From an optimization exercise on the open Yosys and OpenROAD flow, aimed at small area; shortcuts taken in it are not production practice. RTL that was checked went through simulation tests only; none was proved equivalent to the original. Some runs may be left out. An edit can pass the tests and still lose a function that they never use. Only the layout flow was run in run 10; the RTL was not checked for function there. In runs 7 to 12 the design's own scripts or RTL, not TritonCTS, make the clock network. The clock input has no modelled driver; a real chip could not lean on it and would need a root buffer or a full tree.

==> flow/design.v <==
`timescale 1ns / 1ps
module vending_machine(
    input CLK,
    input RESET,
    input RELOAD,
    input CARD_IN,
    input [3:0] ITEM_CODE,
    input KEY_PRESS,
    input VALID_TRAN,
    input DOOR_OPEN,
    output reg VEND,
    output reg INVALID_SEL,
    output reg [2:0] COST,
    output reg FAILED_TRAN
    );
	 parameter IDLE = 4'b0000;
	 parameter RELOADING = 4'b0001;
	 parameter AWAIT_DIGIT = 4'b0010;
	 parameter CHECK_CODE = 4'b0100;
	 parameter INVALID_INPUT = 4'b0101;
	 parameter AWAIT_VALIDATION = 4'b0110;
	 parameter TRANSACTION_FAILED = 4'b0111;
	 parameter VEND_STATE = 4'b1000;
	 parameter OPEN_DOOR = 4'b1001;
	 parameter RST = 4'b1010;
	 parameter WAIT = 4'b1011;
	 parameter CHECK_VALID = 4'b1100;
	 parameter WAIT_TRAN = 4'b1101;
	 parameter WAIT_VEND = 4'b1110;
	 reg [3:0] current_state;
	 reg [3:0] next_state;
	 reg [3:0] selections [20:0];
	 reg [2:0] timeoutCounter;
	 reg clk_start;
	 reg awaitingTimeout;
	 reg [3:0] digit1;
	 reg [3:0] digit2;
	 reg awaitingDigit2;
	 reg [3:0] digit1_next;
	 reg [3:0] digit2_next;
	 reg awaitingDigit2_next;
	 reg VEND_q;
	 reg INVALID_SEL_q;
	 reg [2:0] COST_q;
	 reg FAILED_TRAN_q;
	 always@(posedge CLK)
	 begin
		if(RESET)
			current_state <= RST;
		else
			current_state <= next_state;
	 end
	 always@(posedge CLK)
	 begin
		if(RESET)
		begin
			digit1 <= 0;
			digit2 <= 0;
			awaitingDigit2 <= 0;
		end
		else
		begin
			digit1 <= digit1_next;
			digit2 <= digit2_next;
			awaitingDigit2 <= awaitingDigit2_next;
		end
	 end
	 always@(posedge CLK)
	 begin
		if(RESET)
		begin
			VEND_q <= 0;
			INVALID_SEL_q <= 0;
			COST_q <= 0;
			FAILED_TRAN_q <= 0;
		end
		else
		begin
			VEND_q <= VEND;
			INVALID_SEL_q <= INVALID_SEL;
			COST_q <= COST;
			FAILED_TRAN_q <= FAILED_TRAN;
		end
	 end
	 always@(posedge CLK)
	 begin
		if(RESET)
			clk_start <= 0;
		else if((current_state == AWAIT_DIGIT || current_state == AWAIT_VALIDATION || current_state == VEND_STATE) 
			&& clk_start == 0)	
			clk_start <= 1;
		else
			clk_start <= 0;
	 end
	 always @ (posedge CLK)
    begin
		if (RESET)
			timeoutCounter <= 3'b000;
		else if (clk_start)
			timeoutCounter <= 3'b000;
		else if(awaitingTimeout)
			timeoutCounter <= timeoutCounter + 1;
	 end
	 integer i;
	 always @ (posedge CLK)
	 begin
		if (current_state == RST)
		begin
			for (i = 0; i < 20; i = i + 1) begin
				selections[i] <= 0;
			end
		end
		else if (current_state == RELOADING)
		begin
			for (i = 0; i < 20; i = i + 1) begin
				selections[i] <= 10;
			end
		end
		else if(current_state == VEND_STATE)
		begin
			selections[digit1*10 + digit2] <= selections[digit1*10 + digit2] - 1;
		end
	 end
	 always @ (*) begin
		digit1_next = digit1;
		digit2_next = digit2;
		awaitingDigit2_next = awaitingDigit2;
		case(current_state)
			RST:
			begin
				next_state = IDLE;
				awaitingTimeout = 0;
			end
			IDLE:
				begin
					awaitingDigit2_next = 0;
					awaitingTimeout = 0;
					if(RELOAD)
						next_state = RELOADING;
					else if(CARD_IN)
						next_state = AWAIT_DIGIT;
					else
						next_state = IDLE;
				end
			RELOADING:
				begin
					awaitingTimeout = 0;
					next_state = IDLE;
				end
			AWAIT_DIGIT:
				begin
					if(KEY_PRESS && ~awaitingDigit2)
					begin
						digit1_next = ITEM_CODE;
						awaitingDigit2_next = 1;
						awaitingTimeout = 1;
						next_state = AWAIT_DIGIT;
					end
					else if(KEY_PRESS && awaitingDigit2)
					begin 
						digit2_next = ITEM_CODE;
						next_state = CHECK_VALID;
						awaitingTimeout = 0;
					end
					else
					begin
						next_state = WAIT;
						awaitingTimeout = 1;
					end
				end
			WAIT:
				begin 
					if(timeoutCounter == 2)
					begin
						next_state = INVALID_INPUT;
						awaitingTimeout = 0;
					end
					else if(KEY_PRESS && awaitingDigit2)
					begin
						digit2_next = ITEM_CODE;
						next_state = CHECK_VALID;
						awaitingTimeout = 0;
					end
					else if(KEY_PRESS && ~awaitingDigit2)
					begin
						digit1_next = ITEM_CODE;
						digit2_next = 0;
						next_state = AWAIT_DIGIT;
						awaitingDigit2_next = 1;
						awaitingTimeout = 0;
					end
					else
					begin
						next_state = WAIT;
						awaitingTimeout = 1;
					end
				end
			CHECK_VALID:
				begin
					awaitingTimeout = 0;
					if((digit1 == 1 || digit1 == 0) && (digit2 >= 0) && (digit2 <= 9))
					begin
						if (selections[digit1*10 + digit2] > 0)
							next_state = AWAIT_VALIDATION;
						else
							next_state = INVALID_INPUT;
					end
					else
						next_state = INVALID_INPUT;
				end
			INVALID_INPUT:
			begin
				next_state = IDLE;
				awaitingTimeout = 0;
			end
			AWAIT_VALIDATION:
				begin
					if(VALID_TRAN)
					begin
						next_state = VEND_STATE;
						awaitingTimeout = 0;
					end
					else
					begin
						next_state = WAIT_TRAN;
						awaitingTimeout = 1;
					end
				end
			WAIT_TRAN:
				begin
					if(timeoutCounter == 2)
					begin
						next_state = TRANSACTION_FAILED;
						awaitingTimeout = 0;
					end
					else if(VALID_TRAN)
					begin
						next_state = VEND_STATE;
						awaitingTimeout = 0;
					end
					else
					begin
						next_state = WAIT_TRAN;
						awaitingTimeout = 1;
					end
				end
			TRANSACTION_FAILED:
			begin
				next_state = IDLE;
				awaitingTimeout = 0;
			end
			VEND_STATE:
				begin
					if(DOOR_OPEN)
					begin
						next_state = OPEN_DOOR;
						awaitingTimeout = 0;
					end
					else
					begin
						next_state = WAIT_VEND;
						awaitingTimeout = 1; 
					end
				end
			WAIT_VEND:
				begin
					if(timeoutCounter == 2)
					begin
						next_state = IDLE;
						awaitingTimeout = 0;
					end
					else if(DOOR_OPEN)
					begin
						next_state = OPEN_DOOR;
						awaitingTimeout = 0;
					end
					else
					begin
						next_state = WAIT_VEND;
						awaitingTimeout = 1;
					end
				end
			OPEN_DOOR:
				begin
					awaitingTimeout = 0;
					if(~DOOR_OPEN)
						next_state = IDLE;
					else
						next_state = OPEN_DOOR;
				end
			default: 
			begin
				next_state = IDLE;
				awaitingTimeout = 0;
			end
		endcase	
	end
	always @(*) begin
		VEND = VEND_q;
		INVALID_SEL = INVALID_SEL_q;
		COST = COST_q;
		FAILED_TRAN = FAILED_TRAN_q;
		case(current_state)
			IDLE,
			AWAIT_DIGIT,
			CHECK_CODE,
			WAIT,
			CHECK_VALID,
			RST,
			RELOADING:
				begin
					VEND = 0;
					INVALID_SEL = 0;
					COST = 3'b000;
					FAILED_TRAN = 0;
				end
			INVALID_INPUT:
				begin
					VEND = 0;
					INVALID_SEL = 1;
					COST = 3'b000;
					FAILED_TRAN = 0;
				end
			AWAIT_VALIDATION:
				begin
					if((digit1 == 0) && (digit2 >= 0) && (digit2 <= 3))
						COST = 1;
					else if((digit1 == 0) && (digit2 >= 4) && (digit2 <= 7))
						COST = 2;
					else if(((digit1 == 0) && (digit2 >= 8) && (digit2 <= 9))
								|| ((digit1 == 1) && (digit2 >= 0) && (digit2 <= 1)))
						COST = 3;
					else if((digit1 == 1) && (digit2 >= 2) && (digit2 <= 5))
						COST = 4;
					else if((digit1 == 1) && (digit2 >= 6) && (digit2 <= 7))
						COST = 5;
					else if((digit1 == 1) && (digit2 >= 8) && (digit2 <= 9))
						COST = 6;
				end
			TRANSACTION_FAILED:
				FAILED_TRAN = 1;
			VEND_STATE:
				begin
					VEND = 1;
				end
		endcase
	end  
endmodule
==> flow/run.sh <==
#!/bin/bash
# synth_recipe.tcl (not shown) runs the flow's synth.tcl, then flattens the netlist and writes it again
# the make line also repeats each setting of config.mk as NAME=value (left out here)
make -C /OpenROAD-flow-scripts/flow DESIGN_CONFIG=/design/flow/config.mk WORK_HOME=/design/flow/orfs CLKGATE_MAP_FILE= SYNTH_SCRIPT=/design/flow/synth_recipe.tcl finish
==> flow/config.mk <==
export PLATFORM = sky130hd
export DESIGN_NAME = vending_machine
export DESIGN_NICKNAME = vending_machine
export VERILOG_FILES = /design/flow/design.v
export SDC_FILE = /design/flow/constraint.sdc
export NUM_CORES = 4
export LEC_CHECK = 0
export CAP_MARGIN = 20
export CORE_MARGIN = 2
export CORE_UTILIZATION = 40
export SLEW_MARGIN = 20
==> flow/constraint.sdc <==
create_clock -name core_clock -period 10.0 [get_ports {CLK}]
set_input_delay 2.0000 -clock core_clock [delete_from_list [all_inputs] [get_ports {CLK}]]
set_output_delay 2.0000 -clock core_clock [all_outputs]
set_load 0.01 [all_outputs]
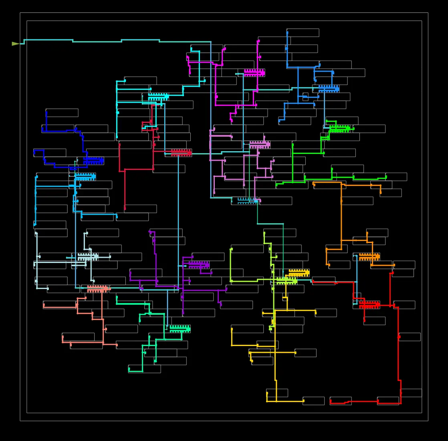
(run_1/cts_layout.png)
clock sinks: 151
H-Tree Depth: 4
Root Driver: clkbuf_16
FF+latch count: 151
TritonCTS buffer count: 17

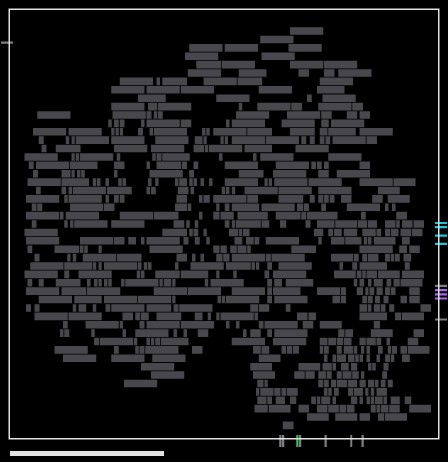
(run_1/pins.png)
Scale bar: 50 microns. Pins as bars across the die edge, other pins in grey.
legend:
  green:
    port: DOOR_OPEN
    pins: 1
    direction: input
    edge: south
  purple:
    port: COST
    pins: 3
    direction: output
    edge: east
  cyan:
    port: ITEM_CODE
    pins: 4
    direction: input
    edge: east
all pins by edge: 9 east, 7 south, 1 west
Die Span Y: 138.8 microns
die width: 138.8 microns
port bufs: 16

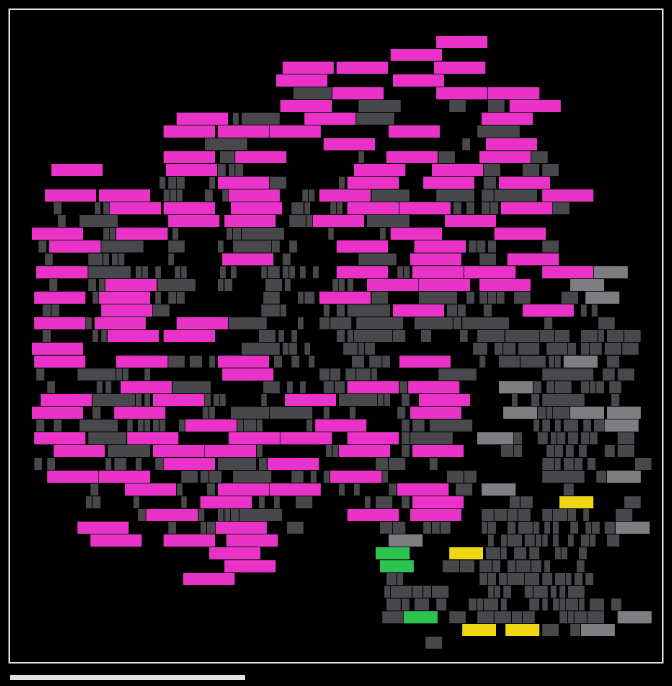
(run_1/registers.png)
Scale bar: 50 microns. Other sequential cells in the stronger grey, the rest of the logic in the fainter grey.
legend:
  green:
    netlist_name: timeoutCounter
    flops: 3
  magenta:
    netlist_name: selections
    flops: 128
  yellow:
    netlist_name: current_state
    flops: 4
    where: south-east
not coloured: 16

==> impl_metrics.tcl, run 1 <==
set metrics [dict create \
    seqCellArea_sq_um 4305 \
    post_cts_buffers 0 \
    synth-seq-cells 151 \
    clkbuf_count 18 \
    ys.flop_type "edfxtp_1" \
    syn_nets 626 \
    dp_hpwl_mm 11.15 \
    finClkSkew_ns 0.008011 \
    avgRoutedWirePerCell_microns 19.44 \
    multi_input_gates 408 \
    finalSetupTns_ns 0 \
    dr.pass1.iters 5 \
    place_inst 818 \
    num_vias 4809 \
    multi_input_area_share_pct 33.88 \
    postCtsResizedCells 0 \
    wirelength_mm 16.53 \
    layout.nonclk_buf_share_pct 2.437 \
    top_layer_used "met4" \
    synth.most_common_cell "edfxtp_1" \
    min_period_over_period_pct 50.86 \
    tritoncts "done" \
    period_needed_ns 5.086 \
    well_tap_count 229 \
    fmax_ghz 0.1966 \
    seq_area_frac_synth_pct 59.26 \
    fin_hold_ws_ns 0.4992 \
    outcome "no timing/DRC/antenna violations" \
    synthSimpleGateAreaFrac_pct 13.47 \
    rows 49 \
    gp_congestion 0.8598 \
    multi_input_area_sq_um 2749 \
    placed_cell_area_sq_um 7570 \
    synthesis.area_sq_um 7263 \
    finalWorstSetupSlack_ns 4.914 \
    drt_iter0_drc 416 \
    top_usage_layer "met2" \
    grt_pass1_wl_mm 26.84 \
    met2_usage_pct 29.23 \
    hold_viol 0 \
    post-synth-top-area-fraction_pct 52.92 \
    drv_slew 0 \
    largest_cell_class "sequential cells" \
    synthAdderAreaFrac_pct 1.481 \
    layout.cells.non_filler 850 \
    n_antenna_cell 0 \
    post-place-ws_ns 4.965 \
    synthArstFlopShare_pct 0 \
    tightest_slew_ns 1.030 \
    final_cell_mix "edfxtp_1 (128), nor2_1 (84), nand2_1 (65), o21ai_0 (38), mux2i_1 (32)" \
    synth_area_leader_cell "edfxtp_1" \
    postCtsHoldBufs 0 \
    inverters_excl_clock 9 \
    finish.utilization_pct 45.32 \
    vias_per_cell 5.658 \
    cp_num_buf_inv 4 \
    synth_common_cells "edfxtp_1 (128), nor2_1 (84), nand2_1 (66), o21ai_0 (38), mux2i_1 (32)" \
    setup-violations-final 0 \
    n_all_buffers 21 \
    synth_cell_types 55 \
    synth_edf_count 128 \
    grt_util_met3_pct 3.867 \
    cpLargestDelayFamily "buffers and inverters" \
    path_max_fanout 27 \
    drv_cap 0 \
    end_kind "flop" \
    layout_commonest_cell "edfxtp_1" \
    cp_slowest_cell "xor2_1" \
    clk_latency_ns 0.43 \
    die-area_sq_um 19250 \
    grt_pass1_vias 4871 \
    gr-total-overflow 0 \
    fillers 1643 \
    path_clk_slew_ns 0.06 \
    met2_length_mm 8.133 \
    grt.total_usage_pct 17.98 \
    ctsLongestPathBuffers 2 \
    cpMostUsedCell "buf_4" \
    maxSlewHeadroom_pct 31.12 \
    synthXorXnorAreaFrac_pct 1.671 \
    crit_type "flop to flop" \
    synth_top_family_by_area "simple AND/OR/NAND/NOR gates" \
    drc_errors 0 \
    stdcell_area_sq_um 8113 \
    ioPinCount 17 \
    ys_top_cells_by_area "edfxtp_1 (53%), mux4_2 (6.8%), dfxtp_1 (6.3%)" \
    arrival_ns 5.21 \
    start_util_pct 40.57 \
    sh_seq_area_pct 53.07 \
    grtUsageMet1_pct 23.86 \
    ant_nets 0 \
    ys.warnings.count 1 \
    critPathLaunchType "flop" \
    grt_start_max_net_pins 37 \
    routed-wl-met3_microns 758 \
    grt_antenna_before_repair 0 \
    hold_class "flop to flop" \
    rsz0062_at_grt "false" \
    coreArea_sq_um 17900 \
    worstPathRequired_ns 10.12 \
    syn_inst 607 \
    fin_nets 627 \
]
-- run 1: logic make-up after synthesis --
logic type,after synthesis
xor gates and xnor gates,10
AOI/OAI and AO/OA,117
and+or+nand+nor,218
muxes,55
adders and majority gates,8
buffers and inverters,48
DFF,151
-- run 1: final timing paths --
check | slack [ns] | cells after the start | to | startpoint
min | 0.50 | 1 | timeoutCounter[2]$_SDFFE_PP0P_ | clk_start$_SDFF_PP0_
min reg2reg | 0.50 | 1 | timeoutCounter[2]$_SDFFE_PP0P_ | clk_start$_SDFF_PP0_
max reg2reg | 4.91 | 11 | selections[28][2]$_DFFE_PP_ | digit1[0]$_SDFFE_PP0P_
max | 4.91 | 11 | selections[28][2]$_DFFE_PP_ | digit1[0]$_SDFFE_PP0P_
-- run 1: flip-flops by register name (all words and copies together) (netlist names) --
| signal | count |
|---|---|
| COST_q | 3 |
| clk_start | 1 |
| VEND_q | 1 |
| digit1 | 4 |
| awaitingDigit2 | 1 |
| current_state | 4 |
| digit2 | 4 |
| selections | 128 |
| timeoutCounter | 3 |
| FAILED_TRAN_q | 1 |
| INVALID_SEL_q | 1 |
## Run 2: files that changed since run 1, shown whole
removed: flow/run.sh
==> flow/design.v <==
`timescale 1ns / 1ps
module vending_machine(
    input CLK,
    input RESET,
    input RELOAD,
    input CARD_IN,
    input [3:0] ITEM_CODE,
    input KEY_PRESS,
    input VALID_TRAN,
    input DOOR_OPEN,
    output VEND,
    output INVALID_SEL,
    output [2:0] COST,
    output FAILED_TRAN
    );
	localparam RST = 4'd0, IDLE = 4'd1, RELOADING = 4'd2, AD0 = 4'd3, AD1 = 4'd4,
	           WT0 = 4'd5, WT1 = 4'd6, CV = 4'd7, INV = 4'd8, AV = 4'd9, WTR = 4'd10,
	           TF = 4'd11, VS = 4'd12, WV = 4'd13, OD = 4'd14;
	reg [3:0] S, NS;
	reg tstart;
	reg [1:0] tc;
	reg cnt;
	reg h;
	reg [3:0] dd;
	reg ld1, ld2;
	reg [6:0] pr [0:9];
	wire valid = ~(dd[3] & (dd[2] | dd[1]));
	reg [9:0] sel;
	reg [6:0] cur;
	integer j;
	always @(*) begin
		cur = 7'd0;
		for (j = 0; j < 10; j = j + 1) begin
			sel[j] = (dd == j);
			cur = cur | (pr[j] & {7{sel[j]}});
		end
	end
	wire nz = h ? (cur >= 7'd11) : (cur % 7'd11 != 7'd0);
	wire t2 = (tc == 2'd2);
	always @(*) begin
		NS = S; cnt = 1'b0; ld1 = 1'b0; ld2 = 1'b0;
		case (S)
			RST: NS = IDLE;
			IDLE: NS = RELOAD ? RELOADING : CARD_IN ? AD0 : IDLE;
			RELOADING: NS = IDLE;
			AD0: begin
				cnt = 1'b1;
				if (KEY_PRESS) begin ld1 = 1'b1; NS = AD1; end
				else NS = WT0;
			end
			AD1: begin
				if (KEY_PRESS) begin ld2 = 1'b1; NS = CV; end
				else begin NS = WT1; cnt = 1'b1; end
			end
			WT0: begin
				if (t2) NS = INV;
				else if (KEY_PRESS) begin ld1 = 1'b1; NS = AD1; end
				else cnt = 1'b1;
			end
			WT1: begin
				if (t2) NS = INV;
				else if (KEY_PRESS) begin ld2 = 1'b1; NS = CV; end
				else cnt = 1'b1;
			end
			CV: NS = (valid && nz) ? AV : INV;
			INV: NS = IDLE;
			AV: begin
				if (VALID_TRAN) NS = VS;
				else begin NS = WTR; cnt = 1'b1; end
			end
			WTR: begin
				if (t2) NS = TF;
				else if (VALID_TRAN) NS = VS;
				else cnt = 1'b1;
			end
			TF: NS = IDLE;
			VS: begin
				if (DOOR_OPEN) NS = OD;
				else begin NS = WV; cnt = 1'b1; end
			end
			WV: begin
				if (t2) NS = IDLE;
				else if (DOOR_OPEN) NS = OD;
				else cnt = 1'b1;
			end
			OD: NS = DOOR_OPEN ? OD : IDLE;
			default: NS = IDLE;
		endcase
	end
	always @(posedge CLK) begin
		if (RESET) begin
			S <= RST; tstart <= 1'b0; tc <= 2'd0;
		end else begin
			S <= NS;
			tstart <= (S == AD0 || S == AD1 || S == AV || S == VS) && !tstart;
			if (tstart) tc <= 2'd0;
			else if (cnt) tc <= tc + 2'd1;
		end
	end
	always @(posedge CLK) begin
		if (ld1) begin
			h <= ITEM_CODE[0];
			dd <= {4{|ITEM_CODE[3:1]}};
		end else if (ld2)
			dd <= dd | ITEM_CODE;
	end
	wire st_rst = (S == RST), st_rel = (S == RELOADING), st_vs = (S == VS);
	wire [6:0] bus = st_rst ? 7'd0 : st_rel ? 7'd120 : cur - (h ? 7'd11 : 7'd1);
	integer i;
	always @(posedge CLK) begin
		for (i = 0; i < 10; i = i + 1)
			if (st_rst || st_rel || (st_vs && sel[i])) pr[i] <= bus;
	end
	wire active = (S == AV) || (S == WTR) || (S == TF) || (S == VS) || (S == WV) || (S == OD);
	assign VEND = (S == VS) || (S == WV) || (S == OD);
	assign INVALID_SEL = (S == INV);
	assign FAILED_TRAN = (S == TF);
	reg [2:0] cls;
	always @(*) begin
		case ({h, dd})
			5'h00, 5'h01, 5'h02, 5'h03: cls = 3'd1;
			5'h04, 5'h05, 5'h06, 5'h07: cls = 3'd2;
			5'h08, 5'h09, 5'h10, 5'h11: cls = 3'd3;
			5'h12, 5'h13, 5'h14, 5'h15: cls = 3'd4;
			5'h16, 5'h17: cls = 3'd5;
			default: cls = 3'd6;
		endcase
	end
	assign COST = active ? cls : 3'd0;
endmodule
==> flow/flow/run.sh <==
#!/bin/bash
# Layout flow: the standard ORFS flow, except that the combinational logic
# is mapped with an area-oriented ABC script (flow/area.abc, loaded by
# flow/synth.tcl, which is synth_recipe.tcl with that one change), adders are
# left to ABC, ports are buffered with buf_1 and the clock tree uses small
# buffers. Each tool's output goes to the ORFS logs under orfs/logs and to
# make.log in this folder.
set -euo pipefail
W=$(pwd)
CTS_BUFS="sky130_fd_sc_hd__clkbuf_8"
export MY_ABC_SCRIPT=$W/flow/area.abc
ARGS=(
  -C "$FLOW_HOME"
  DESIGN_CONFIG="$FLOW_CONFIG"
  WORK_HOME="$W/orfs"
  CLKGATE_MAP_FILE=
  ADDER_MAP_FILE=
  SYNTH_SCRIPT="$W/flow/synth.tcl"
  CAP_MARGIN=20 SLEW_MARGIN=20 CORE_MARGIN=2
  CORE_UTILIZATION="${U:-45}"
  BUFFER_PORTS_ARGS="-buffer_cell sky130_fd_sc_hd__buf_1"
  GPL_TIMING_DRIVEN=0
  CTS_ARGS="-sink_clustering_enable -repair_clock_nets -dont_use_dummy_load -buf_list $CTS_BUFS -sink_clustering_size 25 -sink_clustering_max_diameter 200"
)
make "${ARGS[@]}" finish > "$W/make.log" 2>&1
R=$W/orfs/results/$FLOW_PLATFORM/vending_machine/base
: # left out here: write the final layout as DEF
==> flow/flow/area.abc <==
strash
&get -n
&deepsyn -T 30
&put
dch
map -a
topo
==> flow/flow/synth.tcl <==
proc synth {args} { yosys synth -nofsm -noshare {*}$args }
proc abc {args} {
  set i [lsearch -exact $args -script]
  if { $i >= 0 && [info exists ::env(MY_ABC_SCRIPT)] } {
    set args [lreplace $args [expr {$i + 1}] [expr {$i + 1}] $::env(MY_ABC_SCRIPT)]
  }
  yosys abc {*}$args
}
source $::env(SCRIPTS_DIR)/synth.tcl
# left out here: clear keep_hierarchy, flatten, clean up, hide names made inside functions, write 1_2_yosys.v
==> flow/standard.sh <==
#!/bin/bash
# synth_recipe.tcl (not shown) runs the flow's synth.tcl, then flattens the netlist and writes it again
# the make line also repeats each setting of config.mk as NAME=value (left out here)
make -C /OpenROAD-flow-scripts/flow DESIGN_CONFIG=/design/flow/config.mk WORK_HOME=/design/flow/orfs CLKGATE_MAP_FILE= SYNTH_SCRIPT=/design/flow/synth_recipe.tcl "${@:-finish}"
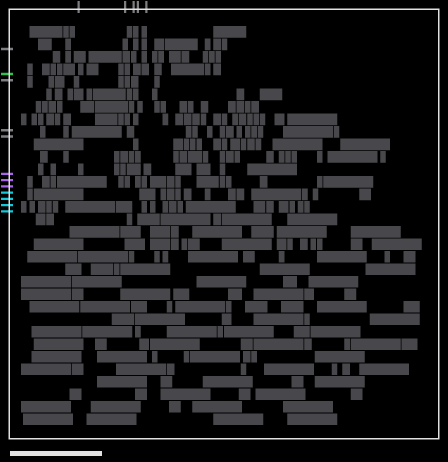
(run_2/pins.png)
Scale bar: 20 microns. Pins as bars across the die edge, other pins in grey.
legend:
  green:
    port: DOOR_OPEN
    pins: 1
    direction: input
    edge: west
  cyan:
    port: ITEM_CODE
    pins: 4
    direction: input
    edge: west
  purple:
    port: COST
    pins: 3
    direction: output
    edge: west

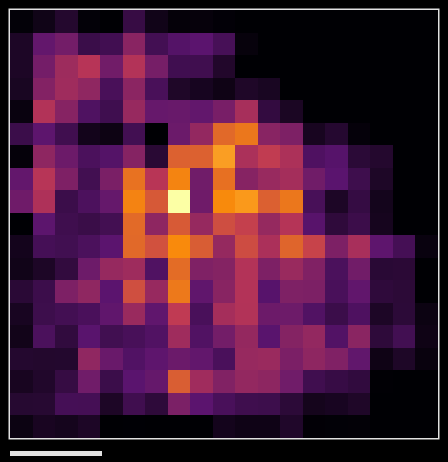
(run_2/wire_density.png)
Scale bar: 20 microns. 19 x 19 tiles, from black (low) to pale yellow (high), scaled to the fullest tile. Values are wire area over tile area, all layers added.
emptiest ninth of the die: north-east
tiles over half the peak: 8.9%
mean over tiles: 0.16
fullest tile: 0.71
densest ninth of the die: centre
nearly empty tiles: 22%

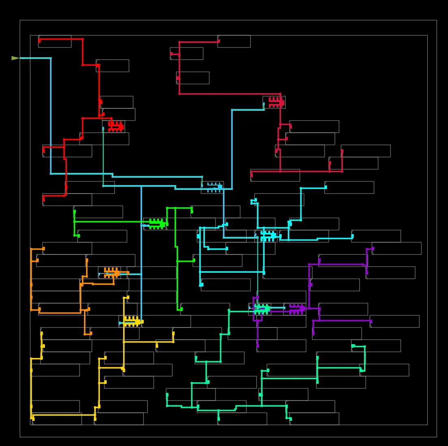
(run_2/cts_layout.png)
TritonCTS buffer count: 9
clock sinks: 82

==> impl_metrics.tcl, run 2 <==
set metrics [dict create \
    stdcell_area_sq_um 3918 \
    top_layer_used "met4" \
    tritoncts "done" \
    hp-start "tc[1]$_SDFFE_PP0P_" \
    dr.pass1.iters 5 \
    outcome "no timing/DRC/antenna violations" \
    top_register "pr" \
    cpMostUsedCell "clkinv_1" \
    critPathLaunch "dd[0]$_DFFE_PP_" \
    fin_nets 360 \
    cp.depth 15 \
    grt_start_max_net_pins 16 \
    drv_slew 0 \
    finish.utilization_pct 50.70 \
    drc_errors 0 \
    holdPathEnd "tc[1]$_SDFFE_PP0P_" \
    place_inst 440 \
    finalSetupTns_ns 0 \
    wirelength_mm 8.391 \
    port_buffers 16 \
    rows 32 \
    synth_common_cells "edfxtp_1 (75), nor2_1 (52), clkinv_1 (42), nand2_1 (37), a21oi_1 (20)" \
    maxSlewHeadroom_pct 30.10 \
    arrival_ns 4.92 \
    critPathLaunchType "flop" \
    largest_reg_flops 70 \
    crit_end "pr[6][5]$_DFFE_PP_" \
    post-synth-top-area-fraction_pct 62.98 \
    area_delta_synth_final_pct 9.552 \
    reg2reg_to "pr[6][5]$_DFFE_PP_" \
    placed_cell_area_sq_um 3784 \
    min_period_over_period_pct 49.22 \
    grtUsageMet1_pct 31.84 \
    crit_type "flop to flop" \
    n_antenna_cell 0 \
    grt_pass1_wl_mm 13.37 \
    drv_cap 0 \
    met2_length_mm 3.753 \
    grt_util_met3_pct 3.546 \
    routed-wl-met3_microns 543 \
    htreeDepth 3 \
    final_cell_mix "edfxtp_1 (75), nor2_1 (52), clkinv_1 (42), nand2_1 (37), a21oi_1 (20)" \
    path_max_fanout 10 \
    grt_pass1_vias 2435 \
    syn_inst 322 \
    ys_top_cells_by_area "edfxtp_1 (63%), nor2_1 (5.5%), clkinv_1 (4.4%)" \
    cp_slowest_cell "a21oi_1" \
    layout_commonest_cell "edfxtp_1" \
    finClkSkew_ns 0.03174 \
    clk_latency_ns 0.36 \
    coreArea_sq_um 7727 \
    synthArstFlopShare_pct 0 \
    hold_class "flop to flop" \
    gp_congestion 0.8591 \
    root_buffer "clkbuf_8" \
    synth.most_common_cell "edfxtp_1" \
    cpLargestDelayFamily "simple AND/OR/NAND/NOR gates" \
    worstPathRequired_ns 10.00 \
    top_usage_layer "met1" \
    setup-violations-final 0 \
    rsz0062_at_grt "false" \
    met2_usage_pct 31.28 \
    dp_hpwl_mm 6.005 \
    postCtsResizedCells 0 \
    cp_num_buf_inv 5 \
    post_cts_buffers 0 \
    period_needed_ns 4.922 \
    ioPinCount 17 \
    ctsLongestPathBuffers 2 \
    avgRoutedWirePerCell_microns 18.69 \
    synth_cell_types 27 \
    fp.dieW_microns 93.15 \
    gr-total-overflow 0 \
    path_clk_slew_ns 0.07 \
    ant_nets 0 \
    synth_edf_count 75 \
    layout.cells.non_filler 449 \
    drt_iter0_drc 218 \
    dieHeight_microns 93.15 \
    ys.warnings.count 2 \
    fmax_ghz 0.2032 \
    seq_area_frac_synth_pct 66.90 \
    vias_per_cell 5.704 \
    die-area_sq_um 8676 \
    drt-met1-wl_mm 3.946 \
    reg2reg_depth 15 \
    synthesis.area_sq_um 3576 \
    hold_viol 0 \
    postCtsHoldBufs 0 \
    fin_hold_ws_ns 0.5022 \
    synth-seq-cells 82 \
]
-- run 2: cell types whose count changed after synthesis, sizes merged, moves of 12 or more --
| cell | delta |
|---|---|
| clkinv | +42 |
| mux4 | -22 |
| nor2 | -32 |
| buf | -12 |
| nor2b | -13 |
| edfxtp | -53 |
| dfxtp | -16 |
| mux2i | -33 |
| clkbuf | -27 |
| o21ai | -41 |
| nand2 | -29 |
-- run 2: stage by stage --
step / setup slack (ns)
after floorplan: 6.497
after global placement: 5.198
after detailed placement: 5.017
after CTS: 4.992
after global routing: 4.502
final: 5.078
-- run 2: logic make-up after synthesis --
family	synth area share, %
and+or+nand+nor	14.45
DFF	66.90
AOI/OAI and AO/OA	13.47
buffers and inverters	4.409
xor gates and xnor gates	0.4899
adders and majority gates	0.2799
-- run 2: layout make-up --
cell class | count | area (sq um)
clock buffer | 9 | 123.9
fill | 699 | 3810
inverter | 42 | 157.7
multi-input combinational | 198 | 1056
sequential | 82 | 2392
tap | 102 | 127.6
timing repair buffer | 16 | 60.06
==> run 3, diff against run 2 <==
--- a/flow/flow/run.sh
+++ b/flow/flow/run.sh
@@ -20,7 +20,7 @@
   CORE_UTILIZATION="${U:-45}"
   BUFFER_PORTS_ARGS="-buffer_cell sky130_fd_sc_hd__buf_1"
   GPL_TIMING_DRIVEN=0
-  CTS_ARGS="-sink_clustering_enable -repair_clock_nets -dont_use_dummy_load -buf_list $CTS_BUFS -sink_clustering_size 25 -sink_clustering_max_diameter 200"
+  CTS_ARGS="-sink_clustering_enable -repair_clock_nets -dont_use_dummy_load -root_buf sky130_fd_sc_hd__clkbuf_8 -buf_list sky130_fd_sc_hd__clkbuf_16 -sink_clustering_size 40 -sink_clustering_max_diameter 300"
 )
 make "${ARGS[@]}" finish > "$W/make.log" 2>&1
 R=$W/orfs/results/$FLOW_PLATFORM/vending_machine/base
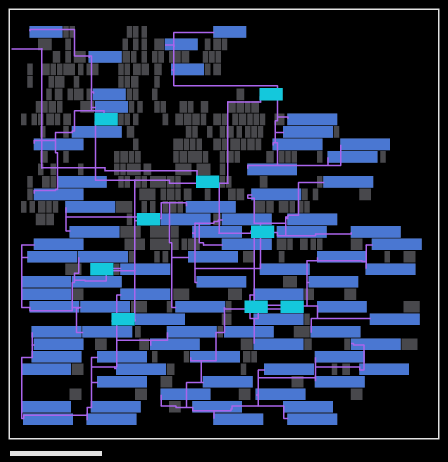
(run_3/clock_map.png)
Scale bar: 20 microns.
legend:
  purple:
    item: clock wires
    length: 938 microns
  blue:
    item: flip-flops
    count: 82
  cyan:
    item: cells driving clock nets
    count: 9
flops lie: spread over the die

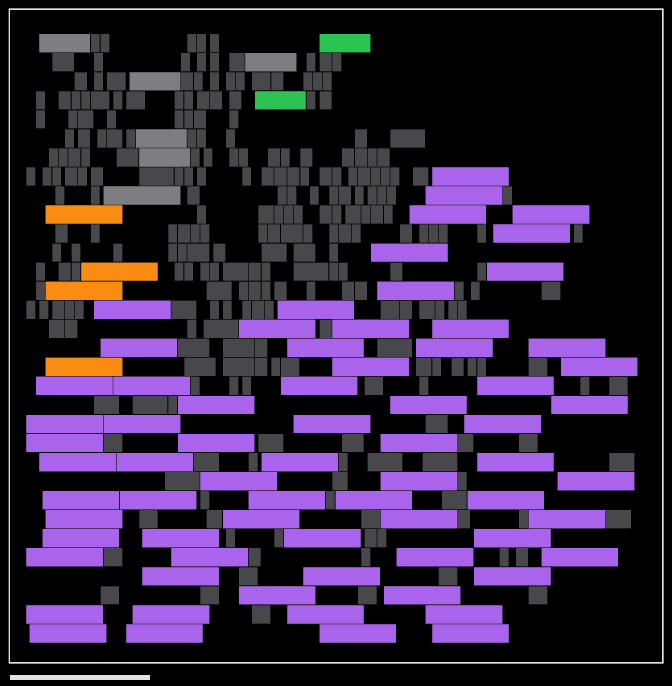
(run_3/registers.png)
Scale bar: 20 microns. Other sequential cells in the stronger grey, the rest of the logic in the fainter grey.
legend:
  green:
    netlist_name: tc
    flops: 2
  orange:
    netlist_name: dd
    flops: 4
    where: west
  purple:
    netlist_name: pr
    flops: 70
not coloured: 6
end-of-flow core utilization: 50.70%
register area: 2392 sq um
proportion of cell area occupied by registers: 61.07%

==> impl_metrics.tcl, run 3 <==
set metrics [dict create \
    dr.pass1.iters 5 \
    synth.most_common_cell "edfxtp_1" \
    post-synth-top-area-fraction_pct 62.98 \
    layout.cells.non_filler 449 \
    grt_start_max_net_pins 16 \
    fin_hold_ws_ns 0.5022 \
    largest_reg_flops 70 \
    clock_area_share_pct 3.162 \
    ys_top_cells_by_area "edfxtp_1 (63%), nor2_1 (5.5%), clkinv_1 (4.4%)" \
    largest_cell_class "sequential cells" \
    avgRoutedWirePerCell_microns 18.69 \
    synth_top_family_by_area "simple AND/OR/NAND/NOR gates" \
    end_kind "flop" \
    grt_pass1_wl_mm 13.37 \
    drc_errors 0 \
    hold_class "flop to flop" \
    multi_input_gates 198 \
    clk_latency_ns 0.36 \
    arrival_ns 4.92 \
    dp_hpwl_mm 6.005 \
    stdcell_area_sq_um 3918 \
    cpLargestDelayFamily "simple AND/OR/NAND/NOR gates" \
    multi_input_area_share_pct 26.96 \
    outcome "no timing/DRC/antenna violations" \
    gp_congestion 0.8591 \
    cpMostUsedCell "clkinv_1" \
    area_delta_synth_final_pct 9.552 \
    n_antenna_cell 0 \
    synth_cell_types 27 \
    ctsLongestPathBuffers 2 \
    finClkSkew_ns 0.03174 \
    placed_cell_area_sq_um 3784 \
    syn_inst 322 \
    ant_nets 0 \
    fp.dieW_microns 93.15 \
    fin_nets 360 \
    synthesis.area_sq_um 3576 \
    layout.nonclk_buf_share_pct 1.533 \
    postCtsResizedCells 0 \
    drv_slew 0 \
    seq_area_frac_synth_pct 66.90 \
    fillers 699 \
    well_tap_count 102 \
    synthArstFlopShare_pct 0 \
    rsz0062_at_grt "false" \
    worstPathRequired_ns 10.00 \
    gr-total-overflow 0 \
    post-place-ws_ns 5.017 \
    finalSetupTns_ns 0 \
    postCtsHoldBufs 0 \
    hold_viol 0 \
    top_register "pr" \
    finalWorstSetupSlack_ns 5.078 \
    synthXorXnorAreaFrac_pct 0.4899 \
    drv_cap 0 \
    final_cell_mix "edfxtp_1 (75), nor2_1 (52), clkinv_1 (42), nand2_1 (37), a21oi_1 (20)" \
    fmax_ghz 0.2032 \
    ys.warnings.count 2 \
    cts_buffers 9 \
    path_clk_slew_ns 0.07 \
    drt_iter0_drc 218 \
    layout_commonest_cell "edfxtp_1" \
    synthAdderAreaFrac_pct 0.2799 \
    synth-seq-cells 82 \
    synth_edf_count 75 \
    place_inst 440 \
    path_max_fanout 10 \
    grt_pass1_vias 2435 \
    setup-violations-final 0 \
    cp_slowest_cell "a21oi_1" \
    clkbuf_count 9 \
    muxShareOfSynthArea_pct 0 \
    period_needed_ns 4.922 \
    wirelength_mm 8.391 \
    cts_sinks 82 \
    root_buffer "clkbuf_8" \
    coreArea_sq_um 7727 \
    cp_num_buf_inv 5 \
    seq_cell_count 82 \
    synth_compound_area_share_pct 13.47 \
    dieHeight_microns 93.15 \
    maxSlewHeadroom_pct 30.10 \
    post_cts_buffers 0 \
    tritoncts "done" \
    rows 32 \
    synthSimpleGateAreaFrac_pct 14.45 \
]
## run 3: cell counts after synthesis
No cell type changed its count.
## run 3: worst paths after layout
kind                             end  slack [ns]  depth (start not counted)               start
setup / recovery  pr[6][5]$_DFFE_PP_        5.08                         15     dd[0]$_DFFE_PP_
hold / removal    tc[1]$_SDFFE_PP0P_        0.50                          2  tc[1]$_SDFFE_PP0P_
setup reg to reg  pr[6][5]$_DFFE_PP_        5.08                         15     dd[0]$_DFFE_PP_
hold reg to reg   tc[1]$_SDFFE_PP0P_        0.50                          2  tc[1]$_SDFFE_PP0P_
## run 3: metal layers
metal  track usage (%)  vias to the layer above  routed length [microns]
met5                 0                        -                        0
met4             7.353                        0                      147
met3             3.546                       14                      543
met2             31.28                       91                     3753
met1             31.84                     1228                     3946
li1                  -                     1228                        -
## run 3: worst reg2reg max path, cell delays in order (launching register included)
cell and delay [ns]:
edfxtp_1 0.59, clkinv_1 0.39, nand3_1 0.25, clkinv_1 0.24, a22o_2 0.29, nor3_1 0.53
clkinv_1 0.18, nand2_1 0.11, o21ai_0 0.10, or2_2 0.35, maj3_1 0.35, nor2_1 0.10
clkinv_1 0.11, nor2_1 0.14, clkinv_1 0.10, a21oi_1 0.74
==> run 4, diff against run 3 <==
--- a/flow/flow/run.sh
+++ b/flow/flow/run.sh
@@ -17,10 +17,10 @@
   ADDER_MAP_FILE=
   SYNTH_SCRIPT="$W/flow/synth.tcl"
   CAP_MARGIN=20 SLEW_MARGIN=20 CORE_MARGIN=2
-  CORE_UTILIZATION="${U:-45}"
+  CORE_UTILIZATION=65 PLACE_DENSITY=0.75
   BUFFER_PORTS_ARGS="-buffer_cell sky130_fd_sc_hd__buf_1"
   GPL_TIMING_DRIVEN=0
-  CTS_ARGS="-sink_clustering_enable -repair_clock_nets -dont_use_dummy_load -root_buf sky130_fd_sc_hd__clkbuf_8 -buf_list sky130_fd_sc_hd__clkbuf_16 -sink_clustering_size 40 -sink_clustering_max_diameter 300"
+  CTS_ARGS="-sink_clustering_enable -repair_clock_nets -dont_use_dummy_load -buf_list sky130_fd_sc_hd__clkbuf_8"
 )
 make "${ARGS[@]}" finish > "$W/make.log" 2>&1
 R=$W/orfs/results/$FLOW_PLATFORM/vending_machine/base
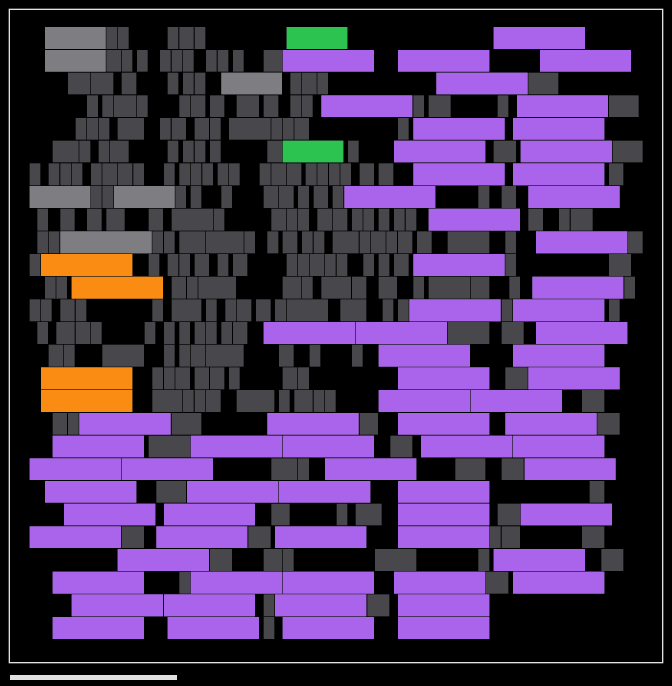
(run_4/registers.png)
Scale bar: 20 microns. Other sequential cells in the stronger grey, the rest of the logic in the fainter grey.
legend:
  orange:
    netlist_name: dd
    flops: 4
    where: west
  green:
    netlist_name: tc
    flops: 2
  purple:
    netlist_name: pr
    flops: 70
    where: spread over the die
not coloured: 6
end-of-flow core utilization: 71.69%
proportion of cell area occupied by registers: 61.74%

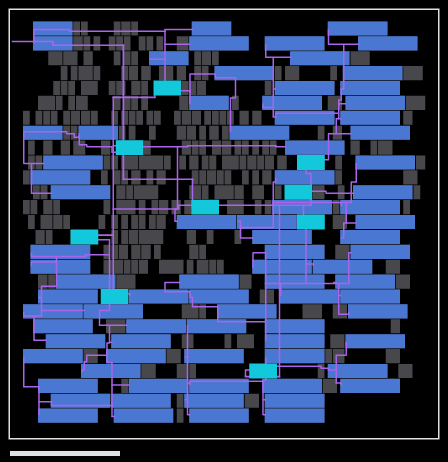
(run_4/clock_map.png)
Scale bar: 20 microns.
legend:
  purple:
    item: clock wires
    length: 828 microns
  cyan:
    item: cells driving clock nets
    count: 9
  blue:
    item: flip-flops
    count: 82
routed clock nets: 10

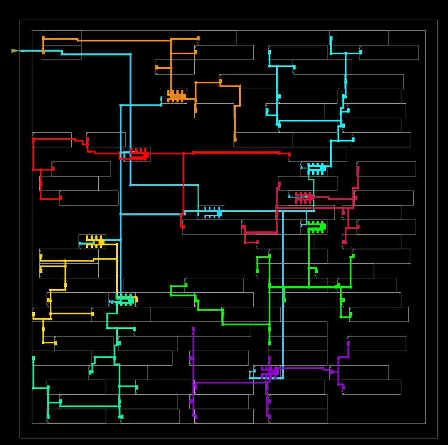
(run_4/cts_layout.png)
FF+latch count: 82
Root Driver: clkbuf_8
H-Tree Depth: 3

==> impl_metrics.tcl, run 4 <==
set metrics [dict create \
    postCtsHoldBufs 0 \
    cp_cell_sequence "clkinv_1, nand3_1, clkinv_1, a22oi_1, nand3_1, nor4_1, clkinv_1, or2_2, maj3_1, nor2_1, clkinv_1, nor2_1, clkinv_1, a21oi_1" \
    top_regs "pr x70, S x4, dd x4" \
    min_period_over_period_pct 48.71 \
    synth_compound_area_share_pct 13.47 \
    finClkSkew_ns 0.02214 \
    syn_inst 322 \
    met2_usage_pct 43.62 \
    ioPinCount 17 \
    grt_antenna_before_repair 0 \
    worstPathRequired_ns 10.02 \
    drt_iter0_drc 248 \
    stdcell_area_sq_um 3875 \
    finalSetupTns_ns 0 \
    maxSlewHeadroom_pct 29.29 \
    synthesis.area_sq_um 3576 \
    post_cts_buffers 0 \
    post-place-ws_ns 5.236 \
    hold_class "flop to flop" \
    fillers 400 \
    drc_errors 0 \
    layout.cells.non_filler 419 \
    cts_buffers 9 \
    gr-total-overflow 0 \
    path_max_fanout 10 \
    routed-wl-met3_microns 602 \
    num_vias 2603 \
    synthArstFlopShare_pct 0 \
    synth_edf_count 75 \
    tritoncts "done" \
    drive_gt1_share_pct 5.764 \
    grt.total_usage_pct 28.32 \
    ctsLongestPathBuffers 2 \
    cpLargestDelayFamily "simple AND/OR/NAND/NOR gates" \
    synthXorXnorAreaFrac_pct 0.4899 \
    grt_pass1_vias 2504 \
    layout_commonest_cell "edfxtp_1" \
    drt-met1-wl_mm 3.382 \
    synth.most_common_cell "edfxtp_1" \
    seq_area_frac_synth_pct 66.90 \
    avgRoutedWirePerCell_microns 18.82 \
    fin_nets 360 \
    wirelength_mm 7.885 \
    outcome "no timing/DRC/antenna violations" \
    clk_latency_ns 0.35 \
    drv_cap 0 \
    grt_util_met3_pct 4.943 \
    end_kind "flop" \
    cts_sinks 82 \
    cp_num_buf_inv 5 \
    top_register "pr" \
    synth_common_cells "edfxtp_1 (75), nor2_1 (52), clkinv_1 (42), nand2_1 (37), a21oi_1 (20)" \
    synthAdderAreaFrac_pct 0.2799 \
    max_stage_delay_ns 0.64 \
    top_usage_layer "met2" \
    finalWorstSetupSlack_ns 5.129 \
    grt_start_max_net_pins 15 \
    n_antenna_cell 0 \
    start_util_pct 66.16 \
    ys_top_cells_by_area "edfxtp_1 (63%), nor2_1 (5.5%), clkinv_1 (4.4%)" \
    cpMostUsedCell "clkinv_1" \
    synthSimpleGateAreaFrac_pct 14.45 \
    port_buffers 16 \
    grt_pass1_wl_mm 12.51 \
    muxShareOfSynthArea_pct 0 \
    cp_slowest_cell "a21oi_1" \
    syn_avg_cell_area_sq_um 11.11 \
    final_cell_mix "edfxtp_1 (75), nor2_1 (52), clkinv_1 (42), nand2_1 (37), a21oi_1 (20)" \
    largest_reg_flops 70 \
    arrival_ns 4.89 \
    hold_viol 0 \
    met2_length_mm 3.651 \
    fmax_ghz 0.2053 \
    rsz0062_at_grt "false" \
    top_layer_used "met4" \
    tightest_slew_ns 1.053 \
    postCtsResizedCells 0 \
    post-synth-top-area-fraction_pct 62.98 \
    critPathLaunchType "flop" \
    fin_hold_ws_ns 0.5012 \
    crit_type "flop to flop" \
    die-area_sq_um 6111 \
    drv_slew 0 \
    placed_cell_area_sq_um 3751 \
    gp_congestion 0.9046 \
    ys.flop_type "edfxtp_1" \
    period_needed_ns 4.871 \
    path_clk_slew_ns 0.06 \
    syn_nets 333 \
    synth_area_leader_cell "edfxtp_1" \
    rows 27 \
    coreArea_sq_um 5405 \
    dr.pass1.iters 5 \
    ant_nets 0 \
    vias_per_cell 6.212 \
    setup-violations-final 0 \
    ys.warnings.count 2 \
    dp_hpwl_mm 5.613 \
    fp.dieW_microns 78.17 \
    grtUsageMet1_pct 39.95 \
    place_inst 410 \
    area_delta_synth_final_pct 8.363 \
    synth_cell_types 27 \
    synth_top_family_by_area "simple AND/OR/NAND/NOR gates" \
    dieHeight_microns 78.17 \
    synth-seq-cells 82 \
]
run 4: layout make-up:
type,count,area [sq um],share of cell area [%]
clock buffer,9,123.9,3.197
inverter,42,157.7,4.068
multi-input combinational,198,1051,27.12
sequential,82,2392,61.74
tap,72,90.09,2.325
timing repair buffer,16,60.06,1.550
run 4: final timing paths:
check	from	to	slack (ns)	depth (start not counted)
hold reg to reg	tc[1]$_SDFFE_PP0P_	tc[1]$_SDFFE_PP0P_	0.50	2
setup / recovery	dd[0]$_DFFE_PP_	pr[8][5]$_DFFE_PP_	5.13	14
hold / removal	tc[1]$_SDFFE_PP0P_	tc[1]$_SDFFE_PP0P_	0.50	2
setup reg to reg	dd[0]$_DFFE_PP_	pr[8][5]$_DFFE_PP_	5.13	14
==> run 5, diff against run 4 <==
--- a/flow/flow/run.sh
+++ b/flow/flow/run.sh
@@ -20,7 +20,7 @@
   CORE_UTILIZATION=65 PLACE_DENSITY=0.75
   BUFFER_PORTS_ARGS="-buffer_cell sky130_fd_sc_hd__buf_1"
   GPL_TIMING_DRIVEN=0
-  CTS_ARGS="-sink_clustering_enable -repair_clock_nets -dont_use_dummy_load -buf_list sky130_fd_sc_hd__clkbuf_8"
+  CTS_ARGS="-repair_clock_nets -dont_use_dummy_load -buf_list sky130_fd_sc_hd__clkbuf_8"
 )
 make "${ARGS[@]}" finish > "$W/make.log" 2>&1
 R=$W/orfs/results/$FLOW_PLATFORM/vending_machine/base
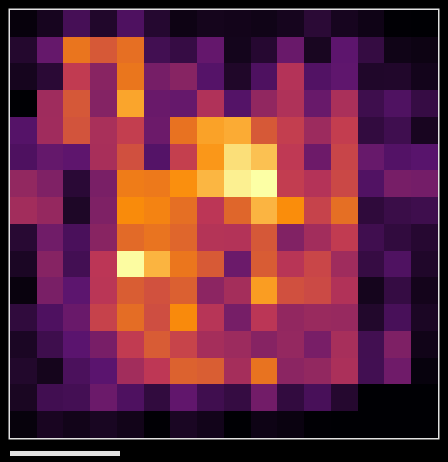
(run_5/wire_density.png)
Scale bar: 20 microns. 16 x 16 tiles, from black (low) to pale yellow (high), scaled to the fullest tile. Values are wire area over tile area, all layers added.
fullest tile: 0.64
tiles over half the peak: 26%
nearly empty tiles: 5.9%
mean over tiles: 0.21
GRT Util Overall: 28.32%
final WL: 7.885 mm
via count: 2603
DR WL/cell: 18.82 microns

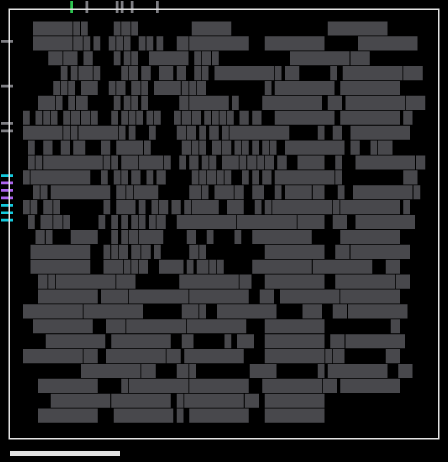
(run_5/pins.png)
Scale bar: 20 microns. Pins as bars across the die edge, other pins in grey.
legend:
  cyan:
    port: ITEM_CODE
    pins: 4
    direction: input
    edge: west
  purple:
    port: COST
    pins: 3
    direction: output
    edge: west
  green:
    port: DOOR_OPEN
    pins: 1
    direction: input
    edge: north
all pins by edge: 11 west, 6 north

==> impl_metrics.tcl, run 5 <==
set metrics [dict create \
    clk_latency_ns 0.35 \
    ys.flop_type "edfxtp_1" \
    grt_start_max_net_pins 15 \
    finClkSkew_ns 0.02214 \
    synth.most_common_cell "edfxtp_1" \
    met2_length_mm 3.651 \
    die-area_sq_um 6111 \
    tritoncts "done" \
    ant_nets 0 \
    muxShareOfSynthArea_pct 0 \
    rows 27 \
    top_regs "pr x70, S x4, dd x4" \
    layout.cells.non_filler 419 \
    syn_nets 333 \
    seq_area_frac_synth_pct 66.90 \
    final_cell_mix "edfxtp_1 (75), nor2_1 (52), clkinv_1 (42), nand2_1 (37), a21oi_1 (20)" \
    drc_errors 0 \
    drive_gt1_share_pct 5.764 \
    cp_cell_sequence "clkinv_1, nand3_1, clkinv_1, a22oi_1, nand3_1, nor4_1, clkinv_1, or2_2, maj3_1, nor2_1, clkinv_1, nor2_1, clkinv_1, a21oi_1" \
    largest_reg_flops 70 \
    n_antenna_cell 0 \
    rsz0062_at_grt "false" \
    critPathLaunchType "flop" \
    period_needed_ns 4.871 \
    cts_sinks 82 \
    synthAdderAreaFrac_pct 0.2799 \
    multi_input_area_sq_um 1051 \
    cpLargestDelayFamily "simple AND/OR/NAND/NOR gates" \
    post-place-ws_ns 5.236 \
    start_util_pct 66.16 \
    fillers 400 \
    routed-wl-met3_microns 602 \
    stdcell_area_sq_um 3875 \
    cp_num_buf_inv 5 \
    drv_cap 0 \
    outcome "no timing/DRC/antenna violations" \
    finalWorstSetupSlack_ns 5.129 \
    dieHeight_microns 78.17 \
    grtUsageMet1_pct 39.95 \
    area_delta_synth_final_pct 8.363 \
    root_buffer "clkbuf_8" \
    ys_top_cells_by_area "edfxtp_1 (63%), nor2_1 (5.5%), clkinv_1 (4.4%)" \
    post-synth-top-area-fraction_pct 62.98 \
    finalSetupTns_ns 0 \
    drt_iter0_drc 248 \
    path_clk_slew_ns 0.06 \
    ys.warnings.count 2 \
    met2_usage_pct 43.62 \
    cts_buffers 9 \
    drt-met1-wl_mm 3.382 \
    setup-violations-final 0 \
    vias_per_cell 6.212 \
    port_buffers 16 \
    dr.pass1.iters 5 \
    arrival_ns 4.89 \
    synth-seq-cells 82 \
    top_register "pr" \
    fmax_ghz 0.2053 \
    synthXorXnorAreaFrac_pct 0.4899 \
    tightest_slew_ns 1.053 \
    synth_cell_types 27 \
    placed_cell_area_sq_um 3751 \
    fin_nets 360 \
    syn_avg_cell_area_sq_um 11.11 \
    layout_commonest_cell "edfxtp_1" \
    coreArea_sq_um 5405 \
    grt_pass1_vias 2504 \
    maxSlewHeadroom_pct 29.29 \
    synth_compound_area_share_pct 13.47 \
    synth_edf_count 75 \
    cp_slowest_cell "a21oi_1" \
    grt_util_met3_pct 4.943 \
    fp.dieW_microns 78.17 \
    crit_type "flop to flop" \
    htreeDepth 3 \
    synthesis.area_sq_um 3576 \
]
==> run 5: metrics by stage <==
step / hold WS [ns]
after global routing: 0.5441
final: 0.5012
after detailed placement: 0.5007
after global placement: 0.4857
after floorplan: 0.4723
after CTS: 0.5066
==> run 5: worst paths after layout <==
kind,from,end,slack [ns],cells after the start
max,dd[0]$_DFFE_PP_,pr[8][5]$_DFFE_PP_,5.13,14
max reg2reg,dd[0]$_DFFE_PP_,pr[8][5]$_DFFE_PP_,5.13,14
min reg2reg,tc[1]$_SDFFE_PP0P_,tc[1]$_SDFFE_PP0P_,0.50,2
min,tc[1]$_SDFFE_PP0P_,tc[1]$_SDFFE_PP0P_,0.50,2
==> run 5: layout make-up <==
type                    instances  share of cell area [%]
well taps                      72                   2.325
inverters                      42                   4.068
flip-flops and latches         82                   61.74
clock buffers                   9                   3.197
repair buffers                 16                   1.550
multi-input cells             198                   27.12
==> run 6, diff against run 5 <==
--- a/flow/flow/run.sh
+++ b/flow/flow/run.sh
@@ -17,10 +17,10 @@
   ADDER_MAP_FILE=
   SYNTH_SCRIPT="$W/flow/synth.tcl"
   CAP_MARGIN=20 SLEW_MARGIN=20 CORE_MARGIN=2
-  CORE_UTILIZATION=65 PLACE_DENSITY=0.75
+  CORE_UTILIZATION="${U:-45}"
   BUFFER_PORTS_ARGS="-buffer_cell sky130_fd_sc_hd__buf_1"
   GPL_TIMING_DRIVEN=0
-  CTS_ARGS="-repair_clock_nets -dont_use_dummy_load -buf_list sky130_fd_sc_hd__clkbuf_8"
+  CTS_ARGS="-sink_clustering_enable -repair_clock_nets -dont_use_dummy_load -buf_list $CTS_BUFS"
 )
 make "${ARGS[@]}" finish > "$W/make.log" 2>&1
 R=$W/orfs/results/$FLOW_PLATFORM/vending_machine/base
==> impl_metrics.tcl, run 6 <==
set metrics [dict create \
    reg2reg_to "pr[6][5]$_DFFE_PP_" \
    grtUsageMet1_pct 31.84 \
    cp_cell_sequence "clkinv_1, nand3_1, clkinv_1, a22o_2, nor3_1, clkinv_1, nand2_1, o21ai_0, or2_2, maj3_1, nor2_1, clkinv_1, nor2_1, clkinv_1, a21oi_1" \
    vias_per_cell 5.704 \
    num_vias 2561 \
    dr.pass1.iters 5 \
    clk_latency_ns 0.36 \
    ys.warnings.count 2 \
    largest_reg_flops 70 \
    start_util_pct 46.28 \
    cp_slowest_cell "a21oi_1" \
    period_needed_ns 4.922 \
    die-area_sq_um 8676 \
    cts_sinks 82 \
    ant_nets 0 \
    fmax_ghz 0.2032 \
    fin_nets 360 \
    synth_edf_count 75 \
    dieHeight_microns 93.15 \
    ys_top_cells_by_area "edfxtp_1 (63%), nor2_1 (5.5%), clkinv_1 (4.4%)" \
    wirelength_mm 8.391 \
    arrival_ns 4.92 \
    setup-violations-final 0 \
    syn_nets 333 \
    maxSlewHeadroom_pct 30.10 \
    port_buffers 16 \
    drt-met1-wl_mm 3.946 \
    drt_iter0_drc 218 \
    final_cell_mix "edfxtp_1 (75), nor2_1 (52), clkinv_1 (42), nand2_1 (37), a21oi_1 (20)" \
    layout.cells.non_filler 449 \
    htreeDepth 3 \
    crit_type "flop to flop" \
    grt_start_max_net_pins 16 \
    drive_gt1_share_pct 6.052 \
    avgRoutedWirePerCell_microns 18.69 \
    path_clk_slew_ns 0.07 \
    top_register "pr" \
    finalSetupTns_ns 0 \
    fin_hold_ws_ns 0.5022 \
    hp-start "tc[1]$_SDFFE_PP0P_" \
    outcome "no timing/DRC/antenna violations" \
    ys.flop_type "edfxtp_1" \
    finClkSkew_ns 0.03174 \
    holdPathEnd "tc[1]$_SDFFE_PP0P_" \
    synth-seq-cells 82 \
    root_buffer "clkbuf_8" \
    drv_cap 0 \
    grt_pass1_vias 2435 \
    grt.total_usage_pct 21.17 \
    rsz0062_at_grt "false" \
    regToRegSetupSlack_ns 5.08 \
    syn_avg_cell_area_sq_um 11.11 \
    holdPathStages 2 \
    n_antenna_cell 0 \
    synth.most_common_cell "edfxtp_1" \
    met2_length_mm 3.753 \
    tritoncts "done" \
    post-synth-top-area-fraction_pct 62.98 \
    layout_commonest_cell "edfxtp_1" \
    grt_util_met3_pct 3.546 \
    met2_usage_pct 31.28 \
    cts_buffers 9 \
    coreArea_sq_um 7727 \
]
[run 6: cell count changes in the layout (fill, tap and decap cells not counted)]
cell / change
o21ai_0: +1
nor3_2: +1
o21ai_1: -1
nor3_1: -1
[run 6: kinds of logic after synthesis]
group | Yosys count | share of synthesized area, %
XOR/XNOR | 2 | 0.4899
AO/OA/AOI/OAI | 73 | 13.47
adder cells (fa/ha/maj) | 1 | 0.2799
flip-flops | 82 | 66.90
buffers and inverters | 42 | 4.409
AND/OR/NAND/NOR | 122 | 14.45
[run 6: worst max-delay path, delay by kind of cell, from the launching register on]
family                     cells  cell delay, ns
and+or+nand+nor                6            1.47
AOI/OAI and AO/OA              3            1.13
buffers and inverters          5            1.01
DFF                            1            0.59
adders and majority gates      1            0.35
[run 6: through the flow]
stage	instance area (sq um)	utilization (%)	worst slack (ns)
after floorplan	3576	-	6.497
after global placement	3764	48.70	5.198
after detailed placement	3784	48.96	5.017
after CTS	3908	50.57	4.992
after global routing	3918	50.70	4.502
final	3918	50.70	5.078
[run 6: area by class of cell]
type	instances	area (sq um)
repair buffers	16	60.06
clock buffers	9	123.9
well taps	102	127.6
multi-input cells	198	1056
inverters	42	157.7
fillers	699	3810
flip-flops and latches	82	2392
==> run 7, diff against run 6 <==
==> flow/flow/run.sh (replaced) <==
#!/bin/bash
# Layout flow: the standard ORFS flow, except that the combinational logic
# is mapped with an area-oriented ABC script (flow/area.abc, loaded by
# flow/synth.tcl, which is synth_recipe.tcl with that one change), adders are
# left to ABC, ports are buffered with buf_1 and the clock tree uses small
# buffers (flow/cts_hook.tcl). Each tool's output goes to the ORFS logs under orfs/logs and to
# make.log in this folder.
set -euo pipefail
W=$(pwd)
export MY_ABC_SCRIPT=$W/flow/area.abc
export CTS_NLEAF=5 CTS_LEAF_BUF=sky130_fd_sc_hd__clkbuf_8 CTS_ROOT_BUF=sky130_fd_sc_hd__clkbuf_2
ARGS=(
  -C "$FLOW_HOME"
  DESIGN_CONFIG="$FLOW_CONFIG"
  WORK_HOME="$W/orfs"
  CLKGATE_MAP_FILE=
  ADDER_MAP_FILE=
  SYNTH_SCRIPT="$W/flow/synth.tcl"
  CAP_MARGIN=20 SLEW_MARGIN=20 CORE_MARGIN=2
  CORE_UTILIZATION=65 PLACE_DENSITY=0.75
  BUFFER_PORTS_ARGS="-buffer_cell sky130_fd_sc_hd__buf_1"
  GPL_TIMING_DRIVEN=0
  PRE_CTS_TCL="$W/flow/cts_hook.tcl"
)
make "${ARGS[@]}" finish > "$W/make.log" 2>&1
R=$W/orfs/results/$FLOW_PLATFORM/vending_machine/base
: # left out here: write the final layout as DEF
==> flow/flow/cts_hook.tcl (new file) <==
# Clock tree (replaces TritonCTS): CTS_NLEAF leaf buffers, each driving the
# flip-flops of one cluster found by k-means on their placed positions, fed
# by one root buffer (CTS_ROOT_BUF) at their centre, which the clock port
# drives. Then the design is legalized and saved as ORFS's
# CTS step would save it, and the step ends here.
set nleaf $::env(CTS_NLEAF)
set bufname $::env(CTS_LEAF_BUF)
set db [ord::get_db]
set block [ord::get_db_block]
set master [$db findMaster $bufname]
set clkport [$block findBTerm CLK]
set clk [$clkport getNet]

set sinks {}
foreach it [$clk getITerms] {
  set bb [[$it getInst] getBBox]
  lappend sinks [list $it [expr {([$bb xMin] + [$bb xMax]) / 2.0}] [expr {([$bb yMin] + [$bb yMax]) / 2.0}]]
}
set n [llength $sinks]
puts "clock tree: $n sinks, $nleaf leaf buffers ($bufname)"

# k-means, seeded with sinks spread along the sorted x+y order
set order [lsort -real -index 0 [lmap s $sinks {list [expr {[lindex $s 1] + [lindex $s 2]}] $s}]]
set cx {}; set cy {}
for {set k 0} {$k < $nleaf} {incr k} {
  set s [lindex [lindex $order [expr {int(($k + 0.5) * $n / $nleaf)}]] 1]
  lappend cx [lindex $s 1]; lappend cy [lindex $s 2]
}
set cap [expr {int(ceil(double($n) / $nleaf))}]
for {set iter 0} {$iter < 50} {incr iter} {
  # capacity-limited assignment: nearest centre with room, sinks taken in
  # order of how much they prefer their best centre
  set prefs {}
  set idx 0
  foreach s $sinks {
    set ds {}
    for {set k 0} {$k < $nleaf} {incr k} {
      set dx [expr {[lindex $s 1] - [lindex $cx $k]}]
      set dy [expr {[lindex $s 2] - [lindex $cy $k]}]
      lappend ds [list [expr {abs($dx) + abs($dy)}] $k]
    }
    set ds [lsort -real -index 0 $ds]
    lappend prefs [list [expr {[lindex $ds 1 0] - [lindex $ds 0 0]}] $idx $ds]
    incr idx
  }
  set prefs [lsort -real -decreasing -index 0 $prefs]
  set cnt [lrepeat $nleaf 0]
  set asg [lrepeat $n 0]
  foreach p $prefs {
    foreach d [lindex $p 2] {
      set k [lindex $d 1]
      if {[lindex $cnt $k] < $cap} {
        lset cnt $k [expr {[lindex $cnt $k] + 1}]
        lset asg [lindex $p 1] $k
        break
      }
    }
  }
  set sx [lrepeat $nleaf 0.0]; set sy [lrepeat $nleaf 0.0]
  for {set i 0} {$i < $n} {incr i} {
    set k [lindex $asg $i]; set s [lindex $sinks $i]
    lset sx $k [expr {[lindex $sx $k] + [lindex $s 1]}]
    lset sy $k [expr {[lindex $sy $k] + [lindex $s 2]}]
  }
  for {set k 0} {$k < $nleaf} {incr k} {
    if {[lindex $cnt $k] > 0} {
      lset cx $k [expr {[lindex $sx $k] / [lindex $cnt $k]}]
      lset cy $k [expr {[lindex $sy $k] / [lindex $cnt $k]}]
    }
  }
}
puts "clock tree: cluster sizes $cnt"

set rootmaster [$db findMaster $::env(CTS_ROOT_BUF)]
set root [odb::dbInst_create $block $rootmaster "clkbuf_root"]
set rootnet [odb::dbNet_create $block "clknet_root"]
$rootnet setSigType CLOCK
[$root findITerm A] connect $clk
[$root findITerm X] connect $rootnet
set mx 0.0; set my 0.0
for {set k 0} {$k < $nleaf} {incr k} {
  set mx [expr {$mx + [lindex $cx $k] / $nleaf}]
  set my [expr {$my + [lindex $cy $k] / $nleaf}]
}
$root setLocation [expr {int($mx - [$rootmaster getWidth] / 2)}] [expr {int($my)}]
$root setPlacementStatus PLACED
for {set k 0} {$k < $nleaf} {incr k} {
  set inst [odb::dbInst_create $block $master "clkbuf_leaf_$k"]
  set net [odb::dbNet_create $block "clknet_leaf_$k"]
  $net setSigType CLOCK
  [$inst findITerm A] connect $rootnet
  [$inst findITerm X] connect $net
  $inst setLocation [expr {int([lindex $cx $k] - [$master getWidth] / 2)}] [expr {int([lindex $cy $k])}]
  $inst setPlacementStatus PLACED
  for {set i 0} {$i < $n} {incr i} {
    if {[lindex $asg $i] == $k} {
      set it [lindex [lindex $sinks $i] 0]
      $it disconnect
      $it connect $net
    }
  }
}
$clk setSigType CLOCK
global_connect

set_placement_padding -global \
  -left $::env(CELL_PAD_IN_SITES_DETAIL_PLACEMENT) \
  -right $::env(CELL_PAD_IN_SITES_DETAIL_PLACEMENT)
detailed_placement
check_placement -verbose

set_propagated_clock [all_clocks]
estimate_parasitics -placement
report_clock_skew
report_checks -path_delay min_max -format full_clock_expanded -group_path_count 1
orfs_write_db $::env(RESULTS_DIR)/4_1_cts.odb
orfs_write_sdc $::env(RESULTS_DIR)/4_cts.sdc
exit 0
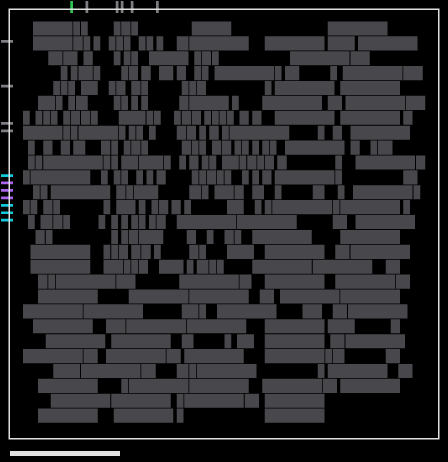
(run_7/pins.png)
Scale bar: 20 microns. Pins as bars across the die edge, other pins in grey.
legend:
  green:
    port: DOOR_OPEN
    pins: 1
    direction: input
    edge: north
  purple:
    port: COST
    pins: 3
    direction: output
    edge: west
  cyan:
    port: ITEM_CODE
    pins: 4
    direction: input
    edge: west
all pins by edge: 11 west, 6 north

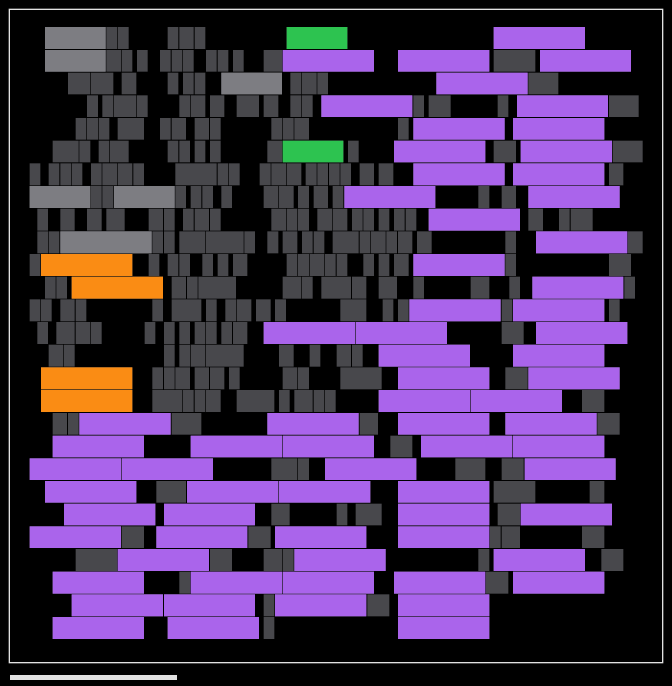
(run_7/registers.png)
Scale bar: 20 microns. Other sequential cells in the stronger grey, the rest of the logic in the fainter grey.
legend:
  purple:
    netlist_name: pr
    flops: 70
    where: spread over the die
  green:
    netlist_name: tc
    flops: 2
  orange:
    netlist_name: dd
    flops: 4
    where: west

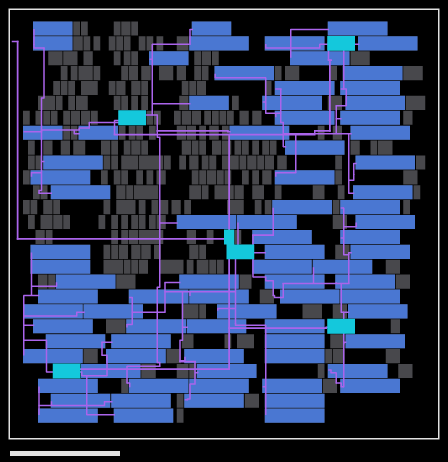
(run_7/clock_map.png)
Scale bar: 20 microns.
legend:
  blue:
    item: flip-flops
    count: 82
  cyan:
    item: cells driving clock nets
    count: 6
  purple:
    item: clock wires
    length: 831 microns
routed clock nets: 7

==> impl_metrics.tcl, run 7 <==
set metrics [dict create \
    finalSetupTns_ns 0 \
    finClkSkew_ns 0.01140 \
    ioPinCount 17 \
    met2_length_mm 3.759 \
    met2_usage_pct 44.66 \
    tightest_slew_ns 1.087 \
    synthArstFlopShare_pct 0 \
    grt_pass1_vias 2447 \
    place_inst 410 \
    seq_area_frac_synth_pct 66.90 \
    cp_slowest_cell "a21oi_1" \
    arrival_ns 5.03 \
    synth_common_cells "edfxtp_1 (75), nor2_1 (52), clkinv_1 (42), nand2_1 (37), a21oi_1 (20)" \
    synth-seq-cells 82 \
    gr-total-overflow 0 \
    dieHeight_microns 78.17 \
    maxSlewHeadroom_pct 26.95 \
    multi_input_area_sq_um 1051 \
    cpMostUsedCell "clkinv_1" \
    grtUsageMet1_pct 39.63 \
    reg2reg_to "pr[1][5]$_DFFE_PP_" \
    regToRegStartpoint "dd[0]$_DFFE_PP_" \
    post-synth-top-area-fraction_pct 62.98 \
    die-area_sq_um 6111 \
    synth_cell_types 27 \
    rows 27 \
    cp_cell_sequence "clkinv_1, nand3_1, clkinv_1, a22oi_1, nand3_1, nor4_1, clkinv_1, or2_2, maj3_1, nor2_1, clkinv_1, nor2_1, clkinv_1, a21oi_1" \
    seq_cell_count 82 \
    fin_hold_ws_ns 0.5082 \
    stdcell_area_sq_um 3825 \
    holdPathStages 2 \
    synth_area_leader_cell "edfxtp_1" \
    n_antenna_cell 0 \
    grt_util_met3_pct 2.644 \
    well_tap_count 72 \
    fmax_ghz 0.2064 \
    grt_pass1_wl_mm 12.46 \
    cpLargestDelayFamily "simple AND/OR/NAND/NOR gates" \
    setup-violations-final 0 \
    dr.pass1.iters 5 \
    gp_congestion 0.9046 \
    period_needed_ns 4.846 \
    hp-start "tc[1]$_SDFFE_PP0P_" \
    syn_nets 333 \
    crit_type "flop to flop" \
    area_delta_synth_final_pct 6.963 \
    finalWorstSetupSlack_ns 5.154 \
    inverters_excl_clock 42 \
    start_util_pct 66.16 \
    ys.warnings.count 2 \
    fillers 407 \
    ys_top_cells_by_area "edfxtp_1 (63%), nor2_1 (5.5%), clkinv_1 (4.4%)" \
    outcome "no timing/DRC/antenna violations" \
    drt-met1-wl_mm 3.350 \
    port_buffers 16 \
    synth_edf_count 75 \
    ys.flop_type "edfxtp_1" \
    syn_inst 322 \
    sh_seq_area_pct 62.54 \
    multi_input_area_share_pct 27.48 \
    rsz0062_at_grt "false" \
    fin_nets 357 \
    ant_nets 0 \
    dp_hpwl_mm 5.613 \
    num_vias 2583 \
    largest_cell_class "sequential cells" \
    critPathLaunchType "flop" \
    cp_num_buf_inv 5 \
    final_cell_mix "edfxtp_1 (75), nor2_1 (52), clkinv_1 (42), nand2_1 (37), a21oi_1 (20)" \
    grt.total_usage_pct 26.95 \
    top_register "pr" \
    hold_class "flop to flop" \
    seqCellArea_sq_um 2392 \
    syn_avg_cell_area_sq_um 11.11 \
    drv_cap 0 \
    layout.cells.non_filler 416 \
    placed_cell_area_sq_um 3751 \
    max_stage_delay_ns 0.64 \
    synthesis.area_sq_um 3576 \
    avgRoutedWirePerCell_microns 18.99 \
    wirelength_mm 7.898 \
    clk_latency_ns 0.49 \
    vias_per_cell 6.209 \
    path_clk_slew_ns 0.11 \
    holdPathEnd "tc[1]$_SDFFE_PP0P_" \
    largest_reg_flops 70 \
    regToRegSetupSlack_ns 5.15 \
    hold_viol 0 \
    coreArea_sq_um 5405 \
    drt_iter0_drc 274 \
    routed-wl-met3_microns 621 \
    drv_slew 0 \
    multi_input_gates 198 \
    drive_gt1_share_pct 4.942 \
    finish.utilization_pct 70.76 \
    grt_start_max_net_pins 18 \
    reg2reg_depth 14 \
    post-place-ws_ns 5.236 \
    layout_commonest_cell "edfxtp_1" \
    synth.most_common_cell "edfxtp_1" \
]
==> run 7: how the worst max path moves through the flow <==
stage	start	cells after the start	end
after global routing	dd[0]$_DFFE_PP_	14	pr[1][5]$_DFFE_PP_
after detailed placement	dd[0]$_DFFE_PP_	14	pr[1][5]$_DFFE_PP_
after global placement	dd[0]$_DFFE_PP_	15	pr[0][5]$_DFFE_PP_
final	dd[0]$_DFFE_PP_	14	pr[1][5]$_DFFE_PP_
after floorplan	dd[0]$_DFFE_PP_	14	pr[0][6]$_DFFE_PP_
==> run 7: cells by family (layout without fill, tap and decap cells) <==
kind of cell / Yosys count / in the layout / synth area share [%]
compound gates: 73 / 73 / 13.47
xor+xnor: 2 / 2 / 0.4899
fa+ha+maj: 1 / 1 / 0.2799
buf+inv: 42 / 64 / 4.409
flops: 82 / 82 / 66.90
simple gates: 122 / 122 / 14.45
==> run 8, diff against run 7 <==
==> flow/flow/run.sh (replaced) <==
#!/bin/bash
# Layout flow: the standard ORFS flow, except that the combinational logic
# is mapped with area-oriented ABC scripts (flow/area*.abc, run by
# flow/synth.tcl, which keeps the smallest result and is otherwise
# synth_recipe.tcl), adders are
# left to ABC, ports are buffered with buf_1 and the clock tree uses small
# buffers (flow/cts_hook.tcl). Each tool's output goes to the ORFS logs under orfs/logs and to
# make.log in this folder.
set -euo pipefail
W=$(pwd)
export MY_ABC_SCRIPTS="$W/flow/area1.abc $W/flow/area2.abc $W/flow/area3.abc $W/flow/area4.abc"
export CTS_NLEAF=5 CTS_LEAF_BUF=sky130_fd_sc_hd__clkbuf_8 CTS_ROOT_BUF=sky130_fd_sc_hd__clkbuf_2
ARGS=(
  -C "$FLOW_HOME"
  DESIGN_CONFIG="$FLOW_CONFIG"
  WORK_HOME="$W/orfs"
  CLKGATE_MAP_FILE=
  ADDER_MAP_FILE=
  SYNTH_SCRIPT="$W/flow/synth.tcl"
  CAP_MARGIN=0 SLEW_MARGIN=0 CORE_MARGIN=2
  CORE_UTILIZATION=65 PLACE_DENSITY=0.75
  BUFFER_PORTS_ARGS="-buffer_cell sky130_fd_sc_hd__buf_1"
  GPL_TIMING_DRIVEN=0
  PRE_CTS_TCL="$W/flow/cts_hook.tcl"
)
make "${ARGS[@]}" finish > "$W/make.log" 2>&1
R=$W/orfs/results/$FLOW_PLATFORM/vending_machine/base
: # left out here: write the final layout as DEF
==> flow/flow/area1.abc (new file) <==
strash
&get -n
&deepsyn -T 60 -S 1
&dch
&nf -R 1000
&put
topo
==> flow/flow/area2.abc (new file) <==
strash
&get -n
&deepsyn -T 60 -S 2
&dch
&nf -R 1000
&put
topo
==> flow/flow/area3.abc (new file) <==
strash
&get -n
&deepsyn -T 60 -S 3
&dch
&nf -R 1000
&put
topo
==> flow/flow/area4.abc (new file) <==
strash
&get -n
&deepsyn -T 60 -S 4
&dch
&nf -R 1000
&put
topo
==> flow/flow/synth.tcl (replaced) <==
proc synth {args} { yosys synth -nofsm -noshare {*}$args }
# Map the combinational logic with each ABC script in MY_ABC_SCRIPTS and keep
# the smallest result. Everything else is synth_recipe.tcl unchanged.
proc abc {args} {
  set i [lsearch -exact $args -script]
  if { $i < 0 || ![info exists ::env(MY_ABC_SCRIPTS)] } {
    yosys abc {*}$args
    return
  }
  yosys design -save pre_abc
  set besta 1e18
  foreach scr $::env(MY_ABC_SCRIPTS) {
    yosys design -load pre_abc
    yosys abc {*}[lreplace $args [expr {$i + 1}] [expr {$i + 1}] $scr]
    set st [tee -q -s result.string stat {*}$::lib_args]
    if { ![regexp {Chip area for module[^:]*:\s*([0-9.]+)} $st -> area] } { error "no area for $scr" }
    puts "ABC script $scr: area $area"
    if { $area < $besta } {
      set besta $area
      yosys design -save best_abc
    }
  }
  puts "ABC best area $besta"
  yosys design -load best_abc
}
source $::env(SCRIPTS_DIR)/synth.tcl
# left out here: clear keep_hierarchy, flatten, clean up, hide names made inside functions, write 1_2_yosys.v
removed: flow/flow/area.abc
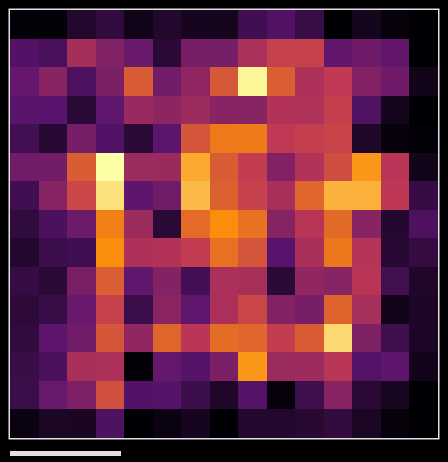
(run_8/wire_density.png)
Scale bar: 20 microns. 15 x 15 tiles, from black (low) to pale yellow (high), scaled to the fullest tile. Values are wire area over tile area, all layers added.
fullest tile: 0.55
densest ninth of the die: centre
nearly empty tiles: 6.7%
mean over tiles: 0.18
tiles over half the peak: 23%

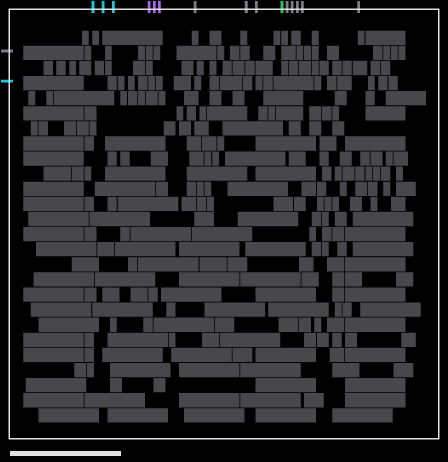
(run_8/pins.png)
Scale bar: 20 microns. Pins as bars across the die edge, other pins in grey.
legend:
  cyan:
    port: ITEM_CODE
    pins: 4
    direction: input
    edge: 3 north, 1 west
  purple:
    port: COST
    pins: 3
    direction: output
    edge: north
  green:
    port: DOOR_OPEN
    pins: 1
    direction: input
    edge: north
all pins by edge: 15 north, 2 west

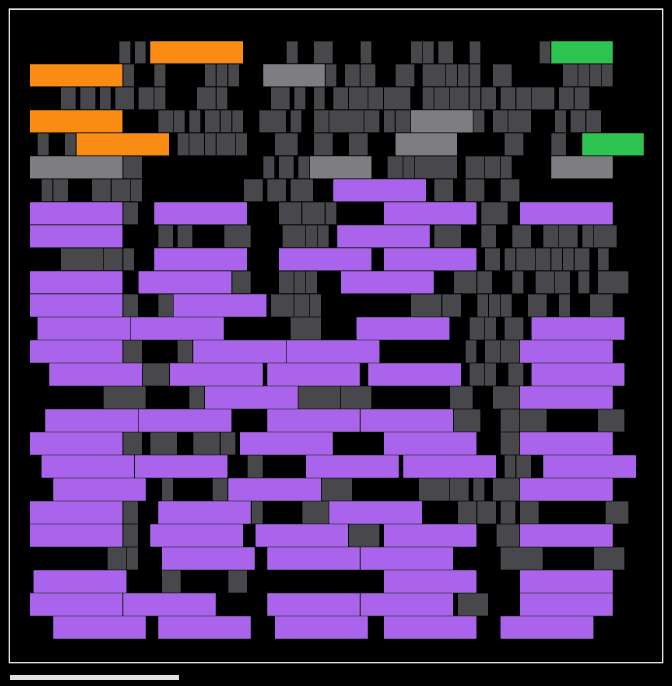
(run_8/registers.png)
Scale bar: 20 microns. Other sequential cells in the stronger grey, the rest of the logic in the fainter grey.
legend:
  purple:
    netlist_name: pr
    flops: 70
  orange:
    netlist_name: dd
    flops: 4
    where: north-west
  green:
    netlist_name: tc
    flops: 2
end-of-flow core utilization: 71.96%

==> impl_metrics.tcl, run 8 <==
set metrics [dict create \
    path_max_fanout 14 \
    hold_class "flop to flop" \
    n_antenna_cell 0 \
    dr.pass1.iters 6 \
    gp_congestion 0.8965 \
    coreArea_sq_um 5140 \
    synth_edf_count 75 \
    top_usage_layer "met2" \
    cp_cell_sequence "or2_0, nor2_1, a221oi_1, and3_1, xnor2_1, or2_0, o21ai_0, nand2b_1, a21oi_1, and2_0, nand3_1, a21oi_1" \
    critPathLaunchType "flop" \
    period_needed_ns 4.325 \
    reg2reg_to "pr[1][6]$_DFFE_PP_" \
    fmax_ghz 0.2312 \
    num_vias 2387 \
    synth-seq-cells 82 \
    regToRegStartpoint "dd[3]$_DFFE_PP_" \
    grt_pass1_vias 2243 \
    met2_length_mm 3.164 \
    max_stage_delay_ns 0.65 \
    placed_cell_area_sq_um 3620 \
    path_clk_slew_ns 0.10 \
    grt.total_usage_pct 23.47 \
    gr-total-overflow 0 \
    cp_slowest_cell "or2_0" \
    syn_avg_cell_area_sq_um 12.72 \
    synthAdderAreaFrac_pct 0 \
    seqCellArea_sq_um 2392 \
    min_period_over_period_pct 43.25 \
    fillers 381 \
    syn_inst 273 \
    post-synth-top-area-fraction_pct 64.86 \
    rows 26 \
    critPathLaunch "dd[3]$_DFFE_PP_" \
    synth_area_leader_cell "edfxtp_1" \
    ys.flop_type "edfxtp_1" \
    hp-start "tstart$_SDFF_PP0_" \
    top_register "pr" \
    layout.cells.non_filler 366 \
    synthesis.area_sq_um 3472 \
    wirelength_mm 6.777 \
    drv_cap 0 \
    grtUsageMet1_pct 35.55 \
    drt_iter0_drc 204 \
    top_layer_used "met4" \
    top_regs "pr x70, S x4, dd x4" \
    cpLargestDelayFamily "simple AND/OR/NAND/NOR gates" \
    drt-met1-wl_mm 3.132 \
    grt_start_max_net_pins 18 \
    rsz0062_at_grt "false" \
    synth.most_common_cell "edfxtp_1" \
    seq_area_frac_synth_pct 68.90 \
    place_inst 359 \
    cp.depth 12 \
    routed-wl-met3_microns 357 \
    synthSimpleGateAreaFrac_pct 13.19 \
    end_kind "flop" \
    die-area_sq_um 5942 \
    dieHeight_microns 77.09 \
    multi_input_area_sq_um 1065 \
    synthArstFlopShare_pct 0 \
    setup-violations-final 0 \
    avgRoutedWirePerCell_microns 18.52 \
    cp_num_buf_inv 0 \
    ant_nets 0 \
    ys_top_cells_by_area "edfxtp_1 (65%), dfxtp_1 (4.0%), nor2_1 (3.7%)" \
    finalSetupTns_ns 0 \
    port_buffers 16 \
    outcome "no timing/DRC/antenna violations" \
    regToRegSetupSlack_ns 5.67 \
    ys.warnings.count 2 \
    fp.dieW_microns 77.09 \
    hold_viol 0 \
    maxSlewHeadroom_pct 13.22 \
    stdcell_area_sq_um 3699 \
    muxShareOfSynthArea_pct 0 \
    fin_nets 309 \
    reg2reg_depth 12 \
    grt_antenna_before_repair 0 \
    grt_util_met3_pct 1.412 \
    worstPathRequired_ns 10.15 \
    finClkSkew_ns 0.007080 \
    holdPathEnd "tstart$_SDFF_PP0_" \
    synth_common_cells "edfxtp_1 (75), nor2_1 (34), a21oi_1 (22), o21ai_0 (21), nand2_1 (18)" \
    layout_commonest_cell "edfxtp_1" \
    met2_usage_pct 37.89 \
    drc_errors 0 \
    dp_hpwl_mm 4.765 \
    drv_slew 0 \
    clk_latency_ns 0.45 \
    largest_reg_flops 70 \
    synth_top_family_by_area "compound AO/OA/AOI/OAI gates" \
    synth_compound_area_share_pct 16.47 \
    crit_type "flop to flop" \
    crit_end "pr[1][6]$_DFFE_PP_" \
    tightest_slew_ns 1.291 \
    synth_cell_types 33 \
    start_util_pct 67.55 \
    drive_gt1_share_pct 2.365 \
    synthXorXnorAreaFrac_pct 1.009 \
    ioPinCount 17 \
    arrival_ns 4.48 \
    syn_nets 284 \
    vias_per_cell 6.522 \
    grt_pass1_wl_mm 11.12 \
    final_cell_mix "edfxtp_1 (75), nor2_1 (34), a21oi_1 (22), o21ai_0 (21), nand2_1 (18)" \
    holdPathStages 1 \
    area_delta_synth_final_pct 6.523 \
]
[run 8: layout make-up]
type                            instances  share of cell area, %
Sequential cell                        82                  64.68
Tap cell                               70                  2.368
Timing Repair Buffer                   17                  1.759
Multi-Input combinational cell        187                  28.79
Buffer                                  6                  1.996
Inverter                                4                 0.4060
[run 8: through the flow]
| step | hold slack, ns | setup WS, ns |
|---|---|---|
| 6_report | 0.4349 | 5.675 |
| 3_5_place_dp | 0.4238 | 5.781 |
| 2_1_floorplan | 0.3988 | 6.729 |
| 5_1_grt | 0.4535 | 5.382 |
| 3_3_place_gp | 0.4146 | 5.854 |
[run 8: kinds of logic (layout without fill, tap and decap cells)]
family	count (synthesis)	in the layout
compound gates	87	87
flops	82	82
simple gates	96	96
buf+inv	4	27
xor+xnor	4	4
==> run 9, diff against run 8 <==
--- a/flow/flow/run.sh
+++ b/flow/flow/run.sh
@@ -17,7 +17,7 @@
   CLKGATE_MAP_FILE=
   ADDER_MAP_FILE=
   SYNTH_SCRIPT="$W/flow/synth.tcl"
-  CAP_MARGIN=0 SLEW_MARGIN=0 CORE_MARGIN=2
+  CAP_MARGIN=20 SLEW_MARGIN=20 CORE_MARGIN=2
   CORE_UTILIZATION=65 PLACE_DENSITY=0.75
   BUFFER_PORTS_ARGS="-buffer_cell sky130_fd_sc_hd__buf_1"
   GPL_TIMING_DRIVEN=0
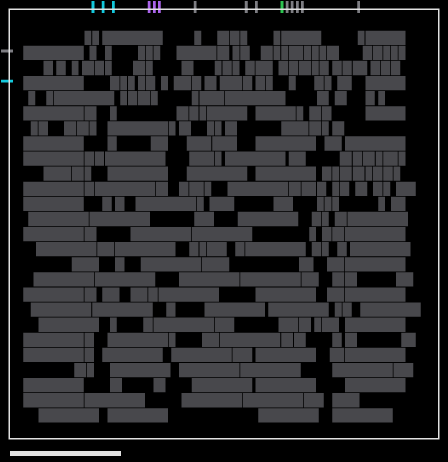
(run_9/pins.png)
Scale bar: 20 microns. Pins as bars across the die edge, other pins in grey.
legend:
  purple:
    port: COST
    pins: 3
    direction: output
    edge: north
  green:
    port: DOOR_OPEN
    pins: 1
    direction: input
    edge: north
  cyan:
    port: ITEM_CODE
    pins: 4
    direction: input
    edge: 3 north, 1 west

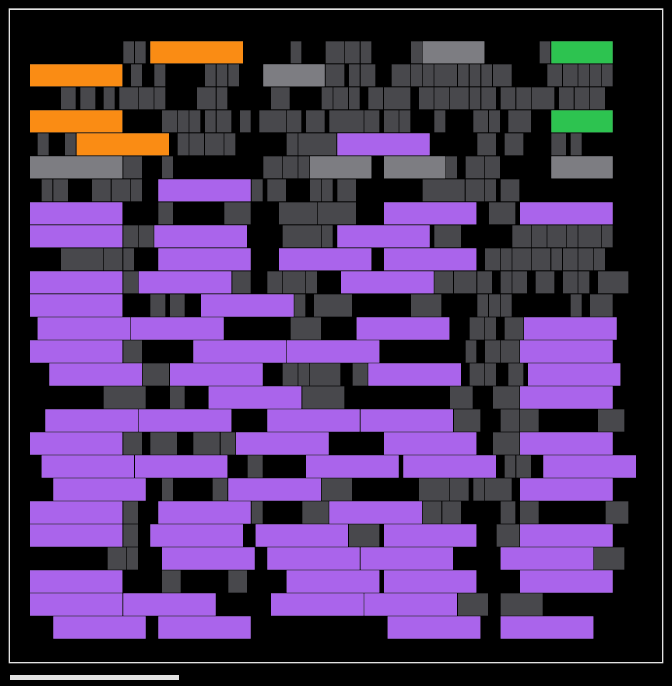
(run_9/registers.png)
Scale bar: 20 microns. Other sequential cells in the stronger grey, the rest of the logic in the fainter grey.
legend:
  purple:
    netlist_name: pr
    flops: 70
  green:
    netlist_name: tc
    flops: 2
  orange:
    netlist_name: dd
    flops: 4
    where: north-west
not coloured: 6
end-of-flow core utilization: 72.44%
proportion of cell area occupied by registers: 64.25%

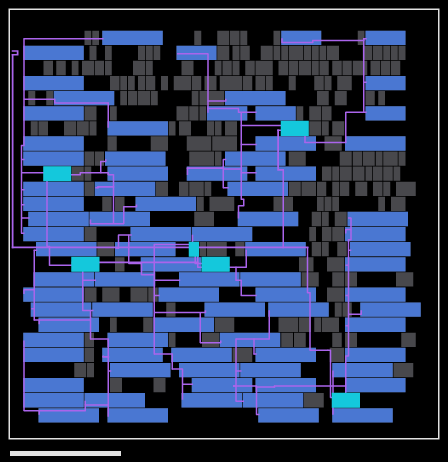
(run_9/clock_map.png)
Scale bar: 20 microns.
legend:
  purple:
    item: clock wires
    length: 751 microns
  cyan:
    item: cells driving clock nets
    count: 6
  blue:
    item: flip-flops
    count: 82
flops lie: spread over the die
routed clock nets: 7
Skew-Pair Late Insertion Delay: 0.44 ns
Worst Skew: 0.004042 ns

==> impl_metrics.tcl, run 9 <==
set metrics [dict create \
    synth_common_cells "edfxtp_1 (75), nor2_1 (34), a21oi_1 (22), o21ai_0 (21), nand2_1 (18)" \
    port_buffers 16 \
    largest_cell_class "sequential cells" \
    max_stage_delay_ns 0.73 \
    multi_input_area_share_pct 29.27 \
    grt_antenna_before_repair 0 \
    path_max_fanout 14 \
    coreArea_sq_um 5140 \
    synthXorXnorAreaFrac_pct 1.009 \
    regToRegStartpoint "dd[3]$_DFFE_PP_" \
    top_regs "pr x70, S x4, dd x4" \
    syn_nets 284 \
    dr.pass1.iters 4 \
    ys.warnings.count 2 \
    drc_errors 0 \
    place_inst 360 \
    ant_nets 0 \
    placed_cell_area_sq_um 3640 \
    cp.depth 12 \
    critPathLaunch "dd[3]$_DFFE_PP_" \
    dp_hpwl_mm 4.790 \
    seq_area_frac_synth_pct 68.90 \
    synthSimpleGateAreaFrac_pct 13.19 \
    drt_iter0_drc 236 \
    die-area_sq_um 5942 \
    ys.flop_type "edfxtp_1" \
    largest_reg_flops 70 \
    stdcell_area_sq_um 3724 \
    layout.cells.non_filler 366 \
    drt-met1-wl_mm 3.227 \
    routed-wl-met3_microns 351 \
    reg2reg_to "pr[1][6]$_DFFE_PP_" \
    ioPinCount 17 \
    end_kind "flop" \
    hold_viol 0 \
    maxSlewHeadroom_pct 25.75 \
    multi_input_area_sq_um 1090 \
    period_needed_ns 4.505 \
    inverters_excl_clock 4 \
    gp_congestion 0.8965 \
    setup-violations-final 0 \
    final_cell_mix "edfxtp_1 (75), nor2_1 (34), a21oi_1 (22), o21ai_0 (19), nand2_1 (18)" \
    rsz0062_at_grt "false" \
    grt.total_usage_pct 23.42 \
    fmax_ghz 0.2220 \
    synth_top_family_by_area "compound AO/OA/AOI/OAI gates" \
    synthesis.area_sq_um 3472 \
    fp.dieW_microns 77.09 \
    synthAdderAreaFrac_pct 0 \
    hp-start "tstart$_SDFF_PP0_" \
    start_util_pct 67.55 \
    cpLargestDelayFamily "simple AND/OR/NAND/NOR gates" \
    tightest_slew_ns 1.102 \
    crit_end "pr[1][6]$_DFFE_PP_" \
    holdPathEnd "tstart$_SDFF_PP0_" \
    met2_length_mm 3.158 \
    wirelength_mm 6.876 \
    dieHeight_microns 77.09 \
    avgRoutedWirePerCell_microns 18.79 \
    multi_input_gates 187 \
    finalWorstSetupSlack_ns 5.495 \
    top_layer_used "met4" \
    fin_nets 309 \
    regToRegSetupSlack_ns 5.49 \
    finalSetupTns_ns 0 \
    grt_pass1_wl_mm 10.98 \
    path_clk_slew_ns 0.10 \
    synth_area_leader_cell "edfxtp_1" \
    seq_cell_count 82 \
    grt_pass1_vias 2214 \
    well_tap_count 70 \
    layout_commonest_cell "edfxtp_1" \
    arrival_ns 4.64 \
    muxShareOfSynthArea_pct 0 \
    reg2reg_depth 12 \
    critPathLaunchType "flop" \
    area_delta_synth_final_pct 7.243 \
    rows 26 \
    top_register "pr" \
    cp_cell_sequence "or2_0, nor2_1, a221oi_1, and3_1, xnor2_1, or2_0, o21ai_0, nand2b_1, a21oi_1, and2_0, nand3_1, a21oi_1" \
    fillers 353 \
    holdPathStages 1 \
    seqCellArea_sq_um 2392 \
    min_period_over_period_pct 45.05 \
    syn_inst 273 \
    cp_slowest_cell "or2_0" \
    hold_class "flop to flop" \
    outcome "no timing/DRC/antenna violations" \
    synth.most_common_cell "edfxtp_1" \
    synth_compound_area_share_pct 16.47 \
    drive_gt1_share_pct 4.054 \
    synthArstFlopShare_pct 0 \
    post-synth-top-area-fraction_pct 64.86 \
    drv_slew 0 \
    worstPathRequired_ns 10.13 \
    crit_type "flop to flop" \
]
run 9: cell count changes in the layout (fill, tap and decap cells not counted):
| cell | previous run | this run |
|---|---|---|
| o31ai_1 | 6 | 1 |
| o31ai_2 | 0 | 5 |
| o21ai_1 | 0 | 2 |
| o21ai_0 | 21 | 19 |
run 9: metal layers:
layer,vias up,track usage (%)
li1,1126,-
met1,1132,35.81
met2,88,37.54
met3,15,1.412
met4,0,5.893
met5,-,0
run 9: through the flow:
stage	hold slack [ns]
final	0.4303
after global routing	0.4480
after detailed placement	0.4196
after global placement	0.4146
after floorplan	0.3988
run 9: logic make-up (layout without fill, tap and decap cells):
family	after synthesis	count (layout)
simple gates	96	96
compound gates	87	87
xor+xnor	4	4
buf+inv	4	27
flops	82	82
==> run 10, diff against run 9 <==
--- a/flow/design.v
+++ b/flow/design.v
@@ -13,9 +13,9 @@
     output [2:0] COST,
     output FAILED_TRAN
     );
-	localparam RST = 4'd0, IDLE = 4'd1, RELOADING = 4'd2, AD0 = 4'd3, AD1 = 4'd4,
-	           WT0 = 4'd5, WT1 = 4'd6, CV = 4'd7, INV = 4'd8, AV = 4'd9, WTR = 4'd10,
-	           TF = 4'd11, VS = 4'd12, WV = 4'd13, OD = 4'd14;
+	localparam RST = 4'd2, IDLE = 4'd5, RELOADING = 4'd1, AD0 = 4'd15, AD1 = 4'd10,
+	           WT0 = 4'd8, WT1 = 4'd9, CV = 4'd12, INV = 4'd14, AV = 4'd3, WTR = 4'd13,
+	           TF = 4'd6, VS = 4'd4, WV = 4'd11, OD = 4'd0;
 	reg [3:0] S, NS;
 	reg tstart;
 	reg [1:0] tc;
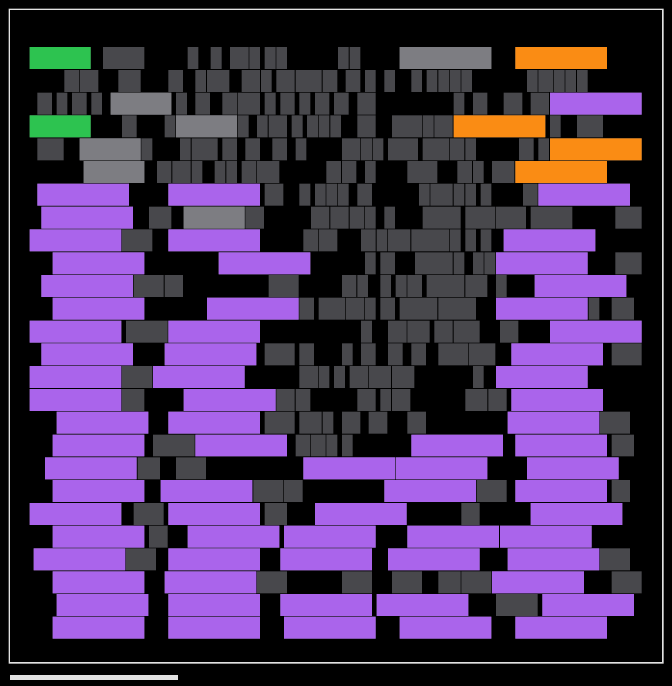
(run_10/registers.png)
Scale bar: 20 microns. Other sequential cells in the stronger grey, the rest of the logic in the fainter grey.
legend:
  orange:
    netlist_name: dd
    flops: 4
    where: north-east
  purple:
    netlist_name: pr
    flops: 70
  green:
    netlist_name: tc
    flops: 2
not coloured: 6
end-of-flow core utilization: 74.17%
proportion of cell area occupied by registers: 62.36%

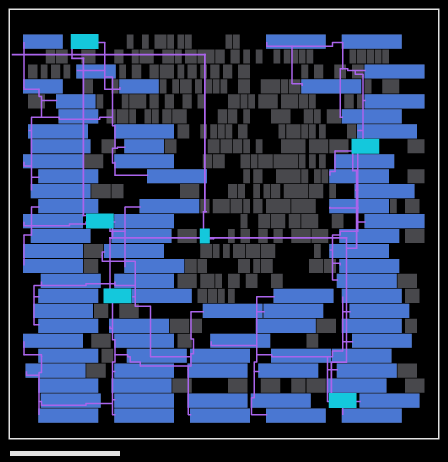
(run_10/clock_map.png)
Scale bar: 20 microns.
legend:
  blue:
    item: flip-flops
    count: 82
  cyan:
    item: cells driving clock nets
    count: 6
  purple:
    item: clock wires
    length: 734 microns
flops lie: spread over the die

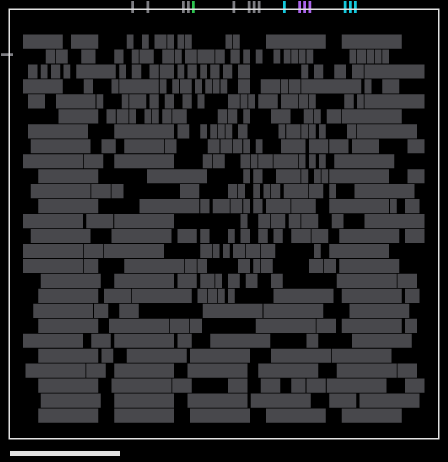
(run_10/pins.png)
Scale bar: 20 microns. Pins as bars across the die edge, other pins in grey.
legend:
  green:
    port: DOOR_OPEN
    pins: 1
    direction: input
    edge: north
  cyan:
    port: ITEM_CODE
    pins: 4
    direction: input
    edge: north
  purple:
    port: COST
    pins: 3
    direction: output
    edge: north

==> impl_metrics.tcl, run 10 <==
set metrics [dict create \
    grt.total_usage_pct 27.52 \
    synth_area_leader_cell "edfxtp_1" \
    ant_nets 0 \
    drt_iter0_drc 360 \
    holdPathEnd "tc[1]$_SDFFE_PP0P_" \
    met2_usage_pct 45.69 \
    place_inst 368 \
    max_stage_delay_ns 0.53 \
    met2_length_mm 3.903 \
    drive_gt1_share_pct 6.250 \
    maxSlewHeadroom_pct 38.11 \
    regToRegSetupSlack_ns 5.68 \
    area_delta_synth_final_pct 8.301 \
    reg2reg_depth 12 \
    clk_latency_ns 0.49 \
    routed-wl-met3_microns 832 \
    syn_nets 290 \
    ioPinCount 17 \
    finalWorstSetupSlack_ns 5.585 \
    layout.cells.non_filler 374 \
    dr.pass1.iters 5 \
    seqCellArea_sq_um 2392 \
    drc_errors 0 \
    multi_input_gates 189 \
    cp_cell_sequence "nor2_1, nand2_1, nand2_1, nor4_1, a221oi_1, buf_1" \
    well_tap_count 70 \
    hp-start "tstart$_SDFF_PP0_" \
    finClkSkew_ns 0.01043 \
    synthArstFlopShare_pct 0 \
    wirelength_mm 8.212 \
    cp_slowest_cell "dfxtp_1" \
    grtUsageMet1_pct 39.59 \
    inverters_excl_clock 8 \
    regToRegStartpoint "dd[0]$_DFFE_PP_" \
    hold_class "flop to flop" \
    hold_viol 0 \
    synth_common_cells "edfxtp_1 (75), nor2_1 (35), nand2_1 (21), a222oi_1 (19), a21oi_1 (16)" \
    period_needed_ns 4.415 \
    top_usage_layer "met2" \
    setup-violations-final 0 \
    holdPathStages 1 \
    seq_area_frac_synth_pct 67.54 \
    ys.warnings.count 2 \
    path_clk_slew_ns 0.09 \
    largest_cell_class "sequential cells" \
    seq_cell_count 82 \
    die-area_sq_um 6056 \
    fmax_ghz 0.2265 \
    final_cell_mix "edfxtp_1 (75), nor2_1 (35), nand2_1 (21), a222oi_1 (19)" \
    rsz0062_at_grt "false" \
    outcome "no timing/DRC/antenna violations" \
    port_buffers 16 \
    crit_type "flop to primary output" \
    grt_util_met3_pct 3.721 \
    path_max_fanout 10 \
    dieHeight_microns 77.82 \
    layout_commonest_cell "edfxtp_1" \
    fillers 364 \
    tightest_slew_ns 0.9222 \
]
==> run 10: logic make-up after synthesis <==
| group | Yosys count | share of synthesized area, % |
|---|---|---|
| and+or+nand+nor | 112 | 15.44 |
| adders and majority gates | 2 | 0.5652 |
| AOI/OAI and AO/OA | 71 | 14.62 |
| xor gates and xnor gates | 4 | 0.9892 |
| DFF | 82 | 67.54 |
| buffers and inverters | 8 | 0.8478 |
==> run 10: how the worst max path moves through the flow <==
stage | from | to | cells after the start
3_3_place_gp | dd[0]$_DFFE_PP_ | pr[0][6]$_DFFE_PP_ | 12
3_5_place_dp | dd[0]$_DFFE_PP_ | pr[2][6]$_DFFE_PP_ | 12
2_1_floorplan | S[1]$_SDFFE_PP1P_ | COST[0] | 5
6_report | S[1]$_SDFFE_PP1P_ | COST[0] | 6
5_1_grt | dd[0]$_DFFE_PP_ | pr[8][6]$_DFFE_PP_ | 12
==> run 11, diff against run 10 <==
--- a/flow/design.v
+++ b/flow/design.v
@@ -13,9 +13,9 @@
     output [2:0] COST,
     output FAILED_TRAN
     );
-	localparam RST = 4'd2, IDLE = 4'd5, RELOADING = 4'd1, AD0 = 4'd15, AD1 = 4'd10,
-	           WT0 = 4'd8, WT1 = 4'd9, CV = 4'd12, INV = 4'd14, AV = 4'd3, WTR = 4'd13,
-	           TF = 4'd6, VS = 4'd4, WV = 4'd11, OD = 4'd0;
+	localparam RST = 4'd0, IDLE = 4'd1, RELOADING = 4'd2, AD0 = 4'd3, AD1 = 4'd4,
+	           WT0 = 4'd5, WT1 = 4'd6, CV = 4'd7, INV = 4'd8, AV = 4'd9, WTR = 4'd10,
+	           TF = 4'd11, VS = 4'd12, WV = 4'd13, OD = 4'd14;
 	reg [3:0] S, NS;
 	reg tstart;
 	reg [1:0] tc;
==> flow/flow/run.sh (replaced) <==
#!/bin/bash
# Layout flow: the standard ORFS flow, except that
# - the combinational logic is mapped with area-oriented ABC scripts
#   (flow/area*.abc, run by flow/synth.tcl, which keeps the smallest result
#   and is otherwise synth_recipe.tcl), and adders are left to ABC;
# - ports are buffered with buf_1 and resizing aims at the library limits;
# - the clock tree is built by flow/cts_hook.tcl: one clkbuf_2 root and five
#   clkbuf_8 leaves over k-means clusters of the flip-flops.
# Each tool's output goes to the ORFS logs under orfs/logs and to make.log
# and write_def.log in this folder.
set -euo pipefail
W=$(pwd)
export MY_ABC_SCRIPTS="$W/flow/area1.abc $W/flow/area2.abc $W/flow/area3.abc $W/flow/area4.abc"
export CTS_NLEAF=5 CTS_LEAF_BUF=sky130_fd_sc_hd__clkbuf_8 CTS_ROOT_BUF=sky130_fd_sc_hd__clkbuf_2
ARGS=(
  -C "$FLOW_HOME"
  DESIGN_CONFIG="$FLOW_CONFIG"
  WORK_HOME="$W/orfs"
  CLKGATE_MAP_FILE=
  ADDER_MAP_FILE=
  SYNTH_SCRIPT="$W/flow/synth.tcl"
  CAP_MARGIN=0 SLEW_MARGIN=0 CORE_MARGIN=2
  CORE_UTILIZATION=65 PLACE_DENSITY=0.75
  BUFFER_PORTS_ARGS="-buffer_cell sky130_fd_sc_hd__buf_1"
  GPL_TIMING_DRIVEN=0
  PRE_CTS_TCL="$W/flow/cts_hook.tcl"
)
make "${ARGS[@]}" finish > "$W/make.log" 2>&1
R=$W/orfs/results/$FLOW_PLATFORM/vending_machine/base
: # left out here: write the final layout as DEF
==> flow/flow/area1.abc (replaced) <==
strash
&get -n
&deepsyn -J 500 -T 240 -S 3
&dch
&nf -R 1000 -C 32 -F 8 -A 4
&put
topo
==> flow/flow/area2.abc (replaced) <==
strash
&get -n
&deepsyn -J 500 -T 240 -S 6
&dch
&nf -R 1000 -C 32 -F 8 -A 4
&put
topo
==> flow/flow/area3.abc (replaced) <==
strash
&get -n
&deepsyn -J 500 -T 240 -S 4
&dch
&nf -R 1000 -C 32 -F 8 -A 4
&put
topo
==> flow/flow/area4.abc (replaced) <==
strash
&get -n
&deepsyn -J 500 -T 240 -S 7
&dch
&nf -R 1000 -C 32 -F 8 -A 4
&put
topo
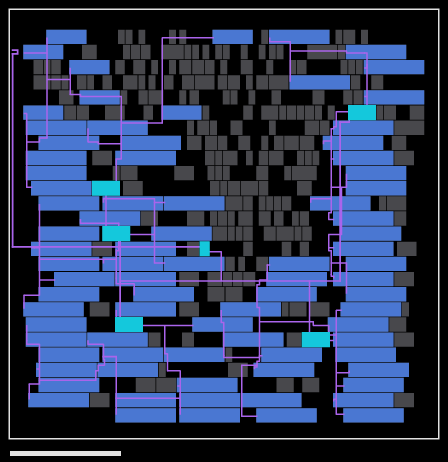
(run_11/clock_map.png)
Scale bar: 20 microns.
legend:
  blue:
    item: flip-flops
    count: 82
  purple:
    item: clock wires
    length: 708 microns
  cyan:
    item: cells driving clock nets
    count: 6
routed clock nets: 7

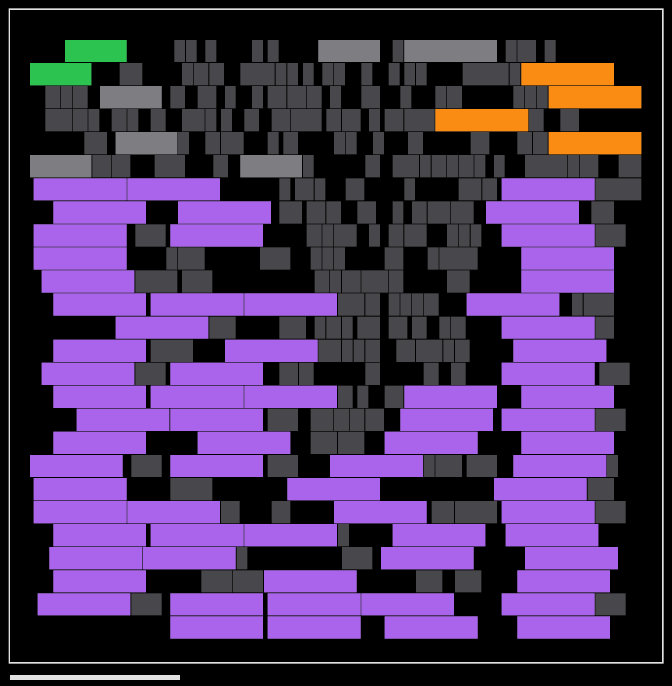
(run_11/registers.png)
Scale bar: 20 microns. Other sequential cells in the stronger grey, the rest of the logic in the fainter grey.
legend:
  purple:
    netlist_name: pr
    flops: 70
  green:
    netlist_name: tc
    flops: 2
  orange:
    netlist_name: dd
    flops: 4
    where: north-east
not coloured: 6

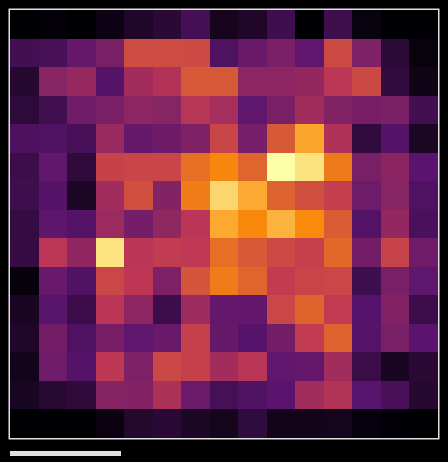
(run_11/wire_density.png)
Scale bar: 20 microns. 15 x 15 tiles, from black (low) to pale yellow (high), scaled to the fullest tile. Values are wire area over tile area, all layers added.
emptiest ninth of the die: south-west
tiles over half the peak: 24%
densest ninth of the die: centre
mean over tiles: 0.21
nearly empty tiles: 5.8%
GRT Util Overall: 26.25%
via count: 2370

==> impl_metrics.tcl, run 11 <==
set metrics [dict create \
    ys.warnings.count 2 \
    grt_start_max_net_pins 18 \
    crit_type "flop to flop" \
    period_needed_ns 4.849 \
    muxShareOfSynthArea_pct 0.2896 \
    cp_slowest_cell "nor3_1" \
    synth_common_cells "edfxtp_1 (75), nor2_1 (26), nand2_1 (20), a222oi_1 (19), a21oi_1 (18)" \
    dieHeight_microns 76.92 \
    largest_cell_class "sequential cells" \
    multi_input_gates 167 \
    place_inst 351 \
    top_regs "pr x70, S x4, dd x4" \
    seq_area_frac_synth_pct 69.23 \
    hold_viol 0 \
    path_max_fanout 10 \
    finish.utilization_pct 72.93 \
    rsz0062_at_grt "false" \
    grt_util_met3_pct 1.647 \
    reg2reg_to "pr[1][5]$_DFFE_PP_" \
    dp_hpwl_mm 5.201 \
    finalWorstSetupSlack_ns 5.151 \
    max_stage_delay_ns 1.12 \
    grt_antenna_before_repair 0 \
    dr.pass1.iters 5 \
    top_usage_layer "met2" \
    synth_compound_area_share_pct 14.81 \
    drt_iter0_drc 273 \
    syn_nets 272 \
    fmax_ghz 0.2062 \
    largest_reg_flops 70 \
    outcome "no timing/DRC/antenna violations" \
    fin_nets 300 \
    met2_length_mm 3.702 \
    synth_area_leader_cell "edfxtp_1" \
    sh_seq_area_pct 64.23 \
    ys_top_cells_by_area "edfxtp_1 (65%), a222oi_1 (5.5%), dfxtp_1 (4.1%)" \
    met2_usage_pct 43.33 \
    placed_cell_area_sq_um 3651 \
    holdPathEnd "tc[1]$_SDFFE_PP0P_" \
    finClkSkew_ns 0.006630 \
    cp_cell_sequence "clkinv_1, nor3_1, a222oi_1, and4_1, xnor2_1, o22ai_1, or2_0, nand2_1, o21ai_0, or2_0, nor2_1, nor2_1, a21oi_1" \
    final_cell_mix "edfxtp_1 (75), nor2_1 (26), nand2_1 (20), a222oi_1 (19), a21oi_1 (18)" \
    tightest_slew_ns 1.389 \
    hold_class "flop to flop" \
    path_clk_slew_ns 0.10 \
    grtUsageMet1_pct 39.29 \
    seq_cell_count 82 \
    syn_inst 261 \
    clk_latency_ns 0.46 \
    reg2reg_depth 13 \
    fillers 360 \
    synthXorXnorAreaFrac_pct 1.521 \
    die-area_sq_um 5916 \
    ant_nets 0 \
    holdPathStages 1 \
    drc_errors 0 \
    ioPinCount 17 \
    hp-start "tstart$_SDFF_PP0_" \
    drive_gt1_share_pct 4.530 \
    setup-violations-final 0 \
    routed-wl-met3_microns 542 \
    layout_commonest_cell "edfxtp_1" \
    layout.cells.non_filler 357 \
    start_util_pct 67.66 \
    inverters_excl_clock 12 \
    regToRegStartpoint "dd[0]$_DFFE_PP_" \
    rows 26 \
    synthSimpleGateAreaFrac_pct 12.56 \
    synth_top_family_by_area "compound AO/OA/AOI/OAI gates" \
    gr-total-overflow 0 \
    min_period_over_period_pct 48.49 \
    wirelength_mm 7.671 \
    synthArstFlopShare_pct 0 \
    regToRegSetupSlack_ns 5.15 \
    well_tap_count 70 \
    synth-seq-cells 82 \
    seqCellArea_sq_um 2392 \
    synthAdderAreaFrac_pct 0.2896 \
    maxSlewHeadroom_pct 6.413 \
    area_delta_synth_final_pct 7.784 \
    port_buffers 16 \
]
-- run 11: cell count changes after synthesis, sizes merged, moves of 7 or more --
cell,before,now
nor2,35,26
nor2b,10,1
a21boi,8,0
nand3,8,1
o21ai,10,17
-- run 11: worst max path at each step --
stage	cells after the start	to	start	slack (ns)
after detailed placement	13	pr[0][6]$_DFFE_PP_	dd[2]$_DFFE_PP_	5.25
after global placement	14	pr[4][5]$_DFFE_PP_	dd[0]$_DFFE_PP_	4.68
final	13	pr[1][5]$_DFFE_PP_	dd[0]$_DFFE_PP_	5.15
after global routing	13	pr[3][6]$_DFFE_PP_	dd[2]$_DFFE_PP_	4.75
after floorplan	14	pr[0][5]$_DFFE_PP_	dd[0]$_DFFE_PP_	6.17
-- run 11: cells by family after synthesis --
group	after synthesis
compound gates	73
xor+xnor	6
fa+ha+maj	1
buf+inv	12
flops	82
mux	1
simple gates	86
==> run 12, diff against run 11 <==
--- a/flow/flow/synth.tcl
+++ b/flow/flow/synth.tcl
@@ -6,6 +6,10 @@
   if { $i < 0 || ![info exists ::env(MY_ABC_SCRIPTS)] } {
     yosys abc {*}$args
     return
+  }
+  # weak x0 cells whose x1 version has the same area are left out
+  foreach c {a21boi_0 and2_0 o21ai_0 o311ai_0 or2_0} {
+    lappend args -dont_use sky130_fd_sc_hd__$c
   }
   yosys design -save pre_abc
   set besta 1e18
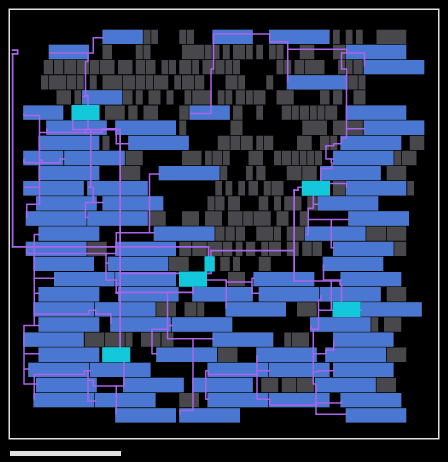
(run_12/clock_map.png)
Scale bar: 20 microns.
legend:
  blue:
    item: flip-flops
    count: 82
  cyan:
    item: cells driving clock nets
    count: 6
  purple:
    item: clock wires
    length: 758 microns
routed clock nets: 7
flops lie: spread over the die
Skew-Pair Late Insertion Delay: 0.46 ns
Worst Skew: 0.008318 ns

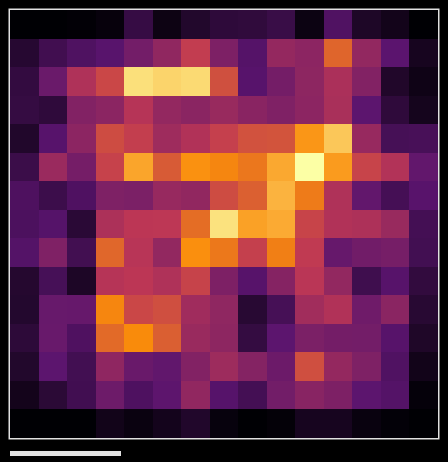
(run_12/wire_density.png)
Scale bar: 20 microns. 15 x 15 tiles, from black (low) to pale yellow (high), scaled to the fullest tile. Values are wire area over tile area, all layers added.
tiles over half the peak: 21%
fullest tile: 0.64
densest ninth of the die: centre
mean over tiles: 0.22
nearly empty tiles: 5.8%

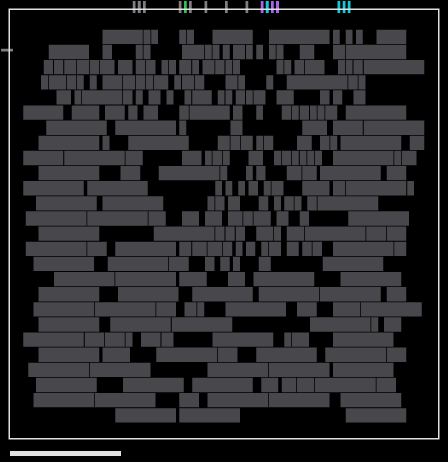
(run_12/pins.png)
Scale bar: 20 microns. Pins as bars across the die edge, other pins in grey.
legend:
  green:
    port: DOOR_OPEN
    pins: 1
    direction: input
    edge: north
  purple:
    port: COST
    pins: 3
    direction: output
    edge: north
  cyan:
    port: ITEM_CODE
    pins: 4
    direction: input
    edge: north
all pins by edge: 16 north, 1 west
die width: 76.92 microns
Die Span Y: 76.92 microns

==> impl_metrics.tcl, run 12 <==
set metrics [dict create \
    outcome "failed layout checks" \
    violatedChecks "max-capacitance violations, max-slew violations" \
    synth_common_cells "edfxtp_1 (75), nor2_1 (26), nand2_1 (20), a222oi_1 (19), a21oi_1 (18)" \
    setup-violations-final 0 \
    cpLargestDelayFamily "simple AND/OR/NAND/NOR gates" \
    inverters_excl_clock 12 \
    holdPathStages 1 \
    drv_slew 9 \
    critPathLaunchType "flop" \
    ant_nets 0 \
    grt_pass1_wl_mm 12.07 \
    dr.pass1.iters 7 \
    seqCellArea_sq_um 2392 \
    met2_usage_pct 41.75 \
    drive_gt1_share_pct 4.530 \
    largest_cell_class "sequential cells" \
    cp_slowest_cell "nor3_1" \
    vias_per_cell 6.700 \
    avgRoutedWirePerCell_microns 21.80 \
    path_max_fanout 10 \
    path_clk_slew_ns 0.10 \
    syn_avg_cell_area_sq_um 13.24 \
    synth.most_common_cell "edfxtp_1" \
    largest_reg_flops 70 \
    rsz0062_at_grt "false" \
    grtUsageMet1_pct 41.47 \
    holdPathEnd "tc[1]$_SDFFE_PP0P_" \
    grt_pass1_vias 2150 \
    grt.total_usage_pct 26.64 \
    fmax_ghz 0.2056 \
    synthAdderAreaFrac_pct 0.2896 \
    tightest_slew_ns 1.506 \
    area_delta_synth_final_pct 7.712 \
    max_stage_delay_ns 1.24 \
    start_util_pct 67.66 \
    finalSetupTns_ns 0 \
    drv_cap 1 \
    crit_type "flop to flop" \
    rows 26 \
    synth_area_leader_cell "edfxtp_1" \
    layout_commonest_cell "edfxtp_1" \
    ioPinCount 17 \
    dp_hpwl_mm 5.151 \
    final_cell_mix "edfxtp_1 (75), nor2_1 (26), nand2_1 (20), a222oi_1 (19), a21oi_1 (18)" \
    multi_input_area_share_pct 27.83 \
    synthSimpleGateAreaFrac_pct 12.56 \
    synth-seq-cells 82 \
    worstPathRequired_ns 10.16 \
    gr-total-overflow 0 \
    end_kind "flop" \
    synth_edf_count 75 \
    die-area_sq_um 5916 \
    top_regs "pr x70, S x4, dd x4" \
    maxSlewHeadroom_pct -1.145 \
    regToRegStartpoint "dd[0]$_DFFE_PP_" \
    muxShareOfSynthArea_pct 0.2896 \
    grt_util_met3_pct 1.765 \
    top_register "pr" \
    synthXorXnorAreaFrac_pct 1.521 \
    wirelength_mm 7.783 \
    multi_input_area_sq_um 1036 \
    min_period_over_period_pct 48.64 \
    drc_errors 0 \
    cp_num_buf_inv 1 \
    drt_iter0_drc 321 \
    synthArstFlopShare_pct 0 \
    grt_antenna_before_repair 0 \
    seq_cell_count 82 \
    synth_top_family_by_area "compound AO/OA/AOI/OAI gates" \
    ys.flop_type "edfxtp_1" \
    synth_compound_area_share_pct 14.81 \
    reg2reg_depth 13 \
    gp_congestion 0.8554 \
    synth_cell_types 35 \
    fin_nets 300 \
    period_needed_ns 4.864 \
    sh_seq_area_pct 64.27 \
    reg2reg_to "pr[6][5]$_DFFE_PP_" \
    well_tap_count 70 \
    cp_cell_sequence "clkinv_1, nor3_1, a222oi_1, and4_1, xnor2_1, o22ai_1, or2_1, nand2_1, o21ai_1, or2_1, nor2_1, nor2_1, a21oi_1" \
    regToRegSetupSlack_ns 5.14 \
    num_vias 2392 \
    hold_viol 0 \
    top_usage_layer "met2" \
    post-synth-top-area-fraction_pct 65.17 \
    n_antenna_cell 0 \
    fillers 345 \
    syn_nets 272 \
    synthesis.area_sq_um 3456 \
    seq_area_frac_synth_pct 69.23 \
    port_buffers 16 \
    hp-start "tstart$_SDFF_PP0_" \
    syn_inst 261 \
    ys.warnings.count 2 \
    multi_input_gates 167 \
    coreArea_sq_um 5107 \
    hold_class "flop to flop" \
    arrival_ns 5.03 \
    grt_start_max_net_pins 18 \
    ys_top_cells_by_area "edfxtp_1 (65%), a222oi_1 (5.5%), dfxtp_1 (4.1%)" \
]
-- run 12: metrics by stage --
step | utilization, % | worst slack (ns) | cell area (sq um) | hold WS (ns) | cells
after floorplan | - | 6.198 | 3456 | 0.3988 | 261
after global placement | 70.55 | 4.662 | 3603 | 0.4119 | 347
after detailed placement | 71.24 | 5.283 | 3638 | 0.4340 | 350
after global routing | 72.88 | 4.819 | 3722 | 0.4635 | 357
final | 72.88 | 5.136 | 3722 | 0.4455 | 357
-- run 12: per-layer routing --
metal  up-vias  routed length (microns)  part of all wire (%)
li1       1106                        -                     -
met1      1156                     3256                    42
met2       115                     3706                    48
met3        15                      667                   8.6
met4         0                      153                   2.0
met5         -                        0                     0
-- run 12: worst max path at each step --
stage / startpoint / end / cells after the start
finish: dd[0]$_DFFE_PP_ / pr[6][5]$_DFFE_PP_ / 13
global route: dd[0]$_DFFE_PP_ / pr[7][5]$_DFFE_PP_ / 13
global placement: dd[0]$_DFFE_PP_ / pr[5][5]$_DFFE_PP_ / 14
detailed placement: dd[0]$_DFFE_PP_ / pr[2][5]$_DFFE_PP_ / 13
floorplan: dd[0]$_DFFE_PP_ / pr[0][5]$_DFFE_PP_ / 14

==> notes/layouts.md <==
Pictures saved along the way, in no particular order.

Signal metal coverage by tile.
Plate I
Scale bar: 50 microns. 28 x 28 tiles, from black (low) to pale yellow (high), scaled to the fullest tile. Values are wire area over tile area, all layers added.
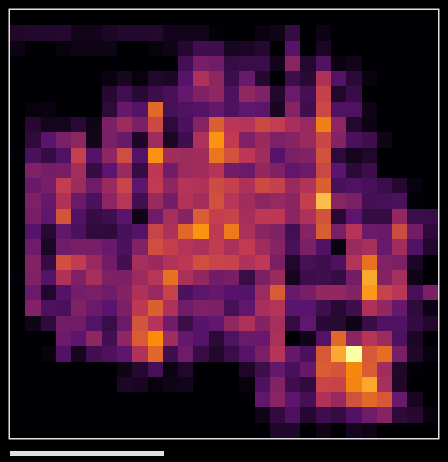
Plate II
Scale bar: 20 microns. 16 x 16 tiles, from black (low) to pale yellow (high), scaled to the fullest tile. Values are wire area over tile area, all layers added.
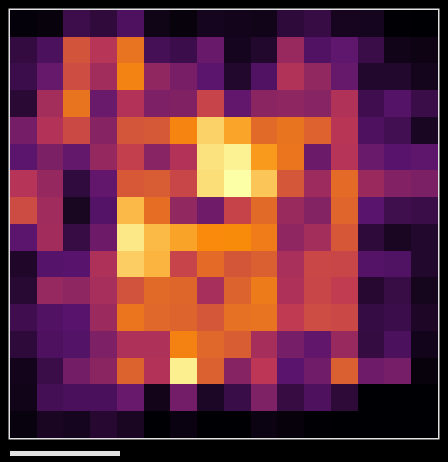
Plate III
Scale bar: 20 microns. 16 x 16 tiles, from black (low) to pale yellow (high), scaled to the fullest tile. Values are wire area over tile area, all layers added.
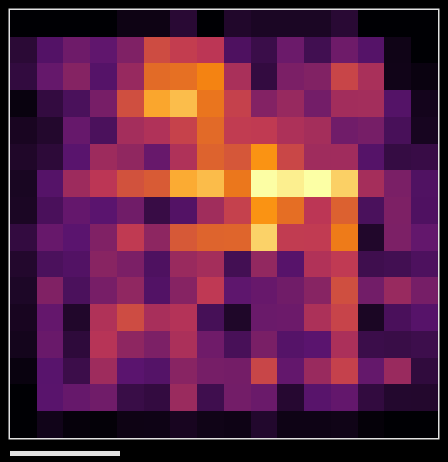
Plate IV
Scale bar: 20 microns. 15 x 15 tiles, from black (low) to pale yellow (high), scaled to the fullest tile. Values are wire area over tile area, all layers added.
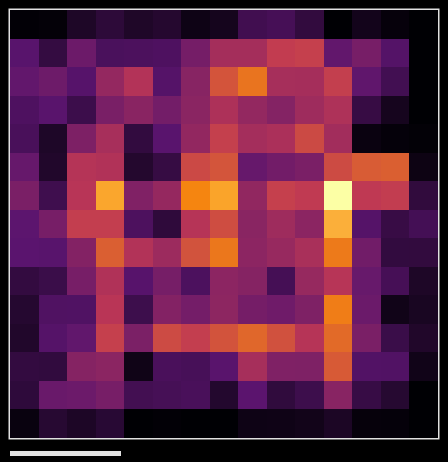
Plate II -> run 7
Plate I -> run 1
Plate III -> run 10
Plate IV -> run 9

afterwards: timing with drivers on the ports:
The flow's constraints put no driver on any port. The routed layouts listed below were extracted and timed again, unchanged, in two steps. Step 1 sets driving cells, clkbuf_16 on the clock port and buf_2 on the other inputs (assumed; they add their load-dependent delay and slew). Step 2 adds t to the input delays and takes it off the output delays; t is the mean of the earliest and latest rising clock arrival at the registers after step 1. Input paths then give back, and output paths get back, about the clock's delay inside the block. Three values: ideal, step 1, step 2; two values: the first two.
run	t, ns	slack for setup (ns)	worst setup path after step 2	clock arrival spread, ns
run 1	0.471	4.914 / 4.914 / 4.914	register to register	0.008 / 0.008
run 2	0.373	5.078 / 5.078 / 5.078	register to register	0.032 / 0.032
run 3	0.373	5.078 / 5.078 / 5.078	register to register	0.032 / 0.032
run 4	0.371	5.129 / 5.129 / 5.129	register to register	0.023 / 0.022
run 5	0.371	5.129 / 5.129 / 5.129	register to register	0.023 / 0.022
run 6	0.373	5.078 / 5.078 / 5.078	register to register	0.032 / 0.032
run 7	0.516	5.154 / 5.154 / 5.154	register to register	0.012 / 0.011
run 8	0.474	5.675 / 5.675 / 5.675	register to register	0.007 / 0.007
run 9	0.459	5.495 / 5.495 / 5.495	register to register	0.004 / 0.004
run 10	0.510	5.585 / 5.556 / 5.675	register to register	0.011 / 0.010
run 11	0.478	5.151 / 5.151 / 5.151	register to register	0.007 / 0.007
run 12	0.481	5.136 / 5.136 / 5.136	register to register	0.008 / 0.009
